What follows belongs to an exercise in optimizing a design on an open flow for small area; a production flow would make more cautious choices.
RTL that was checked went through simulation tests only; none was proved equivalent to the original.
Some runs may be left out. An edit can pass the tests and still lose a function that they never use.
For run 7, only the layout was checked, not whether the RTL still works. The flow treats the clock pin as an ideal source, which a real chip does not have.

`config.mk`:
```
export PLATFORM = sky130hd
export DESIGN_NAME = TOP_FIR
export DESIGN_NICKNAME = TOP_FIR
export VERILOG_FILES = /design/flow/design.v
export SDC_FILE = /design/flow/constraint.sdc
export NUM_CORES = 4
export LEC_CHECK = 0
export CAP_MARGIN = 20
export CORE_MARGIN = 2
export CORE_UTILIZATION = 40
export SLEW_MARGIN = 20
```
`constraint.sdc`:
```
create_clock -name core_clock -period 5.0 [get_ports {clk}]
set_input_delay 1.0000 -clock core_clock [delete_from_list [all_inputs] [get_ports {clk}]]
set_output_delay 1.0000 -clock core_clock [all_outputs]
set_load 0.01 [all_outputs]
```
`design.v`:
```
`timescale 1ns / 1ps
module TOP_FIR(clk, rst, data_in, data_out);
input clk, rst;
input [15:0] data_in;
output [15:0] data_out;
reg [15:0] data_out;
parameter FIR_tap = 16;
reg [15:0] xn [(2*FIR_tap-1):0];  
wire [15:0] yn;
reg [30:0] prod [(FIR_tap-1):0];
reg [30:0] mac [(FIR_tap-1):0];
reg [15:0] b[(FIR_tap-1):0];
reg [15:0] coef_count;
reg [15:0] coefficient_addr_in;                                                                                                                                      
wire [15:0] coefficient_out;
always @ (posedge clk)
begin
	if(rst == 1)
		begin
		for(i=0; i<=(FIR_tap-1); i=i+1)
			b[i] <= 0;
		end
	else
		begin
			b[0] <= 16'd0001;
			b[1] <= 16'd0002;
			b[2] <= 16'd0003;
			b[3] <= 16'd0004;
			b[4] <= 16'd0005;
			b[5] <= 16'd0006;
			b[6] <= 16'd0007;
			b[7] <= 16'd0008;
			b[8] <= 16'd0009;
			b[9] <= 16'd0010;
			b[10] <= 16'd0011;
			b[11] <= 16'd0012;
			b[12] <= 16'd0013;
			b[13] <= 16'd0014;
			b[14] <= 16'd0015;
			b[15] <= 16'd0016;
		end
end
integer i;
always @ (posedge clk)
begin
	if(rst == 1)
		begin
			for(i=0; i<=(2*FIR_tap-1); i=i+1)
				xn[i] <= 0;
		end
	else
		begin
			xn[0] <= data_in;
			for(i=0; i<=(2*FIR_tap-2); i= i+1)
				begin
					xn[i+1] <= xn[i];
				end
		end
end
always @ (posedge clk)
begin
	if(rst == 1)
		begin
			for(i=0; i<=(FIR_tap-1); i=i+1)
				prod[i] <= 0;
		end
	else
		begin
			prod[0] <= xn[1] * b[15];
			prod[1] <= xn[3] * b[14];
			prod[2] <= xn[5] * b[13];
			prod[3] <= xn[7] * b[12];
			prod[4] <= xn[9] * b[11];
			prod[5] <= xn[11] * b[10];
			prod[6] <= xn[13] * b[9];
			prod[7] <= xn[15] * b[8];
			prod[8] <= xn[17] * b[7];
			prod[9] <= xn[19] * b[6];
			prod[10] <= xn[21] * b[5];
			prod[11] <= xn[23] * b[4];
			prod[12] <= xn[25] * b[3];
			prod[13] <= xn[27] * b[2];
			prod[14] <= xn[29] * b[1];
			prod[15] <= xn[31] * b[0];
		end
end
always @ (posedge clk)
begin
	if(rst==1)
		begin
			for(i=0; i<=(FIR_tap-1); i=i+1)
				mac[i] <= 0;
		end
	else
		begin
			mac[0] <= prod[0];
			for(i=1; i<=(FIR_tap-1); i=i+1)
				mac[i] <= mac[i-1] + prod[i];
		end
end
assign yn = mac[15];
always @ (posedge clk)
begin
	if(rst == 1)
		begin
			data_out[15:0] <= 0;
		end
	else
		begin
			data_out <= yn[15:0];
		end
end
endmodule
```
`run.sh`:
```
#!/bin/bash
# synth_recipe.tcl (not shown) runs the flow's synth.tcl, then flattens the netlist and writes it again
# the make line also repeats each setting of config.mk as NAME=value (left out here)
make -C /OpenROAD-flow-scripts/flow DESIGN_CONFIG=/design/flow/config.mk WORK_HOME=/design/flow/orfs CLKGATE_MAP_FILE= SYNTH_SCRIPT=/design/flow/synth_recipe.tcl finish
```
Fig. 1: run 1, cell placement
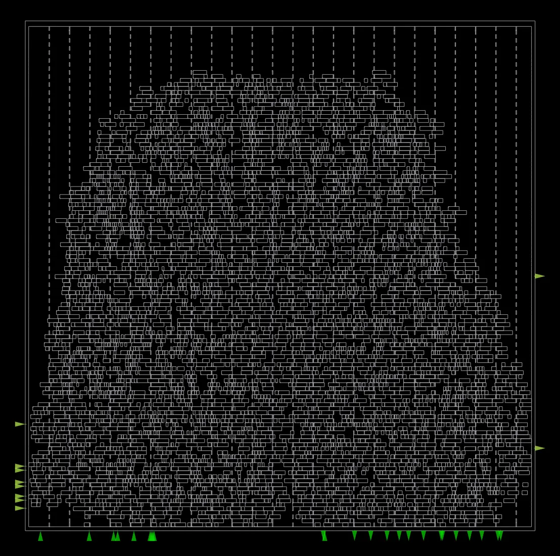
sequential share of cell area: 38.75%
Seq Cell Count: 1022
core footprint: 116200 sq um
Final Instance Count excl. Fillers: 6462

Fig. 2: run 1, placement by cell class
Bar = 100 microns. Fill, decap, tap and diode cells in gray.
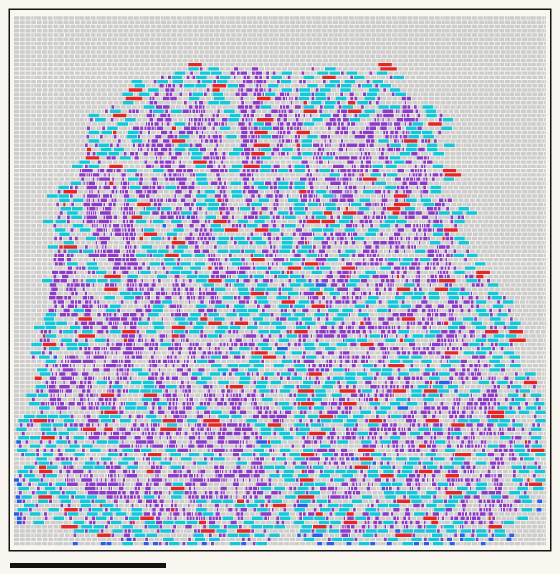
- other buffers and delay cells: blue (cells 55)
- clock drivers and dummy loads: red (cells 196)
- combinational and other logic: purple (cells 3665)
- flops: cyan (cells 1022)
site row count: 125
Final Core Density: 45.44%
final instance area: 52810 sq um

Fig. 3: run 1, routing congestion map
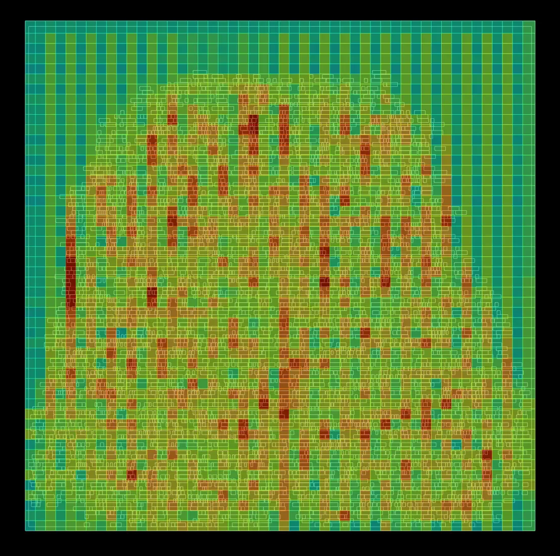
Overall Global Routing Usage: 14.82%
Top Usage Layer GRT: met2
grt met3 use: 2.245%
wire per inst: 13.80 microns

==> impl_metrics.toml, run 1 <==
[setup_path]
cpPeakStageDelay_ns = 0.72
required_ns = 5.61
crit_start = "b[14][2]"
cp_slowest_cell = "dfxtp_4"
startpoint_type = "flop"
worstPathArrival_ns = 4.76
r2r_end = "prod[3][13]"
r2r_cells = 12
path_cells = "buf_4, and2_1, ha_1, inv_1, fa_1, fa_1, nor2b_1, o21ai_0, a21boi_0, o21ai_0, a31oi_1, mux2i_1"
worstPathMaxFanout = 57

[synth]
synth_xor_area_share_pct = 3.808
yosysTopAreaCell = "dfxtp_1"
synth_mux_area_share_pct = 0.9999
yosys.area_share.adder_pct = 16.44
synth_top_family_by_area = "simple AND/OR/NAND/NOR gates"
yosys_warnings = 5
synth_compound_area_share_pct = 11.37
ys_types = 71

[layout]
num-nets-final = 5428
seq_area_sq_um = 20460
n_all_buffers = 55
area_growth_pct = 12.53
final_cell_mix = "1021 x dfxtp_1, 686 x nor2b_1, 471 x ha_1, 362 x nor2_1, 278 x inv_1"
drive_gt1_share_pct = 5.508
final-clk-cell-share_pct = 7.431
layout_commonest_cell = "dfxtp_1"

[global_routing]
grt_max_degree = 184
grt_pass1_wl_mm = 149.7
grt_antenna_before_repair = 1

[flow_run]
cap_viol_max_count = 0

[routing]
ant_nets = 0
wirelength_mm = 89.18
vias = 31020
drcViolationCount = 0

[clock_tree]
clock_latency_ns = 0.69
post_cts_buffers = 0
clk_pin_slew_ns = 0.06
postCtsHoldBufs = 0
clockBufferDepth = 3

[die]
die_area_sq_um = 120100
initial_utilization_pct = 40.38
ioPinCount = 34
tapCellCount = 1524
die_w_microns = 346.5

[sta]
slew_violations = 0
slew_headroom_pct = 33.03
worst_slack_ns = 0.8539

[min_path]
hold-path-endpoint = "xn[3][2]"
hp-class = "reg -> reg"

[place]
portBuffers = 33

[status]
outcome = "complete, no violations"
run 1: routing by layer:
metal	GRT usage [%]	vias up	share of wire [%]
li1	-	16290	-
met1	20.27	14310	50
met2	24.34	282	45
met3	2.245	137	2.6
met4	3.868	0	2.2
met5	0	-	0
run 1: per-stage QoR:
stage | area [sq um] | util [%] | hold WS (ns)
final | 52810 | 45.44 | 0.4187
after global routing | 52810 | 45.44 | 0.4324
after CTS | 52810 | 45.44 | 0.4135
after detailed placement | 48880 | 42.07 | 0.4107
after global placement | 48880 | 42.07 | 0.4111
after floorplan | 46920 | - | 0.4057
run 1: sequential cells by signal, summed over array words and instances, names as in the netlist:
signal,cells
b,1
data_out,16
mac,252
prod,241
xn,512
run 1: worst max-delay path, delay by kind of cell (launching register included):
| kind | cells | cell delay (ns) |
|---|---|---|
| AO/OA/AOI/OAI | 4 | 1.11 |
| adder cells (fa/ha/maj) | 3 | 1.10 |
| flip-flops | 1 | 0.72 |
| buffers and inverters | 2 | 0.51 |
| AND/OR/NAND/NOR | 2 | 0.43 |
| multiplexers | 1 | 0.20 |
## Run 2: what changed since run 1
==> design.v (replaced) <==
`timescale 1ns / 1ps
module TOP_FIR(clk, rst, data_in, data_out);
input clk, rst;
input [15:0] data_in;
output [15:0] data_out;
reg [15:0] data_out;    
reg [15:0] d [0:34];
reg [5:0] cnt;          
reg [15:0] N;           
integer i;
always @(posedge clk) begin
	d[0] <= data_in;
	for (i = 1; i < 35; i = i + 1)
		d[i] <= d[i-1];
end
always @(posedge clk) begin
	if (rst)
		cnt <= 6'd0;
	else if (cnt != 6'd35)
		cnt <= cnt + 6'd1;
end
wire va = (cnt >= 6'd19);
wire vb = (cnt == 6'd35);
wire [15:0] a  = d[18] & {16{va}};       
wire [15:0] na = ~(d[18] & {16{va}});    
wire [15:0] b  = d[34] & {16{vb}};       
wire [15:0] ns_s = N ^ b ^ na;
wire [15:0] ns_c = (N & b) | (N & na) | (b & na);
wire [15:0] n_p = ns_s;
wire [15:0] n_q = {ns_c[14:0], 1'b1};
wire [16:0] n_k;
wire [15:0] n_sum;
assign n_k[0] = 1'b0;
genvar g;
generate for (g = 0; g < 16; g = g + 1) begin : n_add
	assign n_sum[g] = n_p[g] ^ n_q[g] ^ n_k[g];
	assign n_k[g+1] = (n_p[g] & n_q[g]) | (n_p[g] & n_k[g]) | (n_q[g] & n_k[g]);
end endgenerate
wire [15:0] a16 = {a[11:0], 4'b0000};
wire [15:0] ys_s = data_out ^ a16 ^ N;
wire [15:0] ys_c = (data_out & a16) | (data_out & N) | (a16 & N);
wire [15:0] y_p = ys_s;
wire [15:0] y_q = {ys_c[14:0], 1'b0};
wire [16:0] y_k;
wire [15:0] y_sum;
assign y_k[0] = 1'b0;
generate for (g = 0; g < 16; g = g + 1) begin : y_add
	assign y_sum[g] = y_p[g] ^ y_q[g] ^ y_k[g];
	assign y_k[g+1] = (y_p[g] & y_q[g]) | (y_p[g] & y_k[g]) | (y_q[g] & y_k[g]);
end endgenerate
always @(posedge clk) begin
	if (rst) begin
		N <= 16'd0;
		data_out <= 16'd0;
	end else begin
		N <= n_sum;
		data_out <= y_sum;
	end
end
endmodule
Fig. 4: run 2, placement by cell class
Bar = 50 microns. Fill, decap, tap and diode cells in gray.
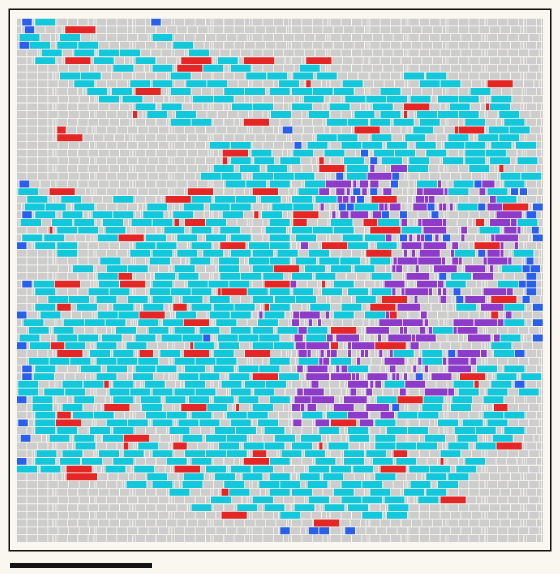
- other buffers and delay cells: blue (cells 68)
- clock drivers and dummy loads: red (cells 100)
- combinational and other logic: purple (cells 203)
- flops: cyan (cells 598)

Fig. 5: run 2, I/O nets highlighted
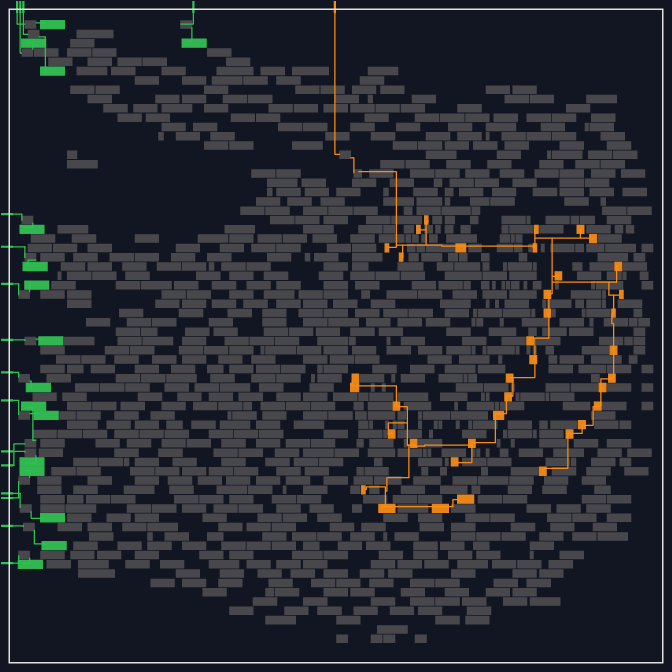
- data_in: green (direction input; edge 12 left, 4 top; end cells 16; buffers 16; wire 182 microns)
- rst: orange (direction input; edge top; end cells 39; buffers 2; wire 494 microns)

==> run 2 against run 1 <==
Compared with the run above:
- the layout now fails its checks (setup timing)
- final cell count is 78% lower
- maximum frequency decreased by 41%
- routed wire length shrank 83%
- die area down 70%
- critical path type unchanged
- largest cell class is now sequential cells
- highest routed layer unchanged
==> impl_metrics.toml, run 2 <==
[layout]
sh_seq_area_pct = 70.21
final_cell_mix = "593 x dfxtp_1, 54 x clkbuf_16, 47 x inv_1, 35 x buf_4, 33 x clkdlybuf4s50_1"
area_growth_pct = 22.52
layout_commonest_cell = "dfxtp_1"
finalNonFillerCells = 1424
seq_area_sq_um = 11980
top_regs = "d x560, N x16, data_out x16"
top_register = "d"
final-clk-cell-share_pct = 10.88
largest_reg_flops = 560

[sta]
worst_slack_ns = -2.042
slew_headroom_pct = 66.53
finalSetupViolCount = 9

[global_routing]
grt_pass1_wl_mm = 25.92
grt_max_degree = 40
grt_antenna_before_repair = 0

[routing]
wl_per_cell_microns = 10.55
ant_nets = 0

[die]
row_count = 68
tapCellCount = 455
initial_utilization_pct = 40.51

[status]
so_faults = "setup timing"
outcome = "complete, but fails checks"

[min_path]
hold-path-endpoint = "d[33][4]"

[synth]
yosys_warnings = 2
yosysTopAreaCell = "dfxtp_1"
ys_types = 25

[setup_path]
cp_slowest_cell = "fa_1"
cp_top_family = "adder cells"
cpPeakStageDelay_ns = 0.51
r2r_cells = 24
worstPathMaxFanout = 3

[clock_tree]
clock_latency_ns = 0.57
post_cts_buffers = 2

[flow_run]
cap_viol_max_count = 0
Fig. 6: run 2, cell placement
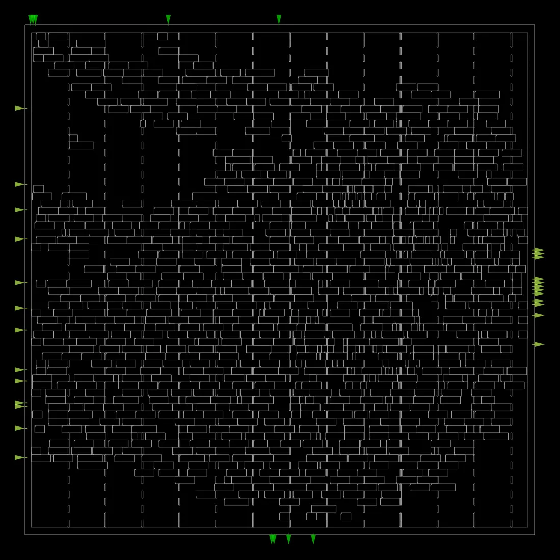
core footprint: 34370 sq um
Seq Cell Count: 598

==> run 2: metal layers <==
layer / share of wire [%] / up-vias / GRT usage (%)
li1: - / 2679 / -
met1: 47 / 2513 / 11.40
met2: 45 / 89 / 13.76
met3: 5.4 / 48 / 2.834
met4: 2.9 / 0 / 4.114
met5: 0 / - / 0
==> run 2: cell families after synthesis <==
| kind of cell | synth area share, % |
|---|---|
| AOI/OAI and AO/OA | 0.2246 |
| xor gates and xnor gates | 0.7547 |
| adders and majority gates | 8.158 |
| buffers and inverters | 1.725 |
| DFF | 85.97 |
| muxes | 0.1438 |
| and+or+nand+nor | 3.028 |
==> run 2: through the flow <==
step / utilization (%) / instance area, sq um
after detailed placement: 43.94 / 15100
final: 49.64 / 17060
after global placement: 43.94 / 15100
after CTS: 49.49 / 17010
after floorplan: - / 14000
after global routing: 49.64 / 17060
## Run 3: what changed since run 2
==> design.v (replaced) <==
`timescale 1ns / 1ps
module TOP_FIR(clk, rst, data_in, data_out);
input clk, rst;
input [15:0] data_in;
output [15:0] data_out;
reg [15:0] data_out;
reg [15:0] d [0:34];
reg [5:0] cnt;                 
reg f18, f19, f34, f35;        
reg [7:0] nlo;                 
reg [7:0] nhi;                 
reg [7:0] ylo;                 
reg cn7, kn8, cy7, ky8;        
integer i;
always @(posedge clk) begin
	d[0] <= data_in;
	for (i = 1; i < 35; i = i + 1)
		d[i] <= d[i-1];
end
always @(posedge clk) begin
	if (rst) begin
		cnt <= 6'd0;
		f18 <= 1'b0;
		f19 <= 1'b0;
		f34 <= 1'b0;
		f35 <= 1'b0;
	end else begin
		if (cnt != 6'd33)
			cnt <= cnt + 6'd1;
		f18 <= (cnt >= 6'd17);
		f19 <= f18;
		f34 <= (cnt == 6'd33);
		f35 <= f34;
	end
end
wire [15:0] a_h = d[18] & {16{f19}};    
wire [15:0] b_h = d[34] & {16{f35}};    
wire [15:0] a_l = d[17] & {16{f18}};    
wire [15:0] b_l = d[33] & {16{f34}};    
genvar g;
wire [7:0] nl_p = nlo ^ b_l[7:0] ^ ~a_l[7:0];
wire [7:0] nl_c = (nlo & b_l[7:0]) | (nlo & ~a_l[7:0]) | (b_l[7:0] & ~a_l[7:0]);
wire [7:0] nl_q = {nl_c[6:0], 1'b1};
wire [8:0] nl_k;
wire [7:0] nl_s;
assign nl_k[0] = 1'b0;
generate for (g = 0; g < 8; g = g + 1) begin : nl_add
	assign nl_s[g] = nl_p[g] ^ nl_q[g] ^ nl_k[g];
	assign nl_k[g+1] = (nl_p[g] & nl_q[g]) | (nl_p[g] & nl_k[g]) | (nl_q[g] & nl_k[g]);
end endgenerate
wire [7:0] nh_p = nhi ^ b_h[15:8] ^ ~a_h[15:8];
wire [7:0] nh_c = (nhi & b_h[15:8]) | (nhi & ~a_h[15:8]) | (b_h[15:8] & ~a_h[15:8]);
wire [7:0] nh_q = {nh_c[6:0], cn7};
wire [8:0] nh_k;
wire [7:0] nh_s;
assign nh_k[0] = kn8;
generate for (g = 0; g < 8; g = g + 1) begin : nh_add
	assign nh_s[g] = nh_p[g] ^ nh_q[g] ^ nh_k[g];
	assign nh_k[g+1] = (nh_p[g] & nh_q[g]) | (nh_p[g] & nh_k[g]) | (nh_q[g] & nh_k[g]);
end endgenerate
wire [7:0] al16 = {a_l[3:0], 4'b0000};
wire [7:0] yl_p = ylo ^ al16 ^ nlo;
wire [7:0] yl_c = (ylo & al16) | (ylo & nlo) | (al16 & nlo);
wire [7:0] yl_q = {yl_c[6:0], 1'b0};
wire [8:0] yl_k;
wire [7:0] yl_s;
assign yl_k[0] = 1'b0;
generate for (g = 0; g < 8; g = g + 1) begin : yl_add
	assign yl_s[g] = yl_p[g] ^ yl_q[g] ^ yl_k[g];
	assign yl_k[g+1] = (yl_p[g] & yl_q[g]) | (yl_p[g] & yl_k[g]) | (yl_q[g] & yl_k[g]);
end endgenerate
wire [7:0] ah16 = a_h[11:4];
wire [7:0] yh_p = data_out[15:8] ^ ah16 ^ nhi;
wire [7:0] yh_c = (data_out[15:8] & ah16) | (data_out[15:8] & nhi) | (ah16 & nhi);
wire [7:0] yh_q = {yh_c[6:0], cy7};
wire [8:0] yh_k;
wire [7:0] yh_s;
assign yh_k[0] = ky8;
generate for (g = 0; g < 8; g = g + 1) begin : yh_add
	assign yh_s[g] = yh_p[g] ^ yh_q[g] ^ yh_k[g];
	assign yh_k[g+1] = (yh_p[g] & yh_q[g]) | (yh_p[g] & yh_k[g]) | (yh_q[g] & yh_k[g]);
end endgenerate
always @(posedge clk) begin
	if (rst) begin
		nlo <= 8'd0;
		nhi <= 8'd0;
		ylo <= 8'd0;
		data_out <= 16'd0;
		cn7 <= 1'b0;
		kn8 <= 1'b1;
		cy7 <= 1'b0;
		ky8 <= 1'b0;
	end else begin
		nlo <= nl_s;
		nhi <= nh_s;
		ylo <= yl_s;
		data_out <= {yh_s, ylo};
		cn7 <= nl_c[7];
		kn8 <= nl_k[8];
		cy7 <= yl_c[7];
		ky8 <= yl_k[8];
	end
end
endmodule
==> flow/run.sh (new file) <==
#!/bin/bash
export CTS_ARGS="-sink_clustering_enable -repair_clock_nets -dont_use_dummy_load -buf_list sky130_fd_sc_hd__clkbuf_4 -sink_clustering_size 20"
export BUFFER_PORTS_ARGS="-buffer_cell sky130_fd_sc_hd__buf_1"
bash standard.sh > standard.log 2>&1
==> standard.sh (new file) <==
#!/bin/bash
# synth_recipe.tcl (not shown) runs the flow's synth.tcl, then flattens the netlist and writes it again
# the make line also repeats each setting of config.mk as NAME=value (left out here)
make -C /OpenROAD-flow-scripts/flow DESIGN_CONFIG=/design/flow/config.mk WORK_HOME=/design/flow/orfs CLKGATE_MAP_FILE= SYNTH_SCRIPT=/design/flow/synth_recipe.tcl "${@:-finish}"
removed: run.sh
Fig. 7: run 3, I/O nets highlighted
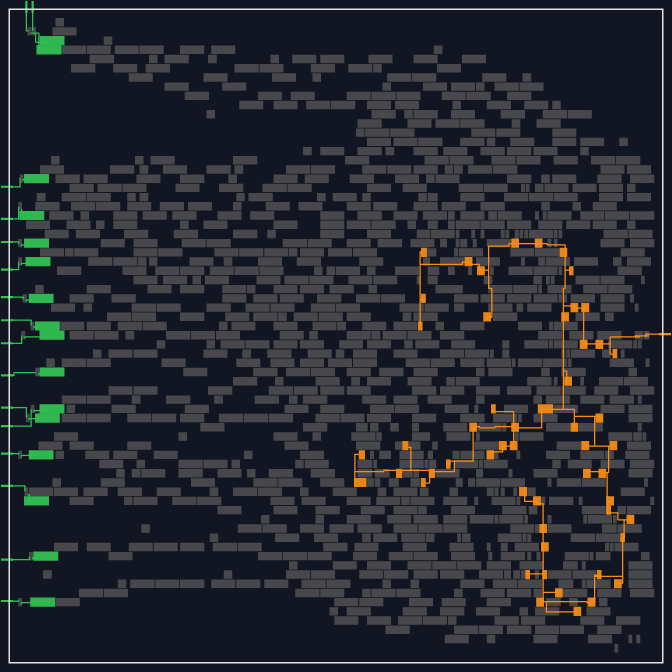
- data_in: green (direction input; edge 14 left, 2 top; end cells 16; buffers 16; wire 145 microns)
- rst: orange (direction input; edge right; end cells 54; buffers 2; wire 521 microns)

Fig. 8: run 3, routing congestion map
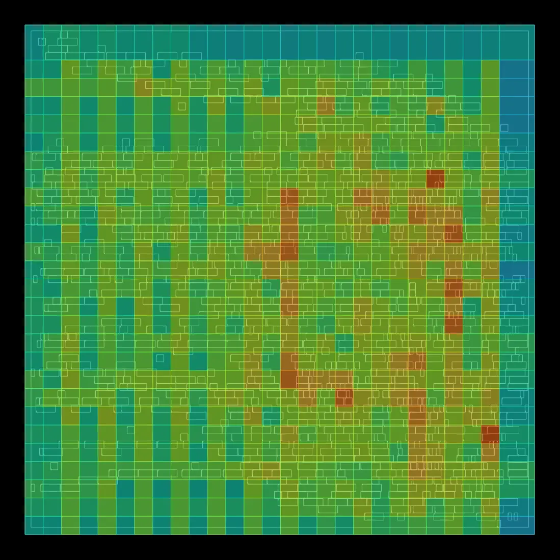
Overall Global Routing Usage: 8.732%
Final Core Density: 45.34%
routing usage on met1: 9.590%

==> run 3 against run 2 <==
Compared with the run above:
- the run now finishes clean
- critical path type unchanged
- setup slack better by 2.5 ns
==> impl_metrics.toml, run 3 <==
[layout]
final_cell_mix = "606 x dfxtp_1, 145 x clkbuf_4, 59 x inv_1, 53 x fa_1, 35 x nor2b_1"
top_regs = "d x552, data_out x16"
finalNonFillerCells = 1481
layout_commonest_cell = "dfxtp_1"
final_area_sq_um = 16010

[routing]
topRoutingLayerUsed = "met4"
ant_nets = 0
wl_per_cell_microns = 9.915
wl_met3_mm = 1.083

[setup_path]
cp_slowest_cell = "fa_1"
r2r_cells = 15
cpPeakStageDelay_ns = 0.48
cp_top_family = "adder cells"

[sta]
slew_headroom_pct = 62.27

[synth]
yosysTopAreaCell = "dfxtp_1"

[global_routing]
grt_pass1_wl_mm = 25.01
grt_antenna_before_repair = 2
grt_max_degree = 55

[status]
outcome = "complete, no violations"

[die]
row_count = 69
core-area_sq_um = 35310

[min_path]
hold-path-endpoint = "d[8][11]"

[flow_run]
cap_viol_max_count = 0

[clock_tree]
post_cts_buffers = 0
clock_latency_ns = 0.74
Fig. 9: run 3, metal layers overlaid
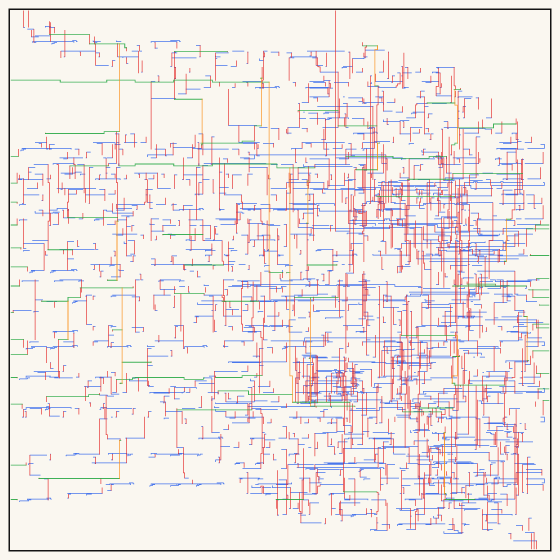
- metal 3: green (wire length 1080 microns)
- metal 1: blue (wire length 6730 microns)
- metal 2: red (wire length 6400 microns)
- metal 4: orange (wire length 469 microns)

-- run 3: cell count changes after synthesis, sizes merged, moves of 3 or more --
cell,change
inv,+7
nand2,+5
and2,+17
xnor2,-3
dfxtp,+8
a21oi,+5
-- run 3: final cells by class --
type / count / area [sq um] / share of cell area [%]
diodes: 1 / 2.502 / 0.01563
multi-input cells: 175 / 1854 / 11.58
flip-flops and latches: 606 / 12130 / 75.79
well taps: 461 / 576.8 / 3.603
repair buffers: 34 / 132.6 / 0.8285
clock buffers: 145 / 1089 / 6.800
inverters: 59 / 221.5 / 1.383
-- run 3: kinds of logic (layout without fill, tap and decap cells) --
| group | after synthesis | after routing | synth area share, % |
|---|---|---|---|
| and+or+nand+nor | 97 | 97 | 3.850 |
| AOI/OAI and AO/OA | 8 | 8 | 0.3515 |
| buffers and inverters | 66 | 238 | 1.749 |
| xor gates and xnor gates | 8 | 8 | 0.5889 |
| muxes | 1 | 1 | 0.07910 |
| adders and majority gates | 61 | 61 | 8.157 |
| other | 0 | 1 | 0 |
| DFF | 606 | 606 | 85.22 |
## Run 4: what changed since run 3
==> flow/run.sh (replaced) <==
#!/bin/bash
export CTS_ARGS="-sink_clustering_enable -repair_clock_nets -dont_use_dummy_load -buf_list sky130_fd_sc_hd__clkbuf_16 -sink_clustering_size 35 -sink_clustering_max_diameter 100"
export BUFFER_PORTS_ARGS="-buffer_cell sky130_fd_sc_hd__buf_1"
bash standard.sh > standard.log 2>&1
Fig. 10: run 4, I/O nets highlighted
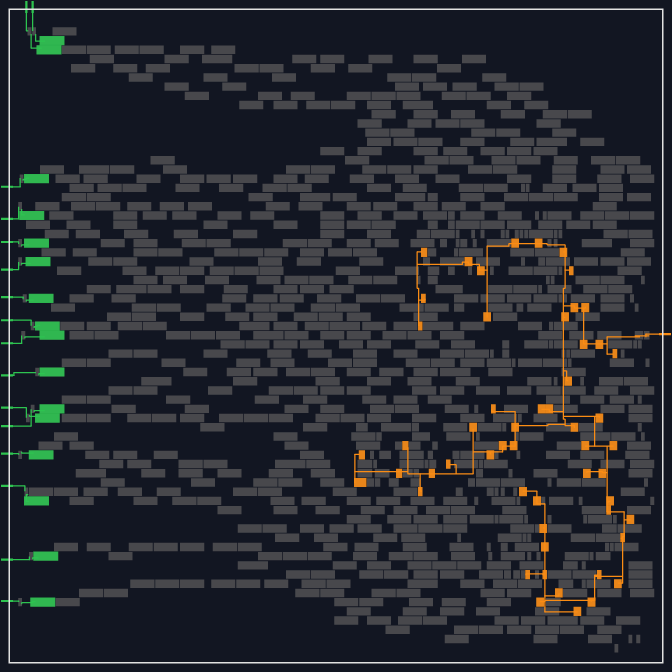
- data_in: green (direction input; edge 14 left, 2 top; end cells 16; buffers 16; wire 144 microns)
- rst: orange (direction input; edge right; end cells 54; buffers 2; wire 524 microns)
# IOs: 34
# port buffers: 33

Fig. 11: run 4, metal layers overlaid
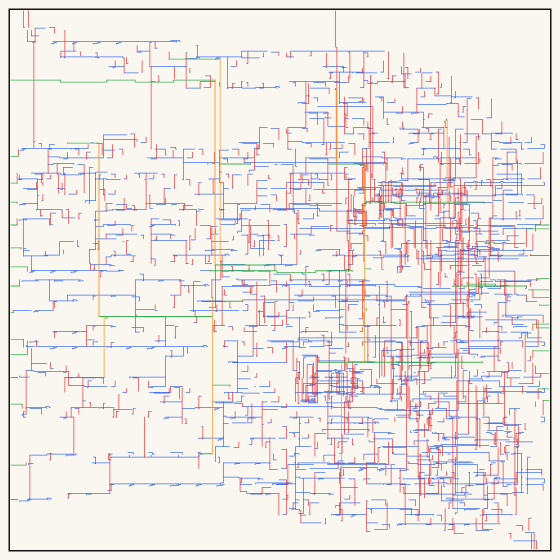
- metal 2: red (wire length 5620 microns)
- metal 4: orange (wire length 498 microns)
- metal 1: blue (wire length 6910 microns)
- metal 3: green (wire length 533 microns)
Overall Global Routing Usage: 7.448%
vias: 5048
wire per inst: 10.00 microns
routed wire length: 13.56 mm

==> run 4 against run 3 <==
Compared with the run above:
- die area unchanged
- still clean
- critical path depth unchanged
==> impl_metrics.toml, run 4 <==
[setup_path]
r2r_cells = 15
cp_slowest_cell = "fa_1"
cpPeakStageDelay_ns = 0.48
crit_type = "reg -> reg"
cp_top_family = "adder cells"
timing.rr.start = "f19"

[min_path]
hold-path-endpoint = "d[1][5]"

[layout]
fill_cells = 3109
antennaDiodeCount = 0
final_area_sq_um = 15440
layout_commonest_cell = "dfxtp_1"
final_cell_mix = "606 x dfxtp_1, 59 x inv_1, 53 x fa_1, 35 x nor2b_1, 32 x buf_1"

[sta]
slew_headroom_pct = 62.25

[synth]
synth-seq-cells = 606
yosys_warnings = 2
yosysTopAreaCell = "dfxtp_1"

[clock_tree]
post_cts_buffers = 0
clk_pin_slew_ns = 0.12
clock_latency_ns = 0.53

[die]
core-area_sq_um = 35310
row_count = 69

[global_routing]
grt_antenna_before_repair = 1
grt_max_degree = 55
grt_pass1_wl_mm = 22.26

[place]
pre_cts_slack_ns = 0.4963

[status]
outcome = "complete, no violations"

[routing]
ant_nets = 0

[flow_run]
cap_viol_max_count = 0
Fig. 12: run 4, routing congestion map
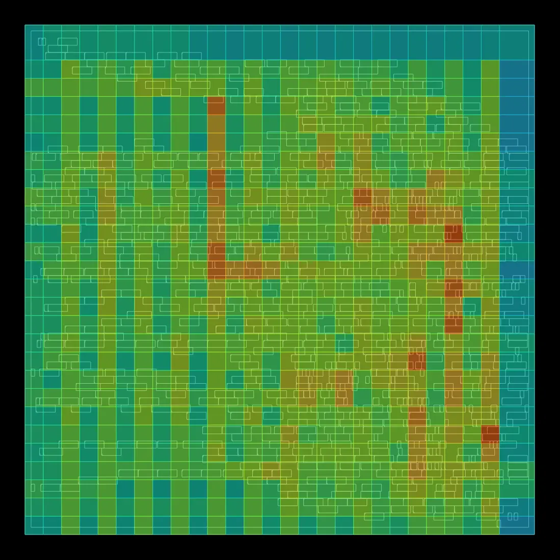
grt met3 use: 1.746%
Final Core Density: 43.73%
met2 Use GR: 11.50%

==> run 4: area by class of cell <==
cell class              count  area [sq um]  area share, %
flip-flops and latches    606         12130          78.56
inverters                  59         221.5          1.434
multi-input cells         175          1854          12.01
well taps                 461         576.8          3.735
repair buffers             34         132.6         0.8589
clock buffers              21         525.5          3.403
==> run 4: cell families after synthesis <==
kind of cell / share of synthesized area, %
compound gates: 0.3515
xor+xnor: 0.5889
fa+ha+maj: 8.157
buf+inv: 1.749
flops: 85.22
mux: 0.07910
simple gates: 3.850
==> run 4: through the flow <==
step / instances / utilization, %
finish: 1356 / 43.73
global route: 1356 / 43.73
CTS: 1356 / 43.73
detailed placement: 1335 / 42.25
global placement: 1335 / 42.25
floorplan: 847 / -
==> run 4: metal layers <==
metal  track usage, %  vias to the layer above  routed length, microns
met5                0                        -                       0
met4            2.848                        0                     497
met3            1.746                       27                     532
met2            11.50                       59                    5619
met1            10.18                     2336                    6913
li1                 -                     2626                       -
## Run 5: what changed since run 4
==> flow/run.sh (replaced) <==
#!/bin/bash
export CTS_ARGS="-sink_clustering_enable -repair_clock_nets -dont_use_dummy_load -buf_list sky130_fd_sc_hd__clkbuf_16 -sink_clustering_size 40 -sink_clustering_max_diameter 60"
export BUFFER_PORTS_ARGS="-buffer_cell sky130_fd_sc_hd__buf_1"
bash standard.sh > standard.log 2>&1
Fig. 13: run 5, placement by cell class
Bar = 50 microns. Fill, decap, tap and diode cells in gray.
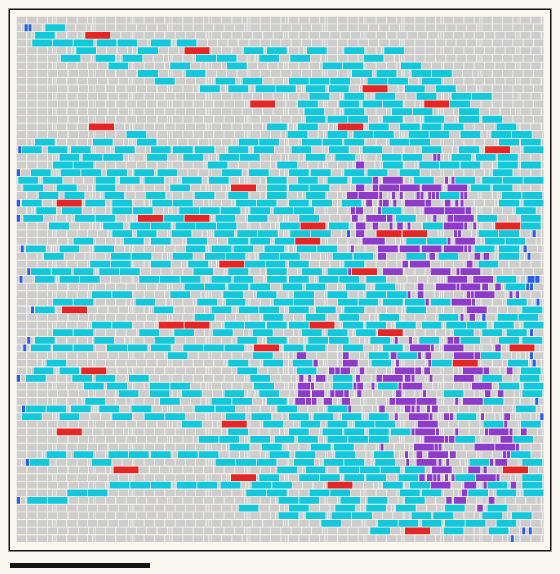
- other buffers and delay cells: blue (cells 34)
- combinational and other logic: purple (cells 234)
- flops: cyan (cells 606)
- clock drivers: red (cells 35)
core footprint: 35310 sq um
site row count: 69
final instance area: 15790 sq um
Final Core Density: 44.73%

Fig. 14: run 5, routing congestion map
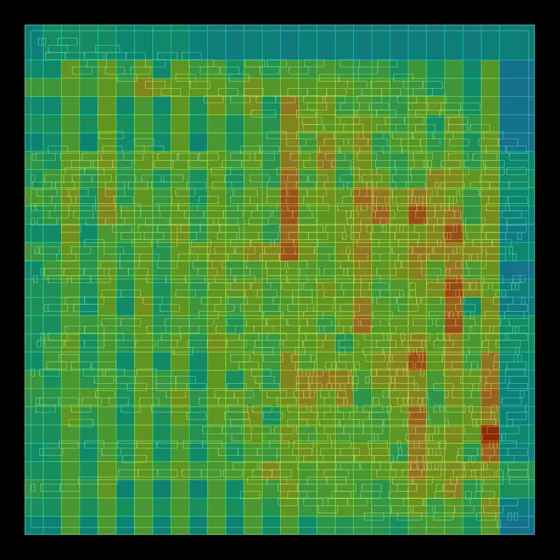
met2 Use GR: 11.63%
routing usage on met1: 10.12%
Overall Global Routing Usage: 7.716%

==> run 5 against run 4 <==
Compared with the run above:
- still clean on timing, DRC and antenna
- die area unchanged
- final area is 2.3% higher
- critical path depth did not move
- non-clock buffer count is the same
- critical path type unchanged
- first-iteration DRC count increased by 11%
==> impl_metrics.toml, run 5 <==
[sta]
slew_headroom_pct = 62.63

[layout]
seq_cell_count = 606
multi_input_area_share_pct = 11.74
n_clock_buffer = 35
num-multi-input-gates = 175
largest_class = "sequential cells"
multi_input_area_sq_um = 1854
final-clk-cell-share_pct = 5.546
n_all_buffers = 34

[setup_path]
timing.rr.start = "f19"
cp_top_family = "adder cells"
cpPeakStageDelay_ns = 0.48
r2r_cells = 15
crit_type = "reg -> reg"

[synth]
synth_mux_area_share_pct = 0.07911
yosys_warnings = 2
synth-seq-cells = 606
synth-simple-area-share_pct = 3.850
yosysTopAreaCell = "dfxtp_1"
yosys.area_share.adder_pct = 8.157
synth_top_family_by_area = "adder cells"

[routing]
wl_per_cell_microns = 10.11
wirelength_mm = 13.85
topRoutingLayerUsed = "met4"
met2_length_mm = 5.700
vias = 5144
ant_nets = 0
wl_met3_microns = 727
met1_length_mm = 6.898

[place]
pre_cts_slack_ns = 0.4963
dpl.cell_count = 1335
portBuffers = 33

[die]
tapCellCount = 461
ioPinCount = 34

[clock_tree]
clk_pin_slew_ns = 0.11

[flow_run]
cap_viol_max_count = 0

[global_routing]
grt_pass1_wl_mm = 22.73
grt_antenna_before_repair = 1
grt_max_degree = 55

[status]
outcome = "complete, no violations"
Fig. 15: run 5, cell placement
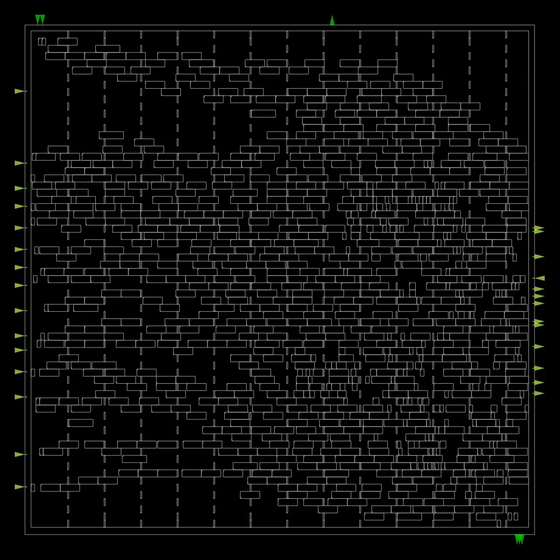
fill count: 3087
Final Instance Count excl. Fillers: 1370

## run 5: cell counts after synthesis
No cell type changed its count.
## run 5: worst min path at each step
stage                    end  cells after the start  slack [ns]     start
global route        d[24][2]                      0        0.28  d[23][2]
global placement    d[12][5]                      0        0.31  d[11][5]
floorplan           d[10][0]                      0        0.31   d[9][0]
CTS                 d[8][11]                      0        0.28  d[7][11]
detailed placement  d[20][2]                      0        0.31  d[19][2]
finish              d[24][2]                      0        0.28  d[23][2]
## run 5: routing by layer
| metal | vias up | GRT usage, % |
|---|---|---|
| li1 | 2656 | - |
| met1 | 2366 | 10.12 |
| met2 | 81 | 11.63 |
| met3 | 41 | 2.328 |
| met4 | 0 | 3.758 |
| met5 | - | 0 |
## Run 6: what changed since run 5
==> run.sh (new file) <==
#!/bin/bash
# synth_recipe.tcl (not shown) runs the flow's synth.tcl, then flattens the netlist and writes it again
# the make line also repeats each setting of config.mk as NAME=value (left out here)
make -C /OpenROAD-flow-scripts/flow DESIGN_CONFIG=/design/flow/config.mk WORK_HOME=/design/flow/orfs CLKGATE_MAP_FILE= SYNTH_SCRIPT=/design/flow/synth_recipe.tcl finish
removed: flow/run.sh
removed: standard.sh
Fig. 16: run 6, the metal 3 layer
Bar = 50 microns.
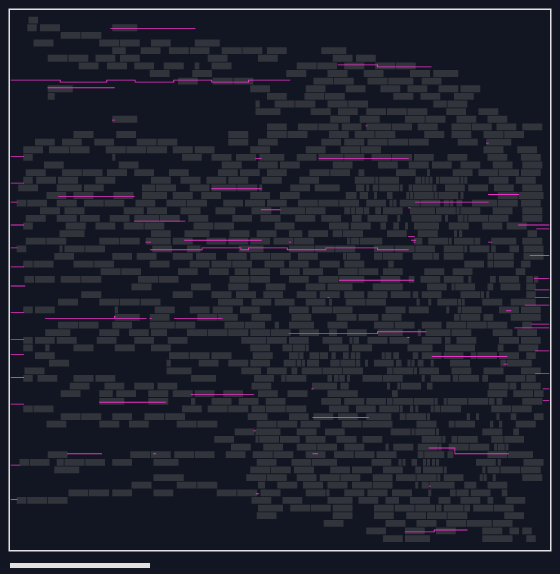
- longest straight run: 35.9 microns
- main direction: horizontal
- wire length on this layer: 888 microns
- nets with wire on the layer: 34
- share of all routed wire: 6.2%
vias: 5366
routed wire length: 14.35 mm
grt met3 use: 2.855%

Fig. 17: run 6, I/O nets highlighted
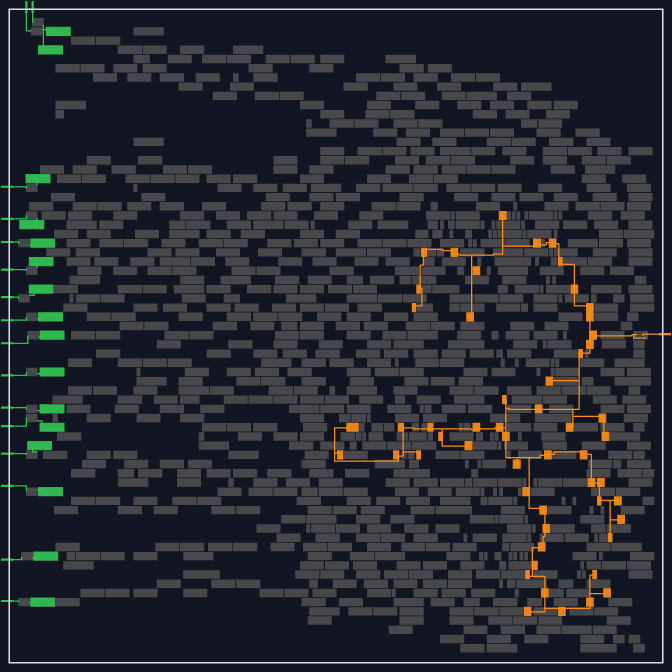
- data_in: green (direction input; edge 14 left, 2 top; end cells 16; buffers 16; wire 124 microns)
- rst: orange (direction input; edge right; end cells 54; buffers 2; wire 515 microns)

==> run 6 against run 5 <==
Compared with the run above:
- synthesized cell count is the same
- clock skew shrank 0.036 ns
- first-iteration DRC count shrank 5.4%
- via count grew 4.3%
- flip-flop and latch count is the same
- critical path depth is the same
- register-to-register slack is essentially flat
==> impl_metrics.toml, run 6 <==
[clock_tree]
clk_pin_slew_ns = 0.06
clockBufferDepth = 3
post_cts_buffers = 0
clock_latency_ns = 0.56

[setup_path]
cp_top_family = "adder cells"
cp.buffers_inverters = 3
cpPeakStageDelay_ns = 0.49
crit_type = "reg -> reg"
required_ns = 5.44
timing.rr.start = "f19"

[global_routing]
grt.total_usage_pct = 8.190
grt_max_degree = 55
grt_pass1_wl_mm = 24.13
grt_antenna_before_repair = 0

[place]
portBuffers = 33
dp_hpwl_mm = 8.212
pre_cts_slack_ns = 0.5057
gp_congestion = 0.7636
dpl.cell_count = 1335

[layout]
multi_input_area_sq_um = 1854
layout_commonest_cell = "dfxtp_1"
drive_gt1_share_pct = 9.794
final_area_sq_um = 17030
finalNonFillerCells = 1431
fill_cells = 2985
utilization_pct = 48.22

[synth]
synth_nets = 926
synth_top_family_by_area = "adder cells"
ys_async_sr_fraction_pct = 0
yosys_warnings = 2
synth-simple-area-share_pct = 3.850
yosysTopAreaCell = "dfxtp_1"
yosys.area_share.adder_pct = 8.157
synth-seq-cells = 606
synth_mux_area_share_pct = 0.07911

[sta]
slew_headroom_pct = 62.35
rsz0062_at_grt = "false"

[routing]
wl_per_cell_microns = 10.03
firstDrtPassIters = 4
ant_nets = 0

[flow_run]
cap_viol_max_count = 0

[die]
row_count = 69
ioPinCount = 34
initial_utilization_pct = 40.31
core-area_sq_um = 35310

[status]
outcome = "complete, no violations"

[min_path]
min_from = "d[26][5]"
Fig. 18: run 6, placement by cell class
Bar = 50 microns. Fill, decap, tap and diode cells in gray.
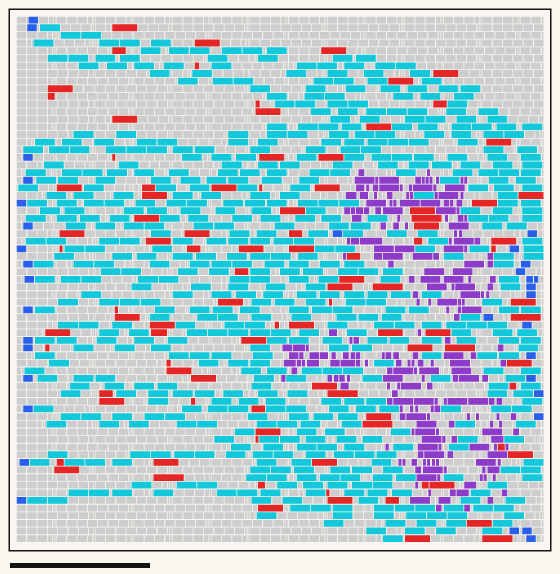
- clock drivers and dummy loads: red (cells 96)
- flops: cyan (cells 606)
- other buffers and delay cells: blue (cells 34)
- combinational and other logic: purple (cells 234)

run 6: changes by cell type in the layout (fill, tap and decap cells not counted), moves of 7 or more:
cell             delta
clkdlybuf4s50_1    +32
bufinv_16           +8
clkinv_2            +7
buf_1              -32
clkbuf_8           +10
clkbuf_16          +21
clkbuf_1            +7
run 6: layer usage:
metal | share of wire [%] | track usage [%]
met2 | 42 | 12.01
met5 | 0 | 0
met1 | 48 | 10.59
met4 | 3.7 | 4.463
met3 | 6.2 | 2.855
run 6: cell type report:
cell class                 instances  share of cell area [%]
sequential                       606                   71.25
timing repair buffer              34                   1.955
inverter                          59                   1.301
tap                              461                   3.387
multi-input combinational        175                   10.89
clock buffer                      73                   9.192
clock inverter                    23                   2.028
run 6: worst paths after layout:
kind	slack, ns	end	cells after the start
worst min register to register	0.31	d[27][5]	0
worst max register to register	0.50	nhi[7]	15
worst max-delay path	0.50	nhi[7]	15
worst min-delay path	0.31	d[27][5]	0
## Run 7: what changed since run 6
--- a/design.v
+++ b/design.v
@@ -6,7 +6,6 @@
 reg [15:0] data_out;
 reg [15:0] d [0:34];
 reg [5:0] cnt;                 
-reg f18, f19, f34, f35;        
 reg [7:0] nlo;                 
 reg [7:0] nhi;                 
 reg [7:0] ylo;                 
@@ -18,21 +17,15 @@
 		d[i] <= d[i-1];
 end
 always @(posedge clk) begin
-	if (rst) begin
+	if (rst)
 		cnt <= 6'd0;
-		f18 <= 1'b0;
-		f19 <= 1'b0;
-		f34 <= 1'b0;
-		f35 <= 1'b0;
-	end else begin
-		if (cnt != 6'd33)
-			cnt <= cnt + 6'd1;
-		f18 <= (cnt >= 6'd17);
-		f19 <= f18;
-		f34 <= (cnt == 6'd33);
-		f35 <= f34;
-	end
+	else if (cnt != 6'd35)
+		cnt <= cnt + 6'd1;
 end
+wire f18 = (cnt >= 6'd18);
+wire f19 = (cnt >= 6'd19);
+wire f34 = (cnt >= 6'd34);
+wire f35 = (cnt == 6'd35);
 wire [15:0] a_h = d[18] & {16{f19}};    
 wire [15:0] b_h = d[34] & {16{f35}};    
 wire [15:0] a_l = d[17] & {16{f18}};    
==> flow/run.sh (new file) <==
#!/bin/bash
export CTS_ARGS="-sink_clustering_enable -repair_clock_nets -dont_use_dummy_load -buf_list sky130_fd_sc_hd__clkbuf_16 -sink_clustering_size 35 -sink_clustering_max_diameter 100"
export BUFFER_PORTS_ARGS="-buffer_cell sky130_fd_sc_hd__buf_1"
bash standard.sh > standard.log 2>&1
==> standard.sh (new file) <==
#!/bin/bash
# synth_recipe.tcl (not shown) runs the flow's synth.tcl, then flattens the netlist and writes it again
# the make line also repeats each setting of config.mk as NAME=value (left out here)
make -C /OpenROAD-flow-scripts/flow DESIGN_CONFIG=/design/flow/config.mk WORK_HOME=/design/flow/orfs CLKGATE_MAP_FILE= SYNTH_SCRIPT=/design/flow/synth_recipe.tcl "${@:-finish}"
removed: run.sh
Fig. 19: run 7, metal layers overlaid
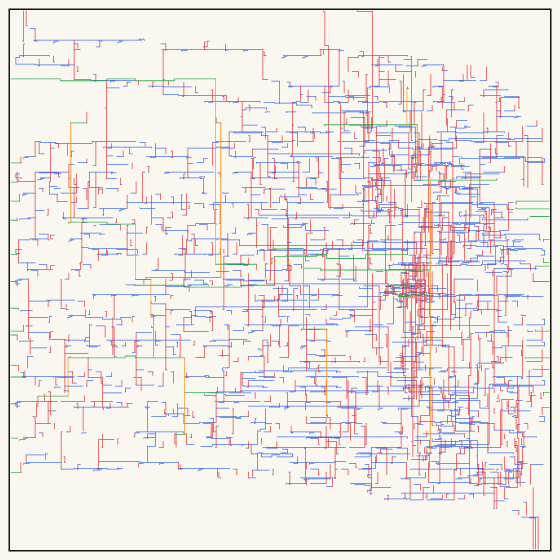
- metal 3: green (wire length 617 microns)
- metal 2: red (wire length 5640 microns)
- metal 4: orange (wire length 435 microns)
- metal 1: blue (wire length 7000 microns)

Fig. 20: run 7, routing congestion map
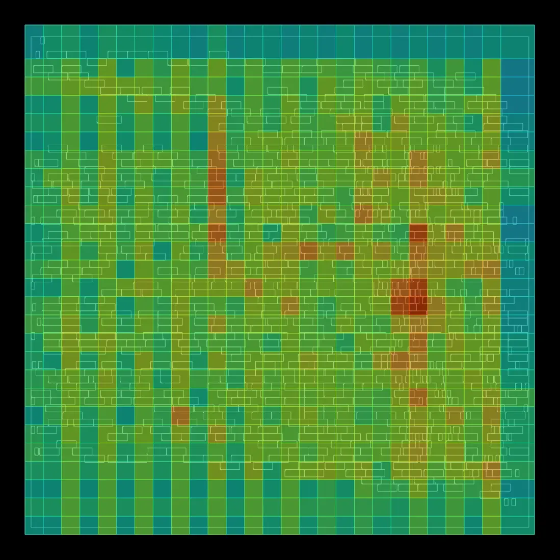
grt met3 use: 2.174%
routing usage on met1: 10.64%
met2 Use GR: 11.68%

==> run 7 against run 6 <==
Compared with the run above:
- still clean on timing, DRC and antenna
- final area fell by 9.0%
- global-route usage fell by 0.47 points
- setup slack got worse by 0.33 ns
- clock skew rose by 0.043 ns
- final cell count fell by 5.4%
- synthesized area fell by 0.56%
- die area fell by 0.55%
- sequential share of layout area rose by 6.6 points
- via count fell by 5.6%
- largest cell class unchanged
==> impl_metrics.toml, run 7 <==
[status]
outcome = "complete, no violations"

[layout]
largest_class = "sequential cells"
inverters_excl_clock = 57
finalNonFillerCells = 1354
utilization_pct = 44.66
num-multi-input-gates = 173
drive_gt1_share_pct = 6.674
buf_share_pct = 1.461
seq_cell_count = 602
layout_commonest_cell = "dfxtp_1"
final-clk-cell-share_pct = 3.390
n_clock_buffer = 21
fill_cells = 3043
n_all_buffers = 46
multi_input_area_sq_um = 1904
multi_input_area_share_pct = 12.28

[routing]
wirelength_mm = 13.70
vias = 5068

[min_path]
min_from = "d[2][1]"
whs_path_depth = 0

[synth]
synth_top_family_by_area = "adder cells"
yosysTopAreaCell = "dfxtp_1"
synth-seq-cells = 602
yosys_warnings = 2
synth-simple-area-share_pct = 3.757
ys_async_sr_fraction_pct = 0
synth_nets = 919

[place]
dp_hpwl_mm = 8.263
pre_cts_slack_ns = -0.04511
portBuffers = 33

[clock_tree]
clk_pin_slew_ns = 0.11

[sta]
rsz0062_at_grt = "true"
slew_headroom_pct = 61.60

[die]
core-area_sq_um = 34710
initial_utilization_pct = 40.78
row_count = 68
ioPinCount = 34
tapCellCount = 455

[setup_path]
cp_top_family = "adder cells"
r2r_cells = 18
cp.buffers_inverters = 3
cpPeakStageDelay_ns = 0.52
timing.rr.start = "cnt[3]"

[global_routing]
grt.total_usage_pct = 7.719
grt_max_degree = 36
Fig. 21: run 7, I/O nets highlighted
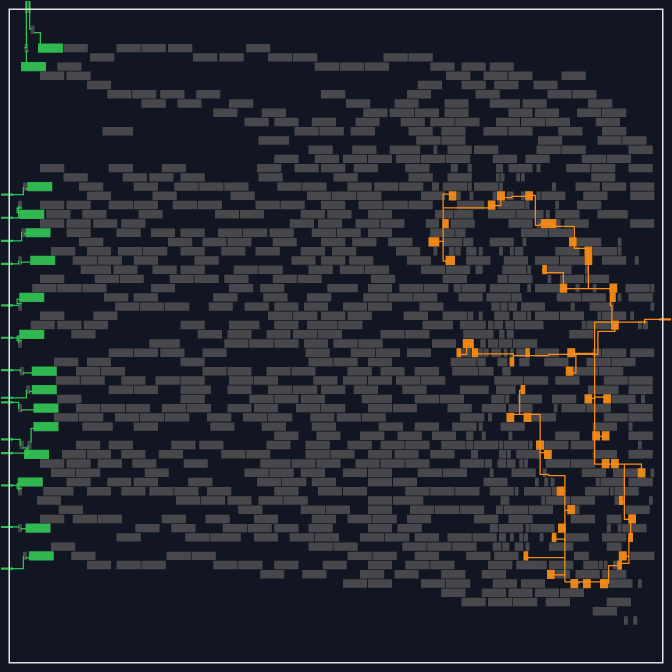
- rst: orange (direction input; edge right; end cells 51; buffers 2; wire 478 microns)
- data_in: green (direction input; edge 14 left, 2 top; end cells 16; buffers 16; wire 148 microns)

-- run 7: cell count changes in the layout (fill, tap and decap cells not counted), moves of 8 or more --
| cell | change |
|---|---|
| clkbuf_16 | -35 |
| clkdlybuf4s50_1 | -32 |
| clkbuf_8 | -10 |
| dfxtp_1 | -9 |
| buf_1 | +32 |
| and2_1 | -8 |
| bufinv_16 | -8 |
| buf_4 | +11 |
-- run 7: per-layer routing --
layer | share of wire (%) | GRT usage, % | vias to the layer above
li1 | - | - | 2624
met1 | 51 | 10.64 | 2353
met2 | 41 | 11.68 | 61
met3 | 4.5 | 2.174 | 30
met4 | 3.2 | 2.672 | 0
met5 | 0 | 0 | -
-- run 7: worst max path at each step --
stage / endpoint / slack, ns / from / cells after the start
final: nhi[7] / 0.17 / cnt[3] / 18
after global routing: nhi[7] / -0.04 / cnt[3] / 18
after CTS: nhi[7] / 0.004 / cnt[3] / 18
after detailed placement: nhi[7] / -0.05 / cnt[2] / 18
after global placement: nhi[7] / 0.11 / cnt[0] / 19
after floorplan: nhi[7] / 0.002 / cnt[1] / 20
-- run 7: timing repair --
item / CTS / global route
pin swaps: 3 / 3
resized for setup: 8 / 8
setup endpoints to repair: 1 / 4
setup buffers: 1 / 3
--- run 8 (changed files replaced; the others as in run 7) ---
==> design.v <==
`timescale 1ns / 1ps
module TOP_FIR(clk, rst, data_in, data_out);
input clk, rst;
input [15:0] data_in;
output [15:0] data_out;
reg [15:0] data_out;
reg [15:0] d [0:34];
reg [5:0] cnt;                 
reg f18, f19, f34, f35;        
reg [7:0] nlo;                 
reg [7:0] nhi;                 
reg [7:0] ylo;                 
reg cn7, kn8, cy7, ky8;        
integer i;
always @(posedge clk) begin
	d[0] <= data_in;
	for (i = 1; i < 35; i = i + 1)
		d[i] <= d[i-1];
end
always @(posedge clk) begin
	if (rst) begin
		cnt <= 6'd0;
		f18 <= 1'b0;
		f19 <= 1'b0;
		f34 <= 1'b0;
		f35 <= 1'b0;
	end else begin
		if (cnt != 6'd33)
			cnt <= cnt + 6'd1;
		f18 <= (cnt >= 6'd17);
		f19 <= f18;
		f34 <= (cnt == 6'd33);
		f35 <= f34;
	end
end
wire [15:0] a_h = d[18] & {16{f19}};    
wire [15:0] b_h = d[34] & {16{f35}};    
wire [15:0] a_l = d[17] & {16{f18}};    
wire [15:0] b_l = d[33] & {16{f34}};    
genvar g;
wire [7:0] nl_p = nlo ^ b_l[7:0] ^ ~a_l[7:0];
wire [7:0] nl_c = (nlo & b_l[7:0]) | (nlo & ~a_l[7:0]) | (b_l[7:0] & ~a_l[7:0]);
wire [7:0] nl_q = {nl_c[6:0], 1'b1};
wire [8:0] nl_k;
wire [7:0] nl_s;
assign nl_k[0] = 1'b0;
generate for (g = 0; g < 8; g = g + 1) begin : nl_add
	assign nl_s[g] = nl_p[g] ^ nl_q[g] ^ nl_k[g];
	assign nl_k[g+1] = (nl_p[g] & nl_q[g]) | (nl_p[g] & nl_k[g]) | (nl_q[g] & nl_k[g]);
end endgenerate
wire [7:0] nh_p = nhi ^ b_h[15:8] ^ ~a_h[15:8];
wire [7:0] nh_c = (nhi & b_h[15:8]) | (nhi & ~a_h[15:8]) | (b_h[15:8] & ~a_h[15:8]);
wire [7:0] nh_q = {nh_c[6:0], cn7};
wire [8:0] nh_k;
wire [7:0] nh_s;
assign nh_k[0] = kn8;
generate for (g = 0; g < 8; g = g + 1) begin : nh_add
	assign nh_s[g] = nh_p[g] ^ nh_q[g] ^ nh_k[g];
	assign nh_k[g+1] = (nh_p[g] & nh_q[g]) | (nh_p[g] & nh_k[g]) | (nh_q[g] & nh_k[g]);
end endgenerate
wire [7:0] al16 = {a_l[3:0], 4'b0000};
wire [7:0] yl_p = ylo ^ al16 ^ nlo;
wire [7:0] yl_c = (ylo & al16) | (ylo & nlo) | (al16 & nlo);
wire [7:0] yl_q = {yl_c[6:0], 1'b0};
wire [8:0] yl_k;
wire [7:0] yl_s;
assign yl_k[0] = 1'b0;
generate for (g = 0; g < 8; g = g + 1) begin : yl_add
	assign yl_s[g] = yl_p[g] ^ yl_q[g] ^ yl_k[g];
	assign yl_k[g+1] = (yl_p[g] & yl_q[g]) | (yl_p[g] & yl_k[g]) | (yl_q[g] & yl_k[g]);
end endgenerate
wire [7:0] ah16 = a_h[11:4];
wire [7:0] yh_p = data_out[15:8] ^ ah16 ^ nhi;
wire [7:0] yh_c = (data_out[15:8] & ah16) | (data_out[15:8] & nhi) | (ah16 & nhi);
wire [7:0] yh_q = {yh_c[6:0], cy7};
wire [8:0] yh_k;
wire [7:0] yh_s;
assign yh_k[0] = ky8;
generate for (g = 0; g < 8; g = g + 1) begin : yh_add
	assign yh_s[g] = yh_p[g] ^ yh_q[g] ^ yh_k[g];
	assign yh_k[g+1] = (yh_p[g] & yh_q[g]) | (yh_p[g] & yh_k[g]) | (yh_q[g] & yh_k[g]);
end endgenerate
always @(posedge clk) begin
	if (rst) begin
		nlo <= 8'd0;
		nhi <= 8'd0;
		ylo <= 8'd0;
		data_out <= 16'd0;
		cn7 <= 1'b0;
		kn8 <= 1'b1;
		cy7 <= 1'b0;
		ky8 <= 1'b0;
	end else begin
		nlo <= nl_s;
		nhi <= nh_s;
		ylo <= yl_s;
		data_out <= {yh_s, ylo};
		cn7 <= nl_c[7];
		kn8 <= nl_k[8];
		cy7 <= yl_c[7];
		ky8 <= yl_k[8];
	end
end
endmodule
==> flow/run.sh <==
#!/bin/bash
# The standard layout with three changes:
#  - after synthesis, flow/polopt.py re-chooses the polarity of the full-adder
#    cells to drop inverters (the netlist stays logically the same, registers untouched);
#  - clock tree synthesis adds no dummy loads and clusters up to 35 sinks per buffer;
#  - port buffers are buf_1.
set -e
W=$PWD
R=$W/orfs/results/sky130hd/TOP_FIR/base
export CTS_ARGS="-sink_clustering_enable -repair_clock_nets -dont_use_dummy_load -buf_list sky130_fd_sc_hd__clkbuf_8 -sink_clustering_size 20 -sink_clustering_max_diameter 60"
export BUFFER_PORTS_ARGS="-buffer_cell sky130_fd_sc_hd__buf_1"
bash standard.sh $R/1_2_yosys.v > standard_synth.log 2>&1
cp $R/1_2_yosys.v $W/1_2_yosys_orig.v
python3 $W/flow/polopt.py $W/1_2_yosys_orig.v $R/1_2_yosys.v > polopt.log 2>&1
bash standard.sh > standard.log 2>&1
==> flow/polopt.py <==
#!/usr/bin/env python3
"""Re-choose the polarity of full-adder cells in a mapped sky130hd netlist.

A full adder is self-dual: FA(~a, ~b, ~c) = (~sum, ~cout). For every fa cell this
script chooses whether it computes on true or complemented signals so that as few
inverters as possible are needed between cells. nor2b cells whose B_N input is
available complemented become nor2 cells. All inverters (inv_*) of the input
netlist are removed and the inverters still needed are re-inserted. Registers and
ports are untouched.

usage: polopt.py in.v out.v
"""
import re
import random
import sys

INV_RE = re.compile(r'^sky130_fd_sc_hd__(inv|clkinv)_\d+$')
INST_RE = re.compile(r'^(\s*)(sky130_fd_sc_hd__\w+)\s+(\S+)\s*\((.*?)\);', re.S | re.M)
PIN_RE = re.compile(r'\.(\w+)\(\s*([^()]*?)\s*\)')
OUT_PINS = {'X', 'Y', 'Q', 'Q_N', 'SUM', 'COUT', 'HI', 'LO'}

A_INV = 3.7536
A_NOR2B = 6.256
A_NOR2 = 3.7536


def main(src, dst):
    text = open(src).read()
    insts = []
    for m in INST_RE.finditer(text):
        pins = PIN_RE.findall(m.group(4))
        insts.append(dict(span=m.span(), indent=m.group(1), typ=m.group(2), name=m.group(3),
                          pins=[(p, n) for p, n in pins]))
    driver = {}
    for i, c in enumerate(insts):
        for p, n in c['pins']:
            if p in OUT_PINS:
                driver[n] = (i, p)

    rm_inv_set = set()
    invs = {i for i, c in enumerate(insts) if INV_RE.match(c['typ'])}

    def base(n):
        pol = 0
        while n in driver and driver[n][0] in rm_inv_set:
            c = insts[driver[n][0]]
            n = dict(c['pins'])['A']
            pol ^= 1
        return n, pol

    # ports: nets named like the module ports; inverters driving a port are kept
    hdr = re.search(r'module\s+\w+\s*\((.*?)\);', text, re.S).group(1)
    ports = {p.strip() for p in hdr.split(',')}

    def is_port(n):
        return n.split('[')[0].strip() in ports

    keep_inv = set()
    for i in invs:
        y = dict(insts[i]['pins'])['Y']
        if is_port(y):
            keep_inv.add(i)
    rm_inv = invs - keep_inv
    rm_inv_set.update(rm_inv)

    fas = [i for i, c in enumerate(insts) if c['typ'].startswith('sky130_fd_sc_hd__fa_')]
    fa_index = {i: k for k, i in enumerate(fas)}

    # sinks: (cell, pin, base net, pol)
    sinks = []
    for i, c in enumerate(insts):
        if i in rm_inv:
            continue
        for p, n in c['pins']:
            if p in OUT_PINS:
                continue
            b, pol = base(n)
            sinks.append((i, p, b, pol))
    # loads of removed inverters that are kept inverters' inputs are covered above

    by_base = {}
    for s in sinks:
        by_base.setdefault(s[2], []).append(s)

    def src_pol(b, f):
        if b in driver and driver[b][0] in fa_index:
            return f[fa_index[driver[b][0]]]
        return 0

    nor2b = {i for i, c in enumerate(insts) if c['typ'] == 'sky130_fd_sc_hd__nor2b_1'}

    def cost_base(b, f):
        sp = src_pol(b, f)
        need_inv = False
        extra = 0.0
        for (i, p, _, pol) in by_base[b]:
            req = pol ^ (f[fa_index[i]] if i in fa_index else 0)
            if i in nor2b and p == 'B_N':
                # nor2b(A, v) == nor2(A, ~v)
                extra += A_NOR2B if req == sp else A_NOR2
                continue
            if req != sp:
                need_inv = True
        return (A_INV if need_inv else 0.0) + extra

    # bases touched by each fa (its outputs and its inputs)
    touch = {}
    for i in fas:
        bs = set()
        for p, n in insts[i]['pins']:
            if p in OUT_PINS:
                if n in by_base:
                    bs.add(n)
            else:
                bs.add(base(n)[0])
        touch[i] = bs

    def total(f):
        return sum(cost_base(b, f) for b in by_base)

    def delta(f, k):
        bs = touch[fas[k]]
        before = sum(cost_base(b, f) for b in bs)
        f[k] ^= 1
        after = sum(cost_base(b, f) for b in bs)
        f[k] ^= 1
        return after - before

    rng = random.Random(1)
    best_f = [0] * len(fas)
    best = total(best_f)
    start = best
    for restart in range(60):
        f = [0] * len(fas) if restart == 0 else [rng.randint(0, 1) for _ in fas]
        improved = True
        while improved:
            improved = False
            order = list(range(len(fas)))
            rng.shuffle(order)
            for k in order:
                if delta(f, k) < -1e-9:
                    f[k] ^= 1
                    improved = True
            if not improved:
                # try pair flips of connected adders
                for k in order:
                    for k2 in range(len(fas)):
                        if k2 == k or not (touch[fas[k]] & touch[fas[k2]]):
                            continue
                        c0 = total_local(f, k, k2, touch, fas, cost_base)
                        f[k] ^= 1
                        f[k2] ^= 1
                        c1 = total_local(f, k, k2, touch, fas, cost_base)
                        if c1 < c0 - 1e-9:
                            improved = True
                            break
                        f[k] ^= 1
                        f[k2] ^= 1
                    if improved:
                        break
        t = total(f)
        if t < best - 1e-9:
            best, best_f = t, f[:]
    f = best_f
    sys.stderr.write('polopt: %d fa, %d inverters removed, cost %.1f -> %.1f\n'
                     % (len(fas), len(rm_inv), start, best))

    # ---- rebuild ----
    new_conn = {}      # (inst, pin) -> net
    new_type = {}      # inst -> type
    new_invs = []      # (name, in, out)
    inv_net = {}
    wires = []

    def inverted(b):
        if b not in inv_net:
            k = len(inv_net)
            nn = '_polopt_n%d_' % k
            inv_net[b] = nn
            new_invs.append(('_polopt_inv%d_' % k, b, nn))
            wires.append(nn)
        return inv_net[b]

    for b, ss in by_base.items():
        sp = src_pol(b, f)
        for (i, p, _, pol) in ss:
            req = pol ^ (f[fa_index[i]] if i in fa_index else 0)
            if i in nor2b and p == 'B_N':
                if req == sp:
                    new_conn[(i, p)] = b
                else:
                    new_type[i] = 'sky130_fd_sc_hd__nor2_1'
                    new_conn[(i, 'B')] = b
                    new_conn[(i, p)] = None
                continue
            new_conn[(i, p)] = b if req == sp else inverted(b)

    out = []
    pos = 0
    for i, c in enumerate(insts):
        s, e = c['span']
        out.append(text[pos:s])
        pos = e
        if i in rm_inv:
            continue
        typ = new_type.get(i, c['typ'])
        pins = []
        for p, n in c['pins']:
            if p in OUT_PINS:
                pins.append((p, n))
            elif (i, p) in new_conn:
                if new_conn[(i, p)] is None:
                    pins.append(('B', new_conn[(i, 'B')]))
                else:
                    pins.append((p, new_conn[(i, p)]))
            else:
                pins.append((p, n))
        body = ',\n'.join('    .%s(%s)' % (p, n if not n.startswith('\\') else n + ' ')
                          for p, n in pins)
        out.append('%s%s %s (\n%s\n  );' % (c['indent'], typ, c['name'], body))
    out.append(text[pos:])
    res = ''.join(out)
    add = ''.join('  wire %s;\n' % w for w in wires)
    add += ''.join('  sky130_fd_sc_hd__inv_1 %s (\n    .A(%s),\n    .Y(%s)\n  );\n'
                   % (nm, a if not a.startswith('\\') else a + ' ', y) for nm, a, y in new_invs)
    k = res.rindex('endmodule')
    res = res[:k] + add + res[k:]
    open(dst, 'w').write(res)


def total_local(f, k, k2, touch, fas, cost_base):
    bs = touch[fas[k]] | touch[fas[k2]]
    return sum(cost_base(b, f) for b in bs)


if __name__ == '__main__':
    main(sys.argv[1], sys.argv[2])
Fig. 22: run 8, the metal 3 layer
Bar = 50 microns.
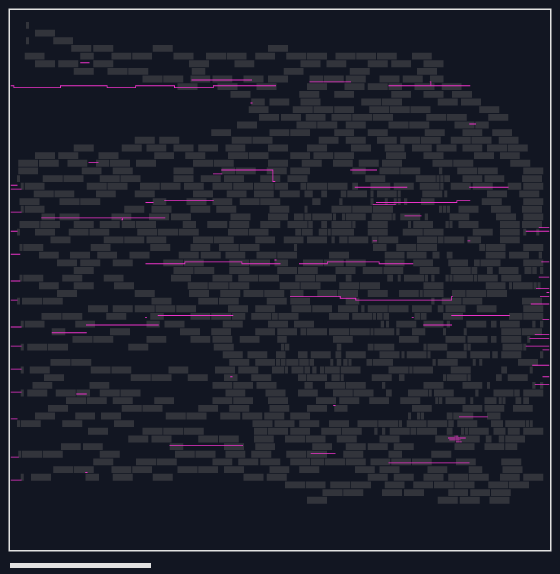
- nets with wire on the layer: 41
- main direction: horizontal
- share of all routed wire: 5.8%
- wire length on this layer: 797 microns

Fig. 23: run 8, routing congestion map
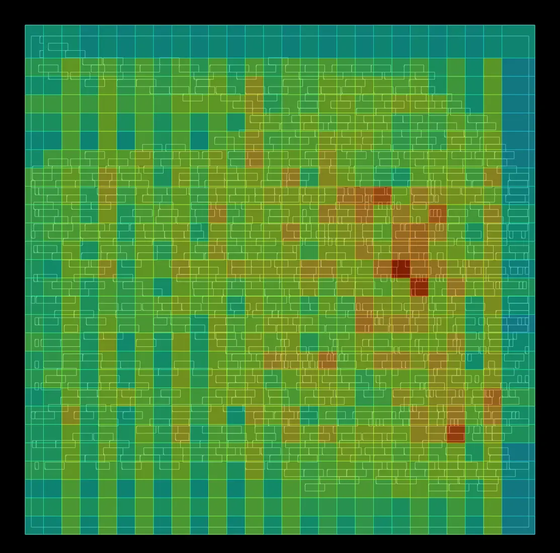
Final Core Density: 44.26%
wire per inst: 10.23 microns
grt met3 use: 2.558%
routing usage on met1: 11.04%
met2 Use GR: 11.90%

==> run 8 against run 7 <==
Compared with the run above:
- still clean
- flip-flop and latch count grew 4
- critical path depth shrank 5
- die area shrank 0.33%
- clock-buffer cell count grew 18
- setup slack gained 0.32 ns
- non-clock buffer count shrank 11
- routed wire length grew 0.43%
==> impl_metrics.toml, run 8 <==
[routing]
vias = 5148
wirelength_mm = 13.76

[layout]
drive_gt1_share_pct = 5.169
finalNonFillerCells = 1345
multi_input_area_share_pct = 11.85
layout_commonest_cell = "dfxtp_1"
multi_input_area_sq_um = 1817
inverters_excl_clock = 35
final-clk-cell-share_pct = 3.502
n_clock_buffer = 39
n_all_buffers = 35
largest_class = "sequential cells"
num-multi-input-gates = 175
buf_share_pct = 0.9144
seq_cell_count = 606

[sta]
slew_headroom_pct = 61.45
setup_tns_ns = 0
rsz0062_at_grt = "false"
finalSetupViolCount = 0
hold_viol_final = 0

[place]
pre_cts_slack_ns = 0.4145
dp_hpwl_mm = 8.378
portBuffers = 33

[synth]
yosys_warnings = 2
synth_nets = 902

[global_routing]
grt_pass1_vias = 5057
grt.total_usage_pct = 8.194
grt_max_degree = 55

[die]
initial_utilization_pct = 40.74
core-area_sq_um = 34630
ioPinCount = 34

[clock_tree]
post_cts_resized = 0
clk_pin_slew_ns = 0.10
post_cts_buffers = 0

[status]
outcome = "complete, no violations"

[setup_path]
required_ns = 5.46
cp.buffers_inverters = 1
end_kind = "flop"
cp_top_family = "adder cells"
cpPeakStageDelay_ns = 0.49
Fig. 24: run 8, cell placement
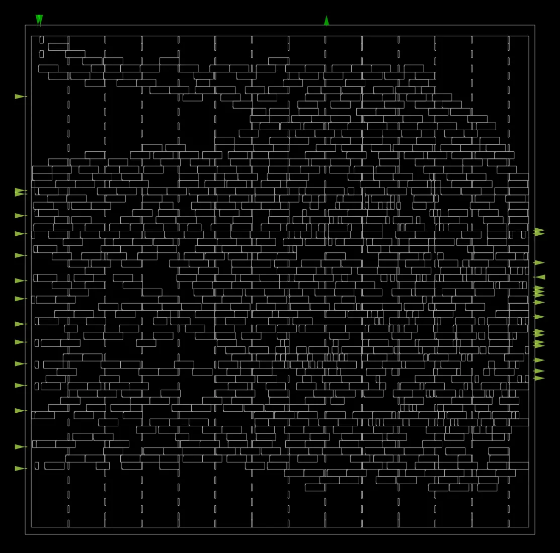
Well Taps: 455
sequential share of cell area: 79.16%
site row count: 68
fill count: 3021

## run 8: final timing paths
| kind | start | to | slack (ns) | cells past startpoint |
|---|---|---|---|---|
| worst max-delay path | f35 | nhi[7] | 0.49 | 13 |
| worst min-delay path | d[27][12] | d[28][12] | 0.28 | 0 |
| worst max register to register | f35 | nhi[7] | 0.49 | 13 |
| worst min register to register | d[27][12] | d[28][12] | 0.28 | 0 |
## run 8: metal layers
layer | wire [microns] | global-route usage, % | up-vias
met5 | 0 | 0 | -
met4 | 529 | 4.112 | 0
met3 | 797 | 2.558 | 41
met2 | 5555 | 11.90 | 89
met1 | 6874 | 11.04 | 2406
li1 | - | - | 2612
## run 8: worst reg2reg max path, stage by stage (launching register included)
cell     delay (ns)
dfxtp_1        0.43
nand2_1        0.12
fa_1           0.49
fa_1           0.39
fa_1           0.39
fa_1           0.39
fa_1           0.38
fa_1           0.38
fa_1           0.38
fa_1           0.37
inv_1          0.06
a21bo_2        0.22
and3_1         0.15
mux2_1         0.28
## Run 9: what changed since run 8
--- a/flow/run.sh
+++ b/flow/run.sh
@@ -7,7 +7,7 @@
 set -e
 W=$PWD
 R=$W/orfs/results/sky130hd/TOP_FIR/base
-export CTS_ARGS="-sink_clustering_enable -repair_clock_nets -dont_use_dummy_load -buf_list sky130_fd_sc_hd__clkbuf_8 -sink_clustering_size 20 -sink_clustering_max_diameter 60"
+export CTS_ARGS="-sink_clustering_enable -repair_clock_nets -dont_use_dummy_load -buf_list sky130_fd_sc_hd__clkbuf_16 -sink_clustering_size 40 -sink_clustering_max_diameter 60"
 export BUFFER_PORTS_ARGS="-buffer_cell sky130_fd_sc_hd__buf_1"
 bash standard.sh $R/1_2_yosys.v > standard_synth.log 2>&1
 cp $R/1_2_yosys.v $W/1_2_yosys_orig.v
Fig. 25: run 9, the metal 3 layer
Bar = 50 microns.
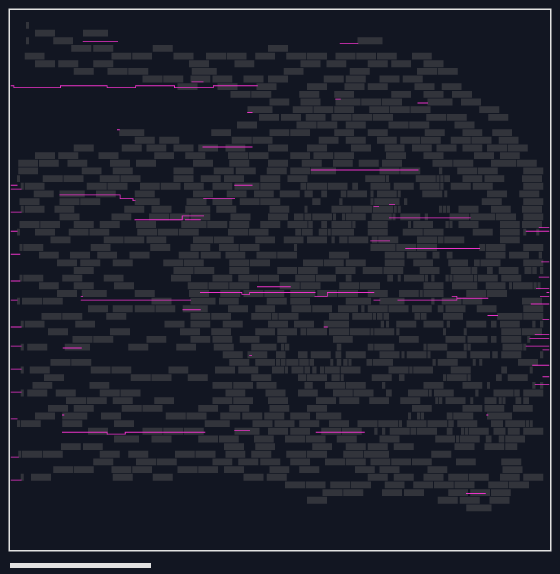
- nets with wire on the layer: 37
- share of all routed wire: 4.9%

Fig. 26: run 9, placement by cell class
Bar = 50 microns. Fill, decap, tap and diode cells in gray.
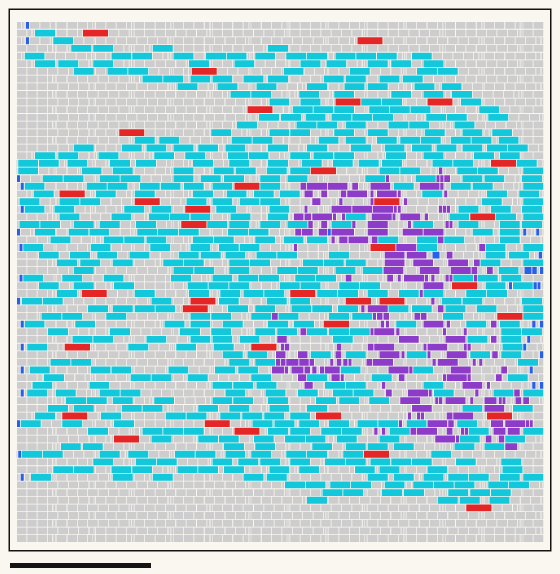
- combinational and other logic: purple (cells 210)
- clock drivers: red (cells 36)
- other buffers and delay cells: blue (cells 35)
- flops: cyan (cells 606)
final instance area: 15690 sq um
Final Core Density: 45.31%
sequential share of cell area: 77.32%
core footprint: 34630 sq um

==> run 9 against run 8 <==
Compared with the run above:
- global-route usage about the same
- final area grew 2.4%
- die area did not move
- still clean on timing, DRC and antenna
- highest routed layer unchanged
==> impl_metrics.toml, run 9 <==
[layout]
multi_input_area_share_pct = 11.58
inverters_excl_clock = 35
layout_commonest_cell = "dfxtp_1"
num-multi-input-gates = 175
final-clk-cell-share_pct = 5.742
n_all_buffers = 35

[place]
dp_hpwl_mm = 8.378
portBuffers = 33
pre_cts_slack_ns = 0.4145

[min_path]
min_from = "d[6][14]"
hold-path-endpoint = "d[7][14]"

[setup_path]
end_kind = "flop"
timing.rr.start = "f35"

[routing]
wl_met3_microns = 679
vias = 5148
met1_length_mm = 7.007
wl_per_cell_microns = 10.33

[clock_tree]
clk_pin_slew_ns = 0.11

[status]
outcome = "complete, no violations"

[synth]
synth_nets = 902
yosys_warnings = 2

[global_routing]
grt_max_degree = 55

[die]
tapCellCount = 455
initial_utilization_pct = 40.74
row_count = 68

[sta]
hold_viol_final = 0
finalSetupViolCount = 0
Fig. 27: run 9, cell placement
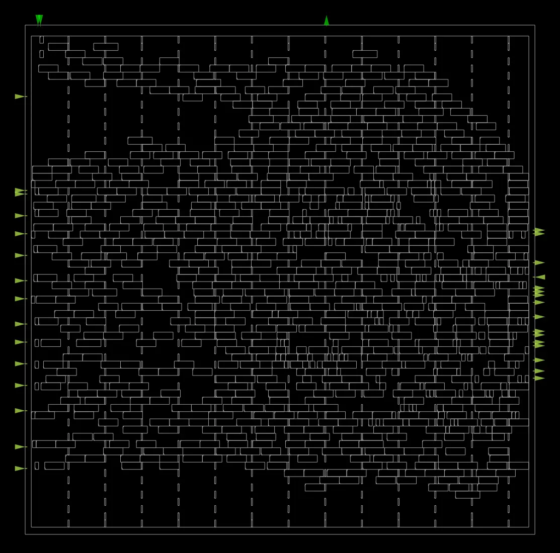
Seq Cell Count: 606
Final Instance Count excl. Fillers: 1342
fill count: 2986

==> run 9: changes by cell type in the layout (fill, tap and decap cells not counted), sizes merged <==
| cell | change |
|---|---|
| clkbuf | -3 |
==> run 9: worst max-delay path, stage by stage, from the launching register on <==
cell	delay [ns]
dfxtp_1	0.43
nand2_1	0.12
fa_1	0.49
fa_1	0.39
fa_1	0.39
fa_1	0.39
fa_1	0.38
fa_1	0.38
fa_1	0.38
fa_1	0.36
inv_1	0.06
a21bo_2	0.22
and3_1	0.15
mux2_1	0.28
==> run 9: layer usage <==
layer | GRT usage [%] | vias up
li1 | - | 2611
met1 | 11.00 | 2423
met2 | 12.19 | 75
met3 | 2.375 | 39
met4 | 3.817 | 0
met5 | 0 | -
## Run 10: what changed since run 9
--- a/flow/run.sh
+++ b/flow/run.sh
@@ -7,7 +7,7 @@
 set -e
 W=$PWD
 R=$W/orfs/results/sky130hd/TOP_FIR/base
-export CTS_ARGS="-sink_clustering_enable -repair_clock_nets -dont_use_dummy_load -buf_list sky130_fd_sc_hd__clkbuf_16 -sink_clustering_size 40 -sink_clustering_max_diameter 60"
+export CTS_ARGS="-sink_clustering_enable -repair_clock_nets -dont_use_dummy_load -buf_list sky130_fd_sc_hd__clkbuf_16 -sink_clustering_size 35 -sink_clustering_max_diameter 200"
 export BUFFER_PORTS_ARGS="-buffer_cell sky130_fd_sc_hd__buf_1"
 bash standard.sh $R/1_2_yosys.v > standard_synth.log 2>&1
 cp $R/1_2_yosys.v $W/1_2_yosys_orig.v
Fig. 28: run 10, placement by cell class
Bar = 50 microns. Fill, decap, tap and diode cells in gray.
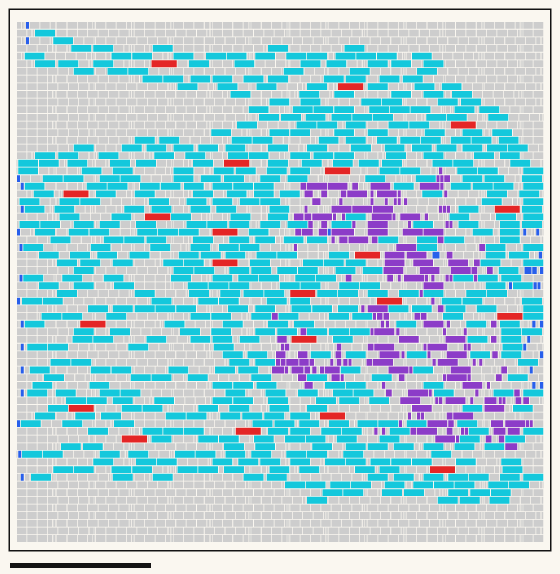
- combinational and other logic: purple (cells 210)
- clock drivers: red (cells 21)
- flops: cyan (cells 606)
- other buffers and delay cells: blue (cells 35)

Fig. 29: run 10, cell placement
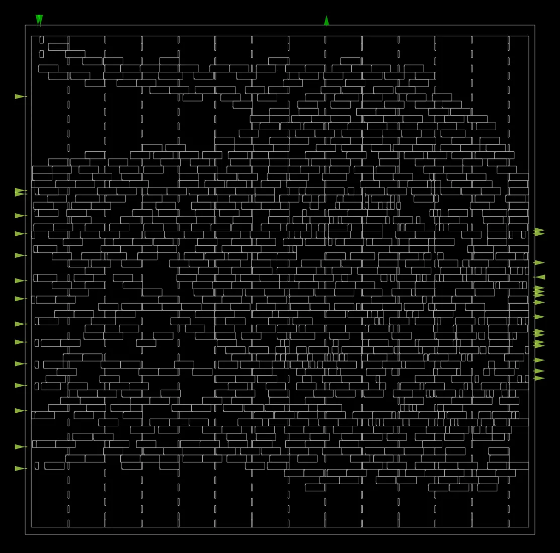
fill count: 3018
Final Instance Count excl. Fillers: 1327
Final Core Density: 44.23%

==> run 10 against run 9 <==
Compared with the run above:
- final cell count fell by 1.1%
- maximum frequency shrank 0.16%
- routed wire length fell by 2.6%
- final area down 2.4%
==> impl_metrics.toml, run 10 <==
[die]
row_count = 68
tapCellCount = 455
initial_utilization_pct = 40.74

[layout]
seq_cell_count = 606
n_all_buffers = 35
final-clk-cell-share_pct = 3.431
multi_input_area_share_pct = 11.86
num-multi-input-gates = 175
layout_commonest_cell = "dfxtp_1"
sh_seq_area_pct = 79.22
final_area_sq_um = 15310

[synth]
synth_nets = 902
yosys_warnings = 2

[global_routing]
top_usage_layer = "met2"
grtUsageMet1_pct = 11.04
grt_max_degree = 55
use_met2_pct = 11.84

[routing]
wl_met3_microns = 544
wl_per_cell_microns = 10.18
vias = 5082
met1_length_mm = 6.986

[sta]
finalSetupViolCount = 0

[setup_path]
end_kind = "flop"

[place]
dp_hpwl_mm = 8.378

[status]
outcome = "complete, no violations"

[clock_tree]
clk_pin_slew_ns = 0.11
Fig. 30: run 10, I/O nets highlighted
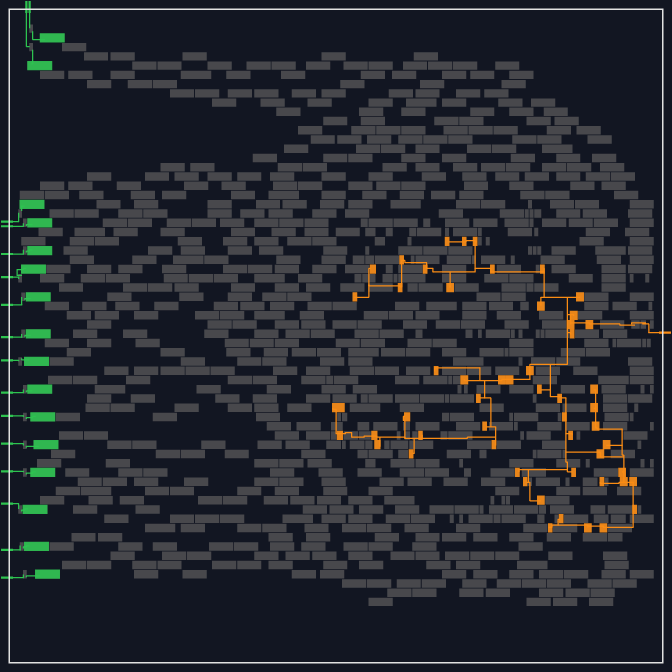
- rst: orange (direction input; edge right; end cells 54; buffers 2; wire 517 microns)
- data_in: green (direction input; edge 14 left, 2 top; end cells 16; buffers 16; wire 122 microns)

-- run 10: stage by stage --
stage	instances	util [%]	hold WS (ns)	worst slack, ns
6_report	1327	44.23	0.2623	0.4343
5_1_grt	1327	44.23	0.2623	0.2864
4_1_cts	1327	44.23	0.2576	0.3973
3_5_place_dp	1306	42.71	0.3121	0.4145
3_3_place_gp	1306	42.71	0.3096	0.4898
2_1_floorplan	823	-	0.3096	0.3826
-- run 10: path summary, 6_finish.rpt --
check	from	to	slack [ns]
max	f35	nhi[7]	0.43
min	d[7][3]	d[8][3]	0.26
max reg2reg	f35	nhi[7]	0.43
min reg2reg	d[7][3]	d[8][3]	0.26
-- run 10: worst max-delay path, cell delays in order, from the launching register on --
cell     delay [ns]
dfxtp_1        0.45
nand2_1        0.12
fa_1           0.49
fa_1           0.39
fa_1           0.39
fa_1           0.39
fa_1           0.38
fa_1           0.38
fa_1           0.38
fa_1           0.37
inv_1          0.06
a21bo_2        0.22
and3_1         0.15
mux2_1         0.28
## Run 11: what changed since run 10
--- a/flow/run.sh
+++ b/flow/run.sh
@@ -7,7 +7,7 @@
 set -e
 W=$PWD
 R=$W/orfs/results/sky130hd/TOP_FIR/base
-export CTS_ARGS="-sink_clustering_enable -repair_clock_nets -dont_use_dummy_load -buf_list sky130_fd_sc_hd__clkbuf_16 -sink_clustering_size 35 -sink_clustering_max_diameter 200"
+export CTS_ARGS="-sink_clustering_enable -repair_clock_nets -dont_use_dummy_load -buf_list sky130_fd_sc_hd__clkbuf_16 -sink_clustering_size 35 -sink_clustering_max_diameter 100"
 export BUFFER_PORTS_ARGS="-buffer_cell sky130_fd_sc_hd__buf_1"
 bash standard.sh $R/1_2_yosys.v > standard_synth.log 2>&1
 cp $R/1_2_yosys.v $W/1_2_yosys_orig.v
Fig. 31: run 11, routing congestion map
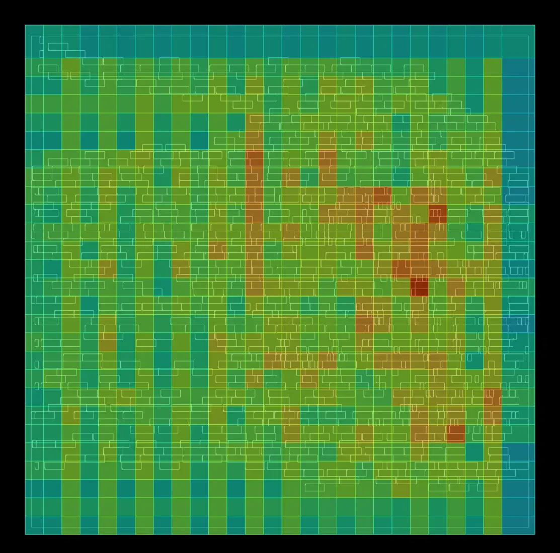
Overall Global Routing Usage: 7.852%
wire per inst: 10.18 microns
met2 Use GR: 11.84%

Fig. 32: run 11, the metal 3 layer
Bar = 50 microns.
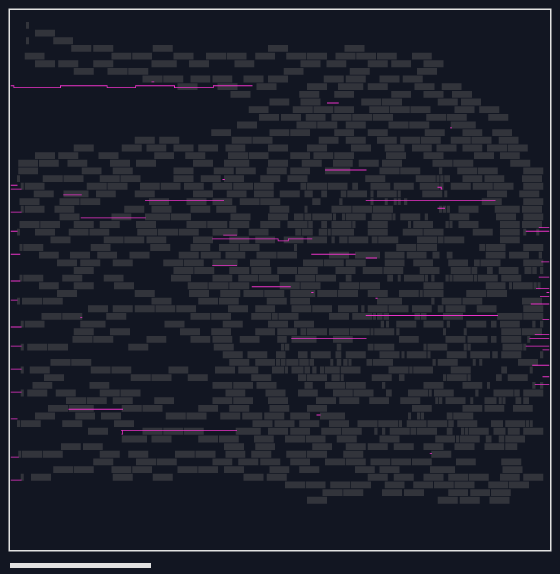
- share of all routed wire: 4.0%
- main direction: horizontal
- wire length on this layer: 545 microns
- longest straight run: 46.7 microns
routed wire length: 13.51 mm
grt met3 use: 1.827%
vias: 5082

==> run 11 against run 10 <==
Compared with the run above:
- synthesized cell count is the same
- utilization stayed put
- largest cell class unchanged
- final cell count unchanged
- first-iteration DRC count unchanged
- global-route usage unchanged
- synthesized area did not move
- critical path type unchanged
- die area unchanged
- setup slack did not move
==> impl_metrics.toml, run 11 <==
[die]
initial_utilization_pct = 40.74
row_count = 68
fp.dieH_microns = 191.8

[setup_path]
cpMostUsedCell = "fa_1"
path_cells = "nand2_1, fa_1, fa_1, fa_1, fa_1, fa_1, fa_1, fa_1, fa_1, inv_1, a21bo_2, and3_1, mux2_1"
r2r_end = "nhi[7]"
timing.rr.start = "f35"
cp.buffers_inverters = 1
cp_slowest_cell = "fa_1"
ff2ff_setup_slack_ns = 0.43
cp_top_family = "adder cells"
end_kind = "flop"

[status]
outcome = "complete, no violations"

[layout]
layout_commonest_cell = "dfxtp_1"
final_area_sq_um = 15310
num-nets-final = 953

[global_routing]
grtUsageMet1_pct = 11.04
grt_max_degree = 55

[min_path]
min_from = "d[7][3]"
hold-path-endpoint = "d[8][3]"

[place]
dp_hpwl_mm = 8.378

[synth]
yosys_warnings = 2
synth_nets = 902

[routing]
met1_length_mm = 6.986

[sta]
holdWs_ns = 0.2623
finalSetupViolCount = 0

[clock_tree]
clk_pin_slew_ns = 0.11
Fig. 33: run 11, metal layers overlaid
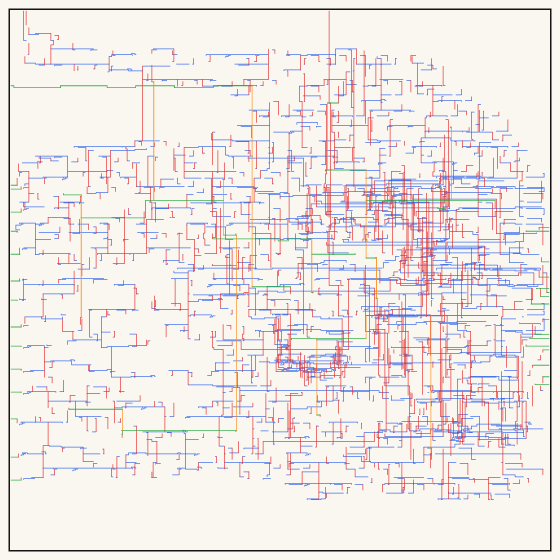
- metal 3: green (wire length 545 microns)
- metal 2: red (wire length 5520 microns)
- metal 1: blue (wire length 6990 microns)
- metal 4: orange (wire length 452 microns)

[run 11: final cells by class]
cell class	instances	area share [%]
inverters	35	0.8578
flip-flops and latches	606	79.22
well taps	455	3.717
clock buffers	21	3.431
repair buffers	35	0.9150
multi-input cells	175	11.86
[run 11: how the worst max path moves through the flow]
stage | cells past startpoint | to | startpoint
2_1_floorplan | 14 | nhi[7] | f19
3_3_place_gp | 13 | nhi[7] | f35
3_5_place_dp | 13 | nhi[7] | f35
4_1_cts | 13 | nhi[7] | f35
5_1_grt | 13 | nhi[7] | f35
6_report | 13 | nhi[7] | f35
[run 11: per-stage QoR]
step,cells,util [%],worst slack [ns]
after floorplan,823,-,0.3826
final,1327,44.23,0.4343
after detailed placement,1306,42.71,0.4145
after global placement,1306,42.71,0.4898
after global routing,1327,44.23,0.2864
after CTS,1327,44.23,0.3973
--- run 12 (changed files replaced; the others as in run 11) ---
removed: flow/polopt.py
==> design.v <==
`timescale 1ns / 1ps
module TOP_FIR(clk, rst, data_in, data_out);
input clk, rst;
input [15:0] data_in;
output [15:0] data_out;
reg [15:0] data_out;
reg [15:0] d [0:34];
reg [5:0] cnt;                 
reg f18, f19, f34, f35;        
reg [7:0] nlo;                 
reg [7:0] nhi;                 
reg [7:0] ylo;                 
reg cn7, kn8, cy7, ky8;        
integer i;
always @(posedge clk) begin
	d[0] <= data_in;
	for (i = 1; i < 35; i = i + 1)
		d[i] <= d[i-1];
end
always @(posedge clk) begin
	if (rst) begin
		cnt <= 6'd0;
		f18 <= 1'b0;
		f19 <= 1'b0;
		f34 <= 1'b0;
		f35 <= 1'b0;
	end else begin
		if (cnt != 6'd33)
			cnt <= cnt + 6'd1;
		f18 <= (cnt >= 6'd17);
		f19 <= f18;
		f34 <= (cnt == 6'd33);
		f35 <= f34;
	end
end
wire [15:0] a_h = d[18] & {16{f19}};    
wire [15:0] b_h = d[34] & {16{f35}};    
wire [15:0] a_l = d[17] & {16{f18}};    
wire [15:0] b_l = d[33] & {16{f34}};    
genvar g;
wire [7:0] nl_p = nlo ^ b_l[7:0] ^ ~a_l[7:0];
wire [7:0] nl_c = (nlo & b_l[7:0]) | (nlo & ~a_l[7:0]) | (b_l[7:0] & ~a_l[7:0]);
wire [7:0] nl_q = {nl_c[6:0], 1'b1};
wire [8:0] nl_k;
wire [7:0] nl_s;
assign nl_k[0] = 1'b0;
generate for (g = 0; g < 8; g = g + 1) begin : nl_add
	assign nl_s[g] = nl_p[g] ^ nl_q[g] ^ nl_k[g];
	assign nl_k[g+1] = (nl_p[g] & nl_q[g]) | (nl_p[g] & nl_k[g]) | (nl_q[g] & nl_k[g]);
end endgenerate
wire [7:0] nh_p = nhi ^ b_h[15:8] ^ ~a_h[15:8];
wire [7:0] nh_c = (nhi & b_h[15:8]) | (nhi & ~a_h[15:8]) | (b_h[15:8] & ~a_h[15:8]);
wire [7:0] nh_q = {nh_c[6:0], cn7};
wire [8:0] nh_k;
wire [7:0] nh_s;
assign nh_k[0] = kn8;
generate for (g = 0; g < 8; g = g + 1) begin : nh_add
	assign nh_s[g] = nh_p[g] ^ nh_q[g] ^ nh_k[g];
	assign nh_k[g+1] = (nh_p[g] & nh_q[g]) | (nh_p[g] & nh_k[g]) | (nh_q[g] & nh_k[g]);
end endgenerate
wire [3:0] yl0_s;
wire [4:0] yl0_k;
assign yl0_k[0] = 1'b0;
generate for (g = 0; g < 4; g = g + 1) begin : yl0_add
	assign yl0_s[g] = ylo[g] ^ nlo[g] ^ yl0_k[g];
	assign yl0_k[g+1] = (ylo[g] & nlo[g]) | (ylo[g] & yl0_k[g]) | (nlo[g] & yl0_k[g]);
end endgenerate
wire [3:0] yl_p = ylo[7:4] ^ a_l[3:0] ^ nlo[7:4];
wire [3:0] yl_c = (ylo[7:4] & a_l[3:0]) | (ylo[7:4] & nlo[7:4]) | (a_l[3:0] & nlo[7:4]);
wire [3:0] yl_q = {yl_c[2:0], 1'b0};
wire [4:0] yl_k;
wire [7:0] yl_s;
assign yl_k[0] = yl0_k[4];
assign yl_s[3:0] = yl0_s;
generate for (g = 0; g < 4; g = g + 1) begin : yl_add
	assign yl_s[g+4] = yl_p[g] ^ yl_q[g] ^ yl_k[g];
	assign yl_k[g+1] = (yl_p[g] & yl_q[g]) | (yl_p[g] & yl_k[g]) | (yl_q[g] & yl_k[g]);
end endgenerate
wire [7:0] ah16 = a_h[11:4];
wire [7:0] yh_p = data_out[15:8] ^ ah16 ^ nhi;
wire [7:0] yh_c = (data_out[15:8] & ah16) | (data_out[15:8] & nhi) | (ah16 & nhi);
wire [7:0] yh_q = {yh_c[6:0], cy7};
wire [8:0] yh_k;
wire [7:0] yh_s;
assign yh_k[0] = ky8;
generate for (g = 0; g < 8; g = g + 1) begin : yh_add
	assign yh_s[g] = yh_p[g] ^ yh_q[g] ^ yh_k[g];
	assign yh_k[g+1] = (yh_p[g] & yh_q[g]) | (yh_p[g] & yh_k[g]) | (yh_q[g] & yh_k[g]);
end endgenerate
always @(posedge clk) begin
	if (rst) begin
		nlo <= 8'd0;
		nhi <= 8'd0;
		ylo <= 8'd0;
		data_out <= 16'd0;
		cn7 <= 1'b0;
		kn8 <= 1'b1;
		cy7 <= 1'b0;
		ky8 <= 1'b0;
	end else begin
		nlo <= nl_s;
		nhi <= nh_s;
		ylo <= yl_s;
		data_out <= {yh_s, ylo};
		cn7 <= nl_c[7];
		kn8 <= nl_k[8];
		cy7 <= yl_c[3];
		ky8 <= yl_k[4];
	end
end
endmodule
==> flow/run.sh <==
#!/bin/bash
# The standard layout with three changes:
#  - after synthesis, flow/polopt2.py re-chooses the polarity of the full-adder
#    cells (and the cell type of two-input gates) to drop inverters (the netlist stays logically the same, registers untouched);
#  - clock tree synthesis adds no dummy loads and clusters up to 35 sinks per buffer;
#  - port buffers are buf_1.
set -e
W=$PWD
R=$W/orfs/results/sky130hd/TOP_FIR/base
export CTS_ARGS="-sink_clustering_enable -repair_clock_nets -dont_use_dummy_load -buf_list sky130_fd_sc_hd__clkbuf_16 -sink_clustering_size 35 -sink_clustering_max_diameter 100"
export BUFFER_PORTS_ARGS="-buffer_cell sky130_fd_sc_hd__buf_1"
bash standard.sh $R/1_2_yosys.v > standard_synth.log 2>&1
cp $R/1_2_yosys.v $W/1_2_yosys_orig.v
python3 $W/flow/polopt2.py $W/1_2_yosys_orig.v $R/1_2_yosys.v > polopt.log 2>&1
bash standard.sh > standard.log 2>&1
==> flow/polopt2.py <==
#!/usr/bin/env python3
"""Re-choose signal polarities in a mapped sky130hd netlist to save inverters.

 - A full adder is self-dual: FA(~a, ~b, ~c) = (~sum, ~cout), so every fa cell may
   compute on complemented signals instead.
 - A two-input gate (and2, nand2, nor2, or2 and their inverted-input forms, xor2,
   xnor2) may be replaced by the cheapest such cell that computes the same output
   from whatever polarity of its inputs is available.
All inverters of the input netlist are removed, a polarity is chosen for every
full adder, and the inverters still needed are re-inserted. Registers, their names
and ports are untouched; the netlist computes the same function.

usage: polopt2.py in.v out.v
"""
import re
import random
import sys

INV_RE = re.compile(r'^sky130_fd_sc_hd__(inv|clkinv)_\d+$')
INST_RE = re.compile(r'^(\s*)(sky130_fd_sc_hd__\w+)\s+(\S+)\s*\((.*?)\);', re.S | re.M)
PIN_RE = re.compile(r'\.(\w+)\(\s*([^()]*?)\s*\)')
OUT_PINS = {'X', 'Y', 'Q', 'Q_N', 'SUM', 'COUT', 'HI', 'LO'}
P = 'sky130_fd_sc_hd__'
A_INV = 3.7536

# two-input cells: name -> (area, input pins, output pin, function of the two pins)
G2 = {
    'and2_1': (6.256, ('A', 'B'), 'X', lambda a, b: a & b),
    'and2b_1': (7.5072, ('A_N', 'B'), 'X', lambda a, b: (1 - a) & b),
    'nand2_1': (3.7536, ('A', 'B'), 'Y', lambda a, b: 1 - (a & b)),
    'nand2b_1': (6.256, ('A_N', 'B'), 'Y', lambda a, b: 1 - ((1 - a) & b)),
    'nor2_1': (3.7536, ('A', 'B'), 'Y', lambda a, b: 1 - (a | b)),
    'nor2b_1': (6.256, ('A', 'B_N'), 'Y', lambda a, b: (1 - a) & b),
    'or2_1': (6.256, ('A', 'B'), 'X', lambda a, b: a | b),
    'or2b_1': (7.5072, ('A', 'B_N'), 'X', lambda a, b: a | (1 - b)),
    'xor2_1': (8.7584, ('A', 'B'), 'X', lambda a, b: a ^ b),
    'xnor2_1': (8.7584, ('A', 'B'), 'Y', lambda a, b: 1 - (a ^ b)),
}


def tt(fn):
    return tuple(fn(a, b) for a in (0, 1) for b in (0, 1))


BEST = {}
for cell, (area, pins, outp, fn) in G2.items():
    for swap in (0, 1):
        t = tuple(fn(b, a) if swap else fn(a, b) for a in (0, 1) for b in (0, 1))
        if t not in BEST or area < BEST[t][0]:
            BEST[t] = (area, cell, swap)


def main(src, dst, seed=1, restarts=200):
    text = open(src).read()
    insts = []
    for m in INST_RE.finditer(text):
        insts.append(dict(span=m.span(), indent=m.group(1), typ=m.group(2), name=m.group(3),
                          pins=PIN_RE.findall(m.group(4))))
    driver = {}
    for i, c in enumerate(insts):
        for p, n in c['pins']:
            if p in OUT_PINS:
                driver[n] = (i, p)

    hdr = re.search(r'module\s+\w+\s*\((.*?)\);', text, re.S).group(1)
    ports = {p.strip() for p in hdr.split(',')}

    def is_port(n):
        return n.split('[')[0].strip() in ports

    invs = {i for i, c in enumerate(insts) if INV_RE.match(c['typ'])}
    rm_inv = {i for i in invs if not is_port(dict(insts[i]['pins'])['Y'])}

    def base(n):
        pol = 0
        while n in driver and driver[n][0] in rm_inv:
            n = dict(insts[driver[n][0]]['pins'])['A']
            pol ^= 1
        return n, pol

    fas = [i for i, c in enumerate(insts) if c['typ'] == P + 'fa_1']
    fa_index = {i: k for k, i in enumerate(fas)}
    gates = {}
    for i, c in enumerate(insts):
        short = c['typ'][len(P):]
        if short in G2:
            area, pins, outp, fn = G2[short]
            pm = dict(c['pins'])
            # logical function over (pin0 net, pin1 net) as given
            gates[i] = (tt(fn), [pm[pins[0]], pm[pins[1]]], outp, pm[outp])

    # rigid sinks: (inst, pin, base, pol)
    rigid = {}
    gate_in = {}   # gate inst -> [(base, pol), (base, pol)]
    for i, c in enumerate(insts):
        if i in rm_inv:
            continue
        if i in gates:
            gate_in[i] = [base(n) for n in gates[i][1]]
            continue
        for p, n in c['pins']:
            if p in OUT_PINS:
                continue
            b, pol = base(n)
            rigid.setdefault(b, []).append((i, p, pol))
    bases = set(rigid)
    for i, ins in gate_in.items():
        for b, _ in ins:
            bases.add(b)
    bases = sorted(bases)

    def src_pol(b, f):
        if b in driver and driver[b][0] in fa_index:
            return f[fa_index[driver[b][0]]]
        return 0

    def evaluate(f, detail=False):
        sp = {b: src_pol(b, f) for b in bases}
        has_inv = {}
        for b in bases:
            need = False
            for (i, p, pol) in rigid.get(b, ()):
                req = pol ^ (f[fa_index[i]] if i in fa_index else 0)
                if req != sp[b]:
                    need = True
                    break
            has_inv[b] = need
        cost = A_INV * sum(has_inv.values())
        choice = {}
        for i, (t, _, _, _) in gates.items():
            (b0, p0), (b1, p1) = gate_in[i]
            best = None
            opts0 = [sp[b0]] + ([1 - sp[b0]] if has_inv[b0] else [])
            opts1 = [sp[b1]] + ([1 - sp[b1]] if has_inv[b1] else [])
            for q0 in opts0:
                for q1 in opts1:
                    # physical value x0 = logical_base0 ^ q0; gate wants logical input
                    # v0 = base0 ^ p0 = x0 ^ q0 ^ p0
                    d0, d1 = q0 ^ p0, q1 ^ p1
                    tt2 = tuple(t[(a ^ d0) * 2 + (b ^ d1)] for a in (0, 1) for b in (0, 1))
                    area, cell, swap = BEST[tt2]
                    if best is None or area < best[0]:
                        best = (area, cell, swap, q0, q1)
            cost += best[0]
            choice[i] = best
        if detail:
            return cost, sp, has_inv, choice
        return cost

    rng = random.Random(seed)
    nfa = len(fas)
    best_f = [0] * nfa
    best = evaluate(best_f)
    start = best
    for restart in range(restarts):
        f = [0] * nfa if restart == 0 else [rng.randint(0, 1) for _ in fas]
        cur = evaluate(f)
        improved = True
        while improved:
            improved = False
            order = list(range(nfa))
            rng.shuffle(order)
            for k in order:
                f[k] ^= 1
                c = evaluate(f)
                if c < cur - 1e-9:
                    cur = c
                    improved = True
                else:
                    f[k] ^= 1
        if cur < best - 1e-9:
            best, best_f = cur, f[:]
    f = best_f
    cost, sp, has_inv, choice = evaluate(f, True)
    sys.stderr.write('polopt2: %d fa, %d gates, %d inverters removed, cost %.1f -> %.1f\n'
                     % (nfa, len(gates), len(rm_inv), start, cost))

    # ---- rebuild ----
    inv_net = {}
    new_invs = []

    def net(b, q):
        """physical net carrying base b complemented q times relative to its source"""
        if q == sp[b]:
            return b
        if b not in inv_net:
            k = len(inv_net)
            inv_net[b] = '_polopt_n%d_' % k
            new_invs.append(('_polopt_inv%d_' % k, b, inv_net[b]))
        return inv_net[b]

    new_pins = {}
    for b, ss in rigid.items():
        for (i, p, pol) in ss:
            req = pol ^ (f[fa_index[i]] if i in fa_index else 0)
            new_pins[(i, p)] = net(b, req)
    for i, (area, cell, swap, q0, q1) in choice.items():
        (b0, _), (b1, _) = gate_in[i]
        n0, n1 = net(b0, q0), net(b1, q1)
        cpins = G2[cell][1]
        outp = G2[cell][2]
        ins = (n1, n0) if swap else (n0, n1)
        new_pins[i] = (P + cell, [(cpins[0], ins[0]), (cpins[1], ins[1]), (outp, gates[i][3])])

    def fmt(n):
        return n + ' ' if n.startswith('\\') else n

    out = []
    pos = 0
    for i, c in enumerate(insts):
        s, e = c['span']
        out.append(text[pos:s])
        pos = e
        if i in rm_inv:
            continue
        if i in gates:
            typ, pins = new_pins[i]
        else:
            typ = c['typ']
            pins = [(p, new_pins.get((i, p), n)) if p not in OUT_PINS else (p, n)
                    for p, n in c['pins']]
        body = ',\n'.join('    .%s(%s)' % (p, fmt(n)) for p, n in pins)
        out.append('%s%s %s (\n%s\n  );' % (c['indent'], typ, c['name'], body))
    out.append(text[pos:])
    res = ''.join(out)
    add = ''.join('  wire %s;\n' % nn for _, _, nn in new_invs)
    add += ''.join('  %sinv_1 %s (\n    .A(%s),\n    .Y(%s)\n  );\n' % (P, nm, fmt(a), y)
                   for nm, a, y in new_invs)
    k = res.rindex('endmodule')
    open(dst, 'w').write(res[:k] + add + res[k:])


if __name__ == '__main__':
    main(sys.argv[1], sys.argv[2])
Fig. 34: run 12, metal layers overlaid
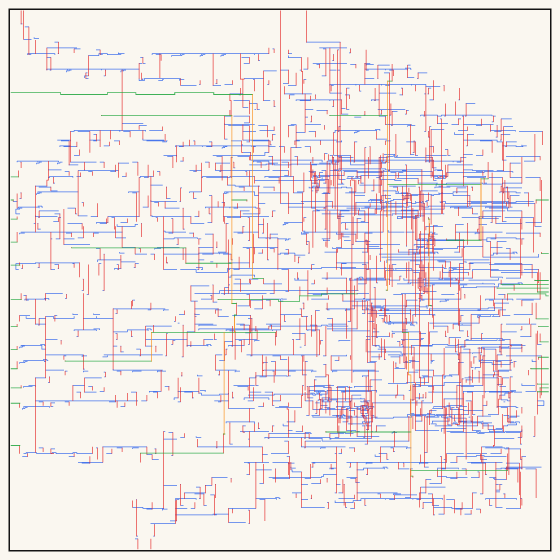
- metal 4: orange (wire length 362 microns)
- metal 3: green (wire length 626 microns)
- metal 2: red (wire length 5700 microns)
- metal 1: blue (wire length 7150 microns)
wire per inst: 10.48 microns
routed wire length: 13.84 mm
vias: 5043
Overall Global Routing Usage: 8.056%

Fig. 35: run 12, I/O nets highlighted
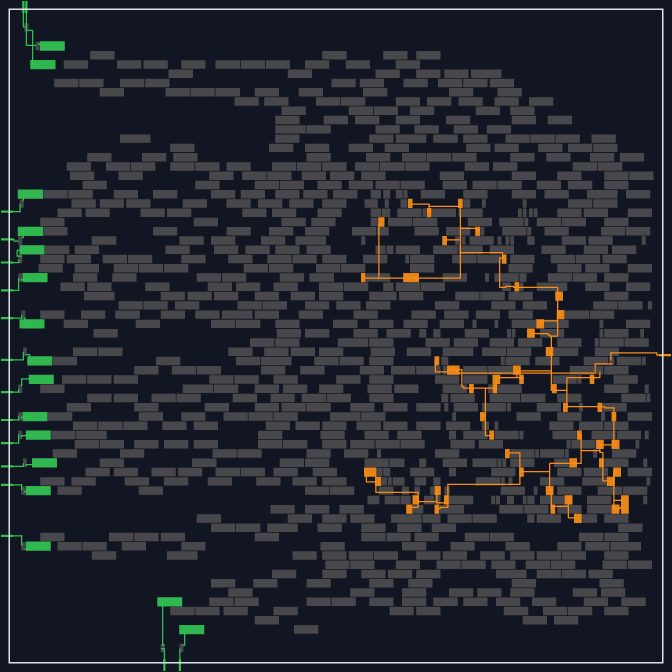
- data_in: green (direction input; edge 12 left, 2 bottom, 2 top; end cells 16; buffers 16; wire 146 microns)
- rst: orange (direction input; edge right; end cells 54; buffers 2; wire 552 microns)

==> run 12 against run 11 <==
Compared with the run above:
- still clean
- register-to-register slack got worse by 0.03 ns
- routed wire length grew 2.5%
- final area fell by 0.34%
- die area shrank 0.36%
- final cell count down 0.53%
- synthesized cell count fell by 0.85%
- largest cell class unchanged
==> impl_metrics.toml, run 12 <==
[sta]
hold_viol_final = 0
worst_slack_ns = 0.4057
holdWs_ns = 0.2668
rsz0062_at_grt = "false"
slew_violations = 0
max_freq_mhz = 217.7
slew_headroom_pct = 62.89
finalSetupViolCount = 0

[layout]
fill_cells = 3085
final_cell_mix = "606 x dfxtp_1, 53 x fa_1, 32 x buf_1, 31 x inv_1, 26 x nor2_1"
num-nets-final = 943
antennaDiodeCount = 0
final_area_sq_um = 15260
multi_input_area_sq_um = 1779
layout_commonest_cell = "dfxtp_1"
finalNonFillerCells = 1320

[global_routing]
grt_antenna_before_repair = 0
grt_max_degree = 54
grt_pass1_vias = 4915
globalRouteOverflowTotal = 0
top_usage_layer = "met2"

[routing]
vias_per_cell = 3.820
drt_iter0_drc = 187
met2_length_mm = 5.698
wl_met3_microns = 625
met1_length_mm = 7.152

[setup_path]
cp.buffers_inverters = 1
end_kind = "flop"
startpoint_type = "flop"
cpMostUsedCell = "fa_1"
cp_slowest_cell = "fa_1"
timing.rr.start = "f35"
r2r_cells = 13
path_cells = "nand2_1, fa_1, fa_1, fa_1, fa_1, fa_1, fa_1, fa_1, fa_1, inv_1, a21bo_2, and3_1, mux2_1"
worstPathArrival_ns = 5.02
r2r_end = "nhi[7]"
cp_top_family = "adder cells"
ff2ff_setup_slack_ns = 0.41

[status]
outcome = "complete, no violations"

[die]
fp.dieH_microns = 191.5
initial_utilization_pct = 40.69
core-area_sq_um = 34540
ioPinCount = 34
row_count = 68

[place]
dpl.cell_count = 1299
dp_hpwl_mm = 8.487
gp_congestion = 0.7425
pre_cts_slack_ns = 0.3835

[min_path]
hp-class = "reg -> reg"
min_from = "d[11][2]"
whs_path_depth = 0
hold-path-endpoint = "d[12][2]"

[clock_tree]
clk_pin_slew_ns = 0.12
cts_tree = "built"

[synth]
synth_nets = 892
yosys_warnings = 2
syn_area_sq_um = 14050
syn_area_per_cell_sq_um = 17.22
Fig. 36: run 12, routing congestion map
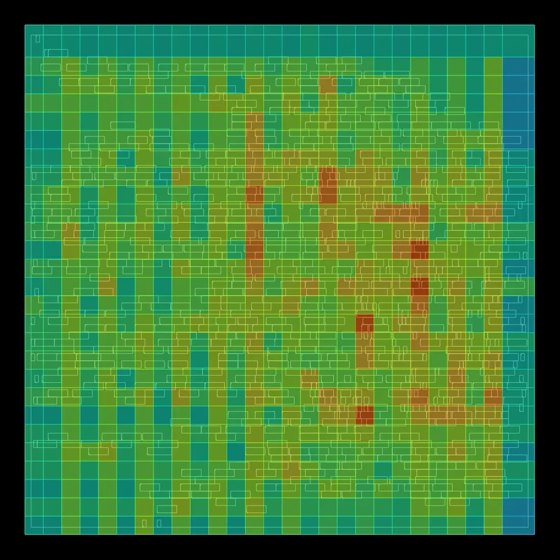
Final Core Density: 44.18%
grt met3 use: 2.111%
met2 Use GR: 12.18%
routing usage on met1: 11.31%

[run 12: cell types whose count changed in the layout (fill, tap and decap cells not counted), sizes merged]
cell    delta
ha         -3
inv        -4
nand2b     +1
or2        -1
[run 12: final cells by class]
type | count | area share [%]
flip-flops and latches | 606 | 79.49
multi-input cells | 172 | 11.66
well taps | 455 | 3.730
clock buffers | 21 | 3.443
repair buffers | 35 | 0.9182
inverters | 31 | 0.7624
[run 12: how the worst max path moves through the flow]
stage                     startpoint  endpoint  cells past startpoint
after CTS                        f35    nhi[7]                     13
after global placement           f35    nhi[7]                     13
after floorplan                  f19    nhi[7]                     14
after detailed placement         f35    nhi[7]                     13
final                            f35    nhi[7]                     13
after global routing             f35    nhi[7]                     13

==> gallery <==
Metal layers overlaid.
(a)
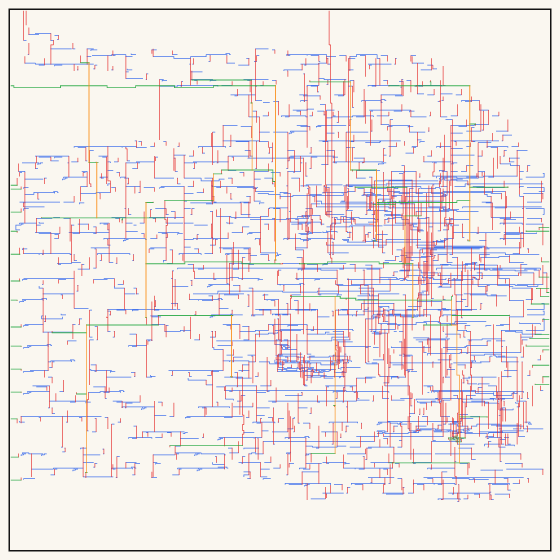
(b)
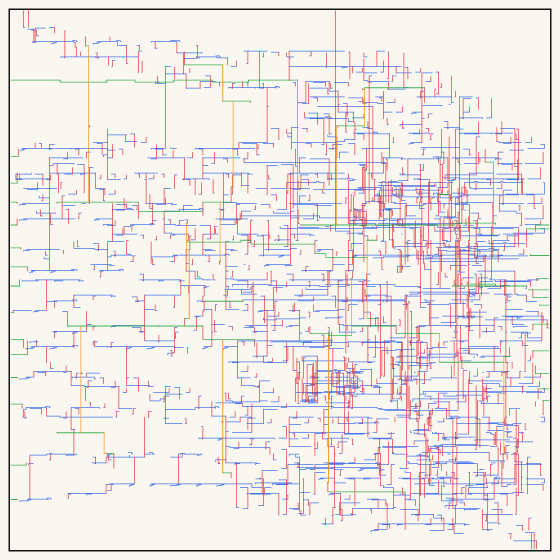
(c)
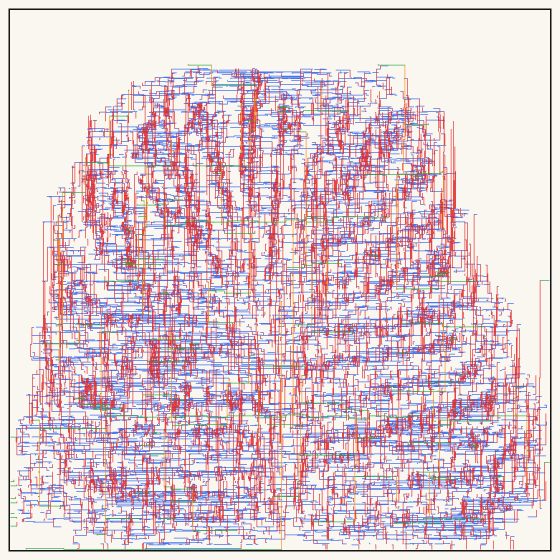
(d)
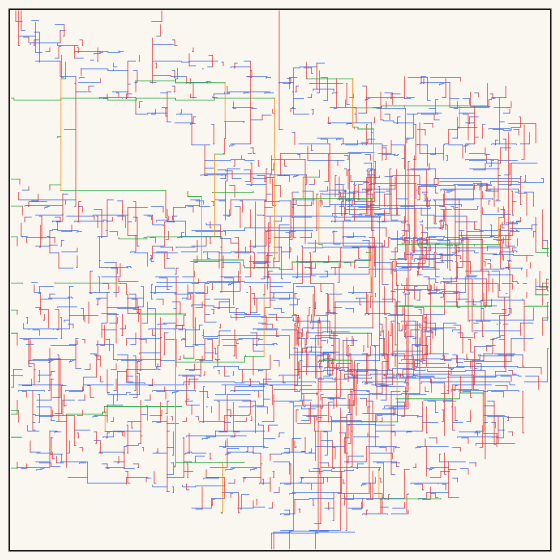
(b) -> run 5
(a) -> run 8
(d) -> run 2
(c) -> run 1
- most wire: (c)

port drivers added, routing unchanged:
The flow's constraints put no driver on any port. The routed layouts listed below were extracted and timed again, unchanged, in two steps.
Step 1 assumes that a clkbuf_16 drives the clock port and a buf_2 every other input.
Step 2 times the ports against the registers' clock, not the clock port: input delays grow and output delays shrink by t, the midpoint of the rising clock arrivals with the driver on.
Three values: ideal, step 1, step 2; two values: the first two.
| run | shift t [ns] | setup WS [ns] | worst setup path after step 2 | slew at the worst register clock pin (ns) | cell pins on the clock port's net |
|---|---|---|---|---|---|
| run 1 | 0.741 | 0.854 / 0.854 / 0.854 | register to register | 0.07 / 0.07 | 1 |
| run 2 | 0.610 | -2.042 / -2.042 / -2.042 | register to register | 0.06 / 0.06 | 1 |
| run 3 | 0.748 | 0.492 / 0.492 / 0.492 | register to register | 0.07 / 0.07 | 1 |
| run 4 | 0.573 | 0.520 / 0.520 / 0.520 | register to register | 0.12 / 0.12 | 1 |
| run 5 | 0.551 | 0.496 / 0.496 / 0.496 | register to register | 0.11 / 0.11 | 1 |
| run 6 | 0.599 | 0.500 / 0.500 / 0.500 | register to register | 0.06 / 0.06 | 1 |
| run 7 | 0.559 | 0.169 / 0.169 / 0.169 | register to register | 0.12 / 0.12 | 1 |
| run 8 | 0.585 | 0.486 / 0.486 / 0.486 | register to register | 0.11 / 0.11 | 1 |
| run 9 | 0.553 | 0.441 / 0.441 / 0.441 | register to register | 0.12 / 0.12 | 1 |
| run 10 | 0.561 | 0.434 / 0.434 / 0.434 | register to register | 0.12 / 0.12 | 1 |
| run 11 | 0.561 | 0.434 / 0.434 / 0.434 | register to register | 0.12 / 0.12 | 1 |
| run 12 | 0.561 | 0.406 / 0.406 / 0.406 | register to register | 0.12 / 0.12 | 1 |
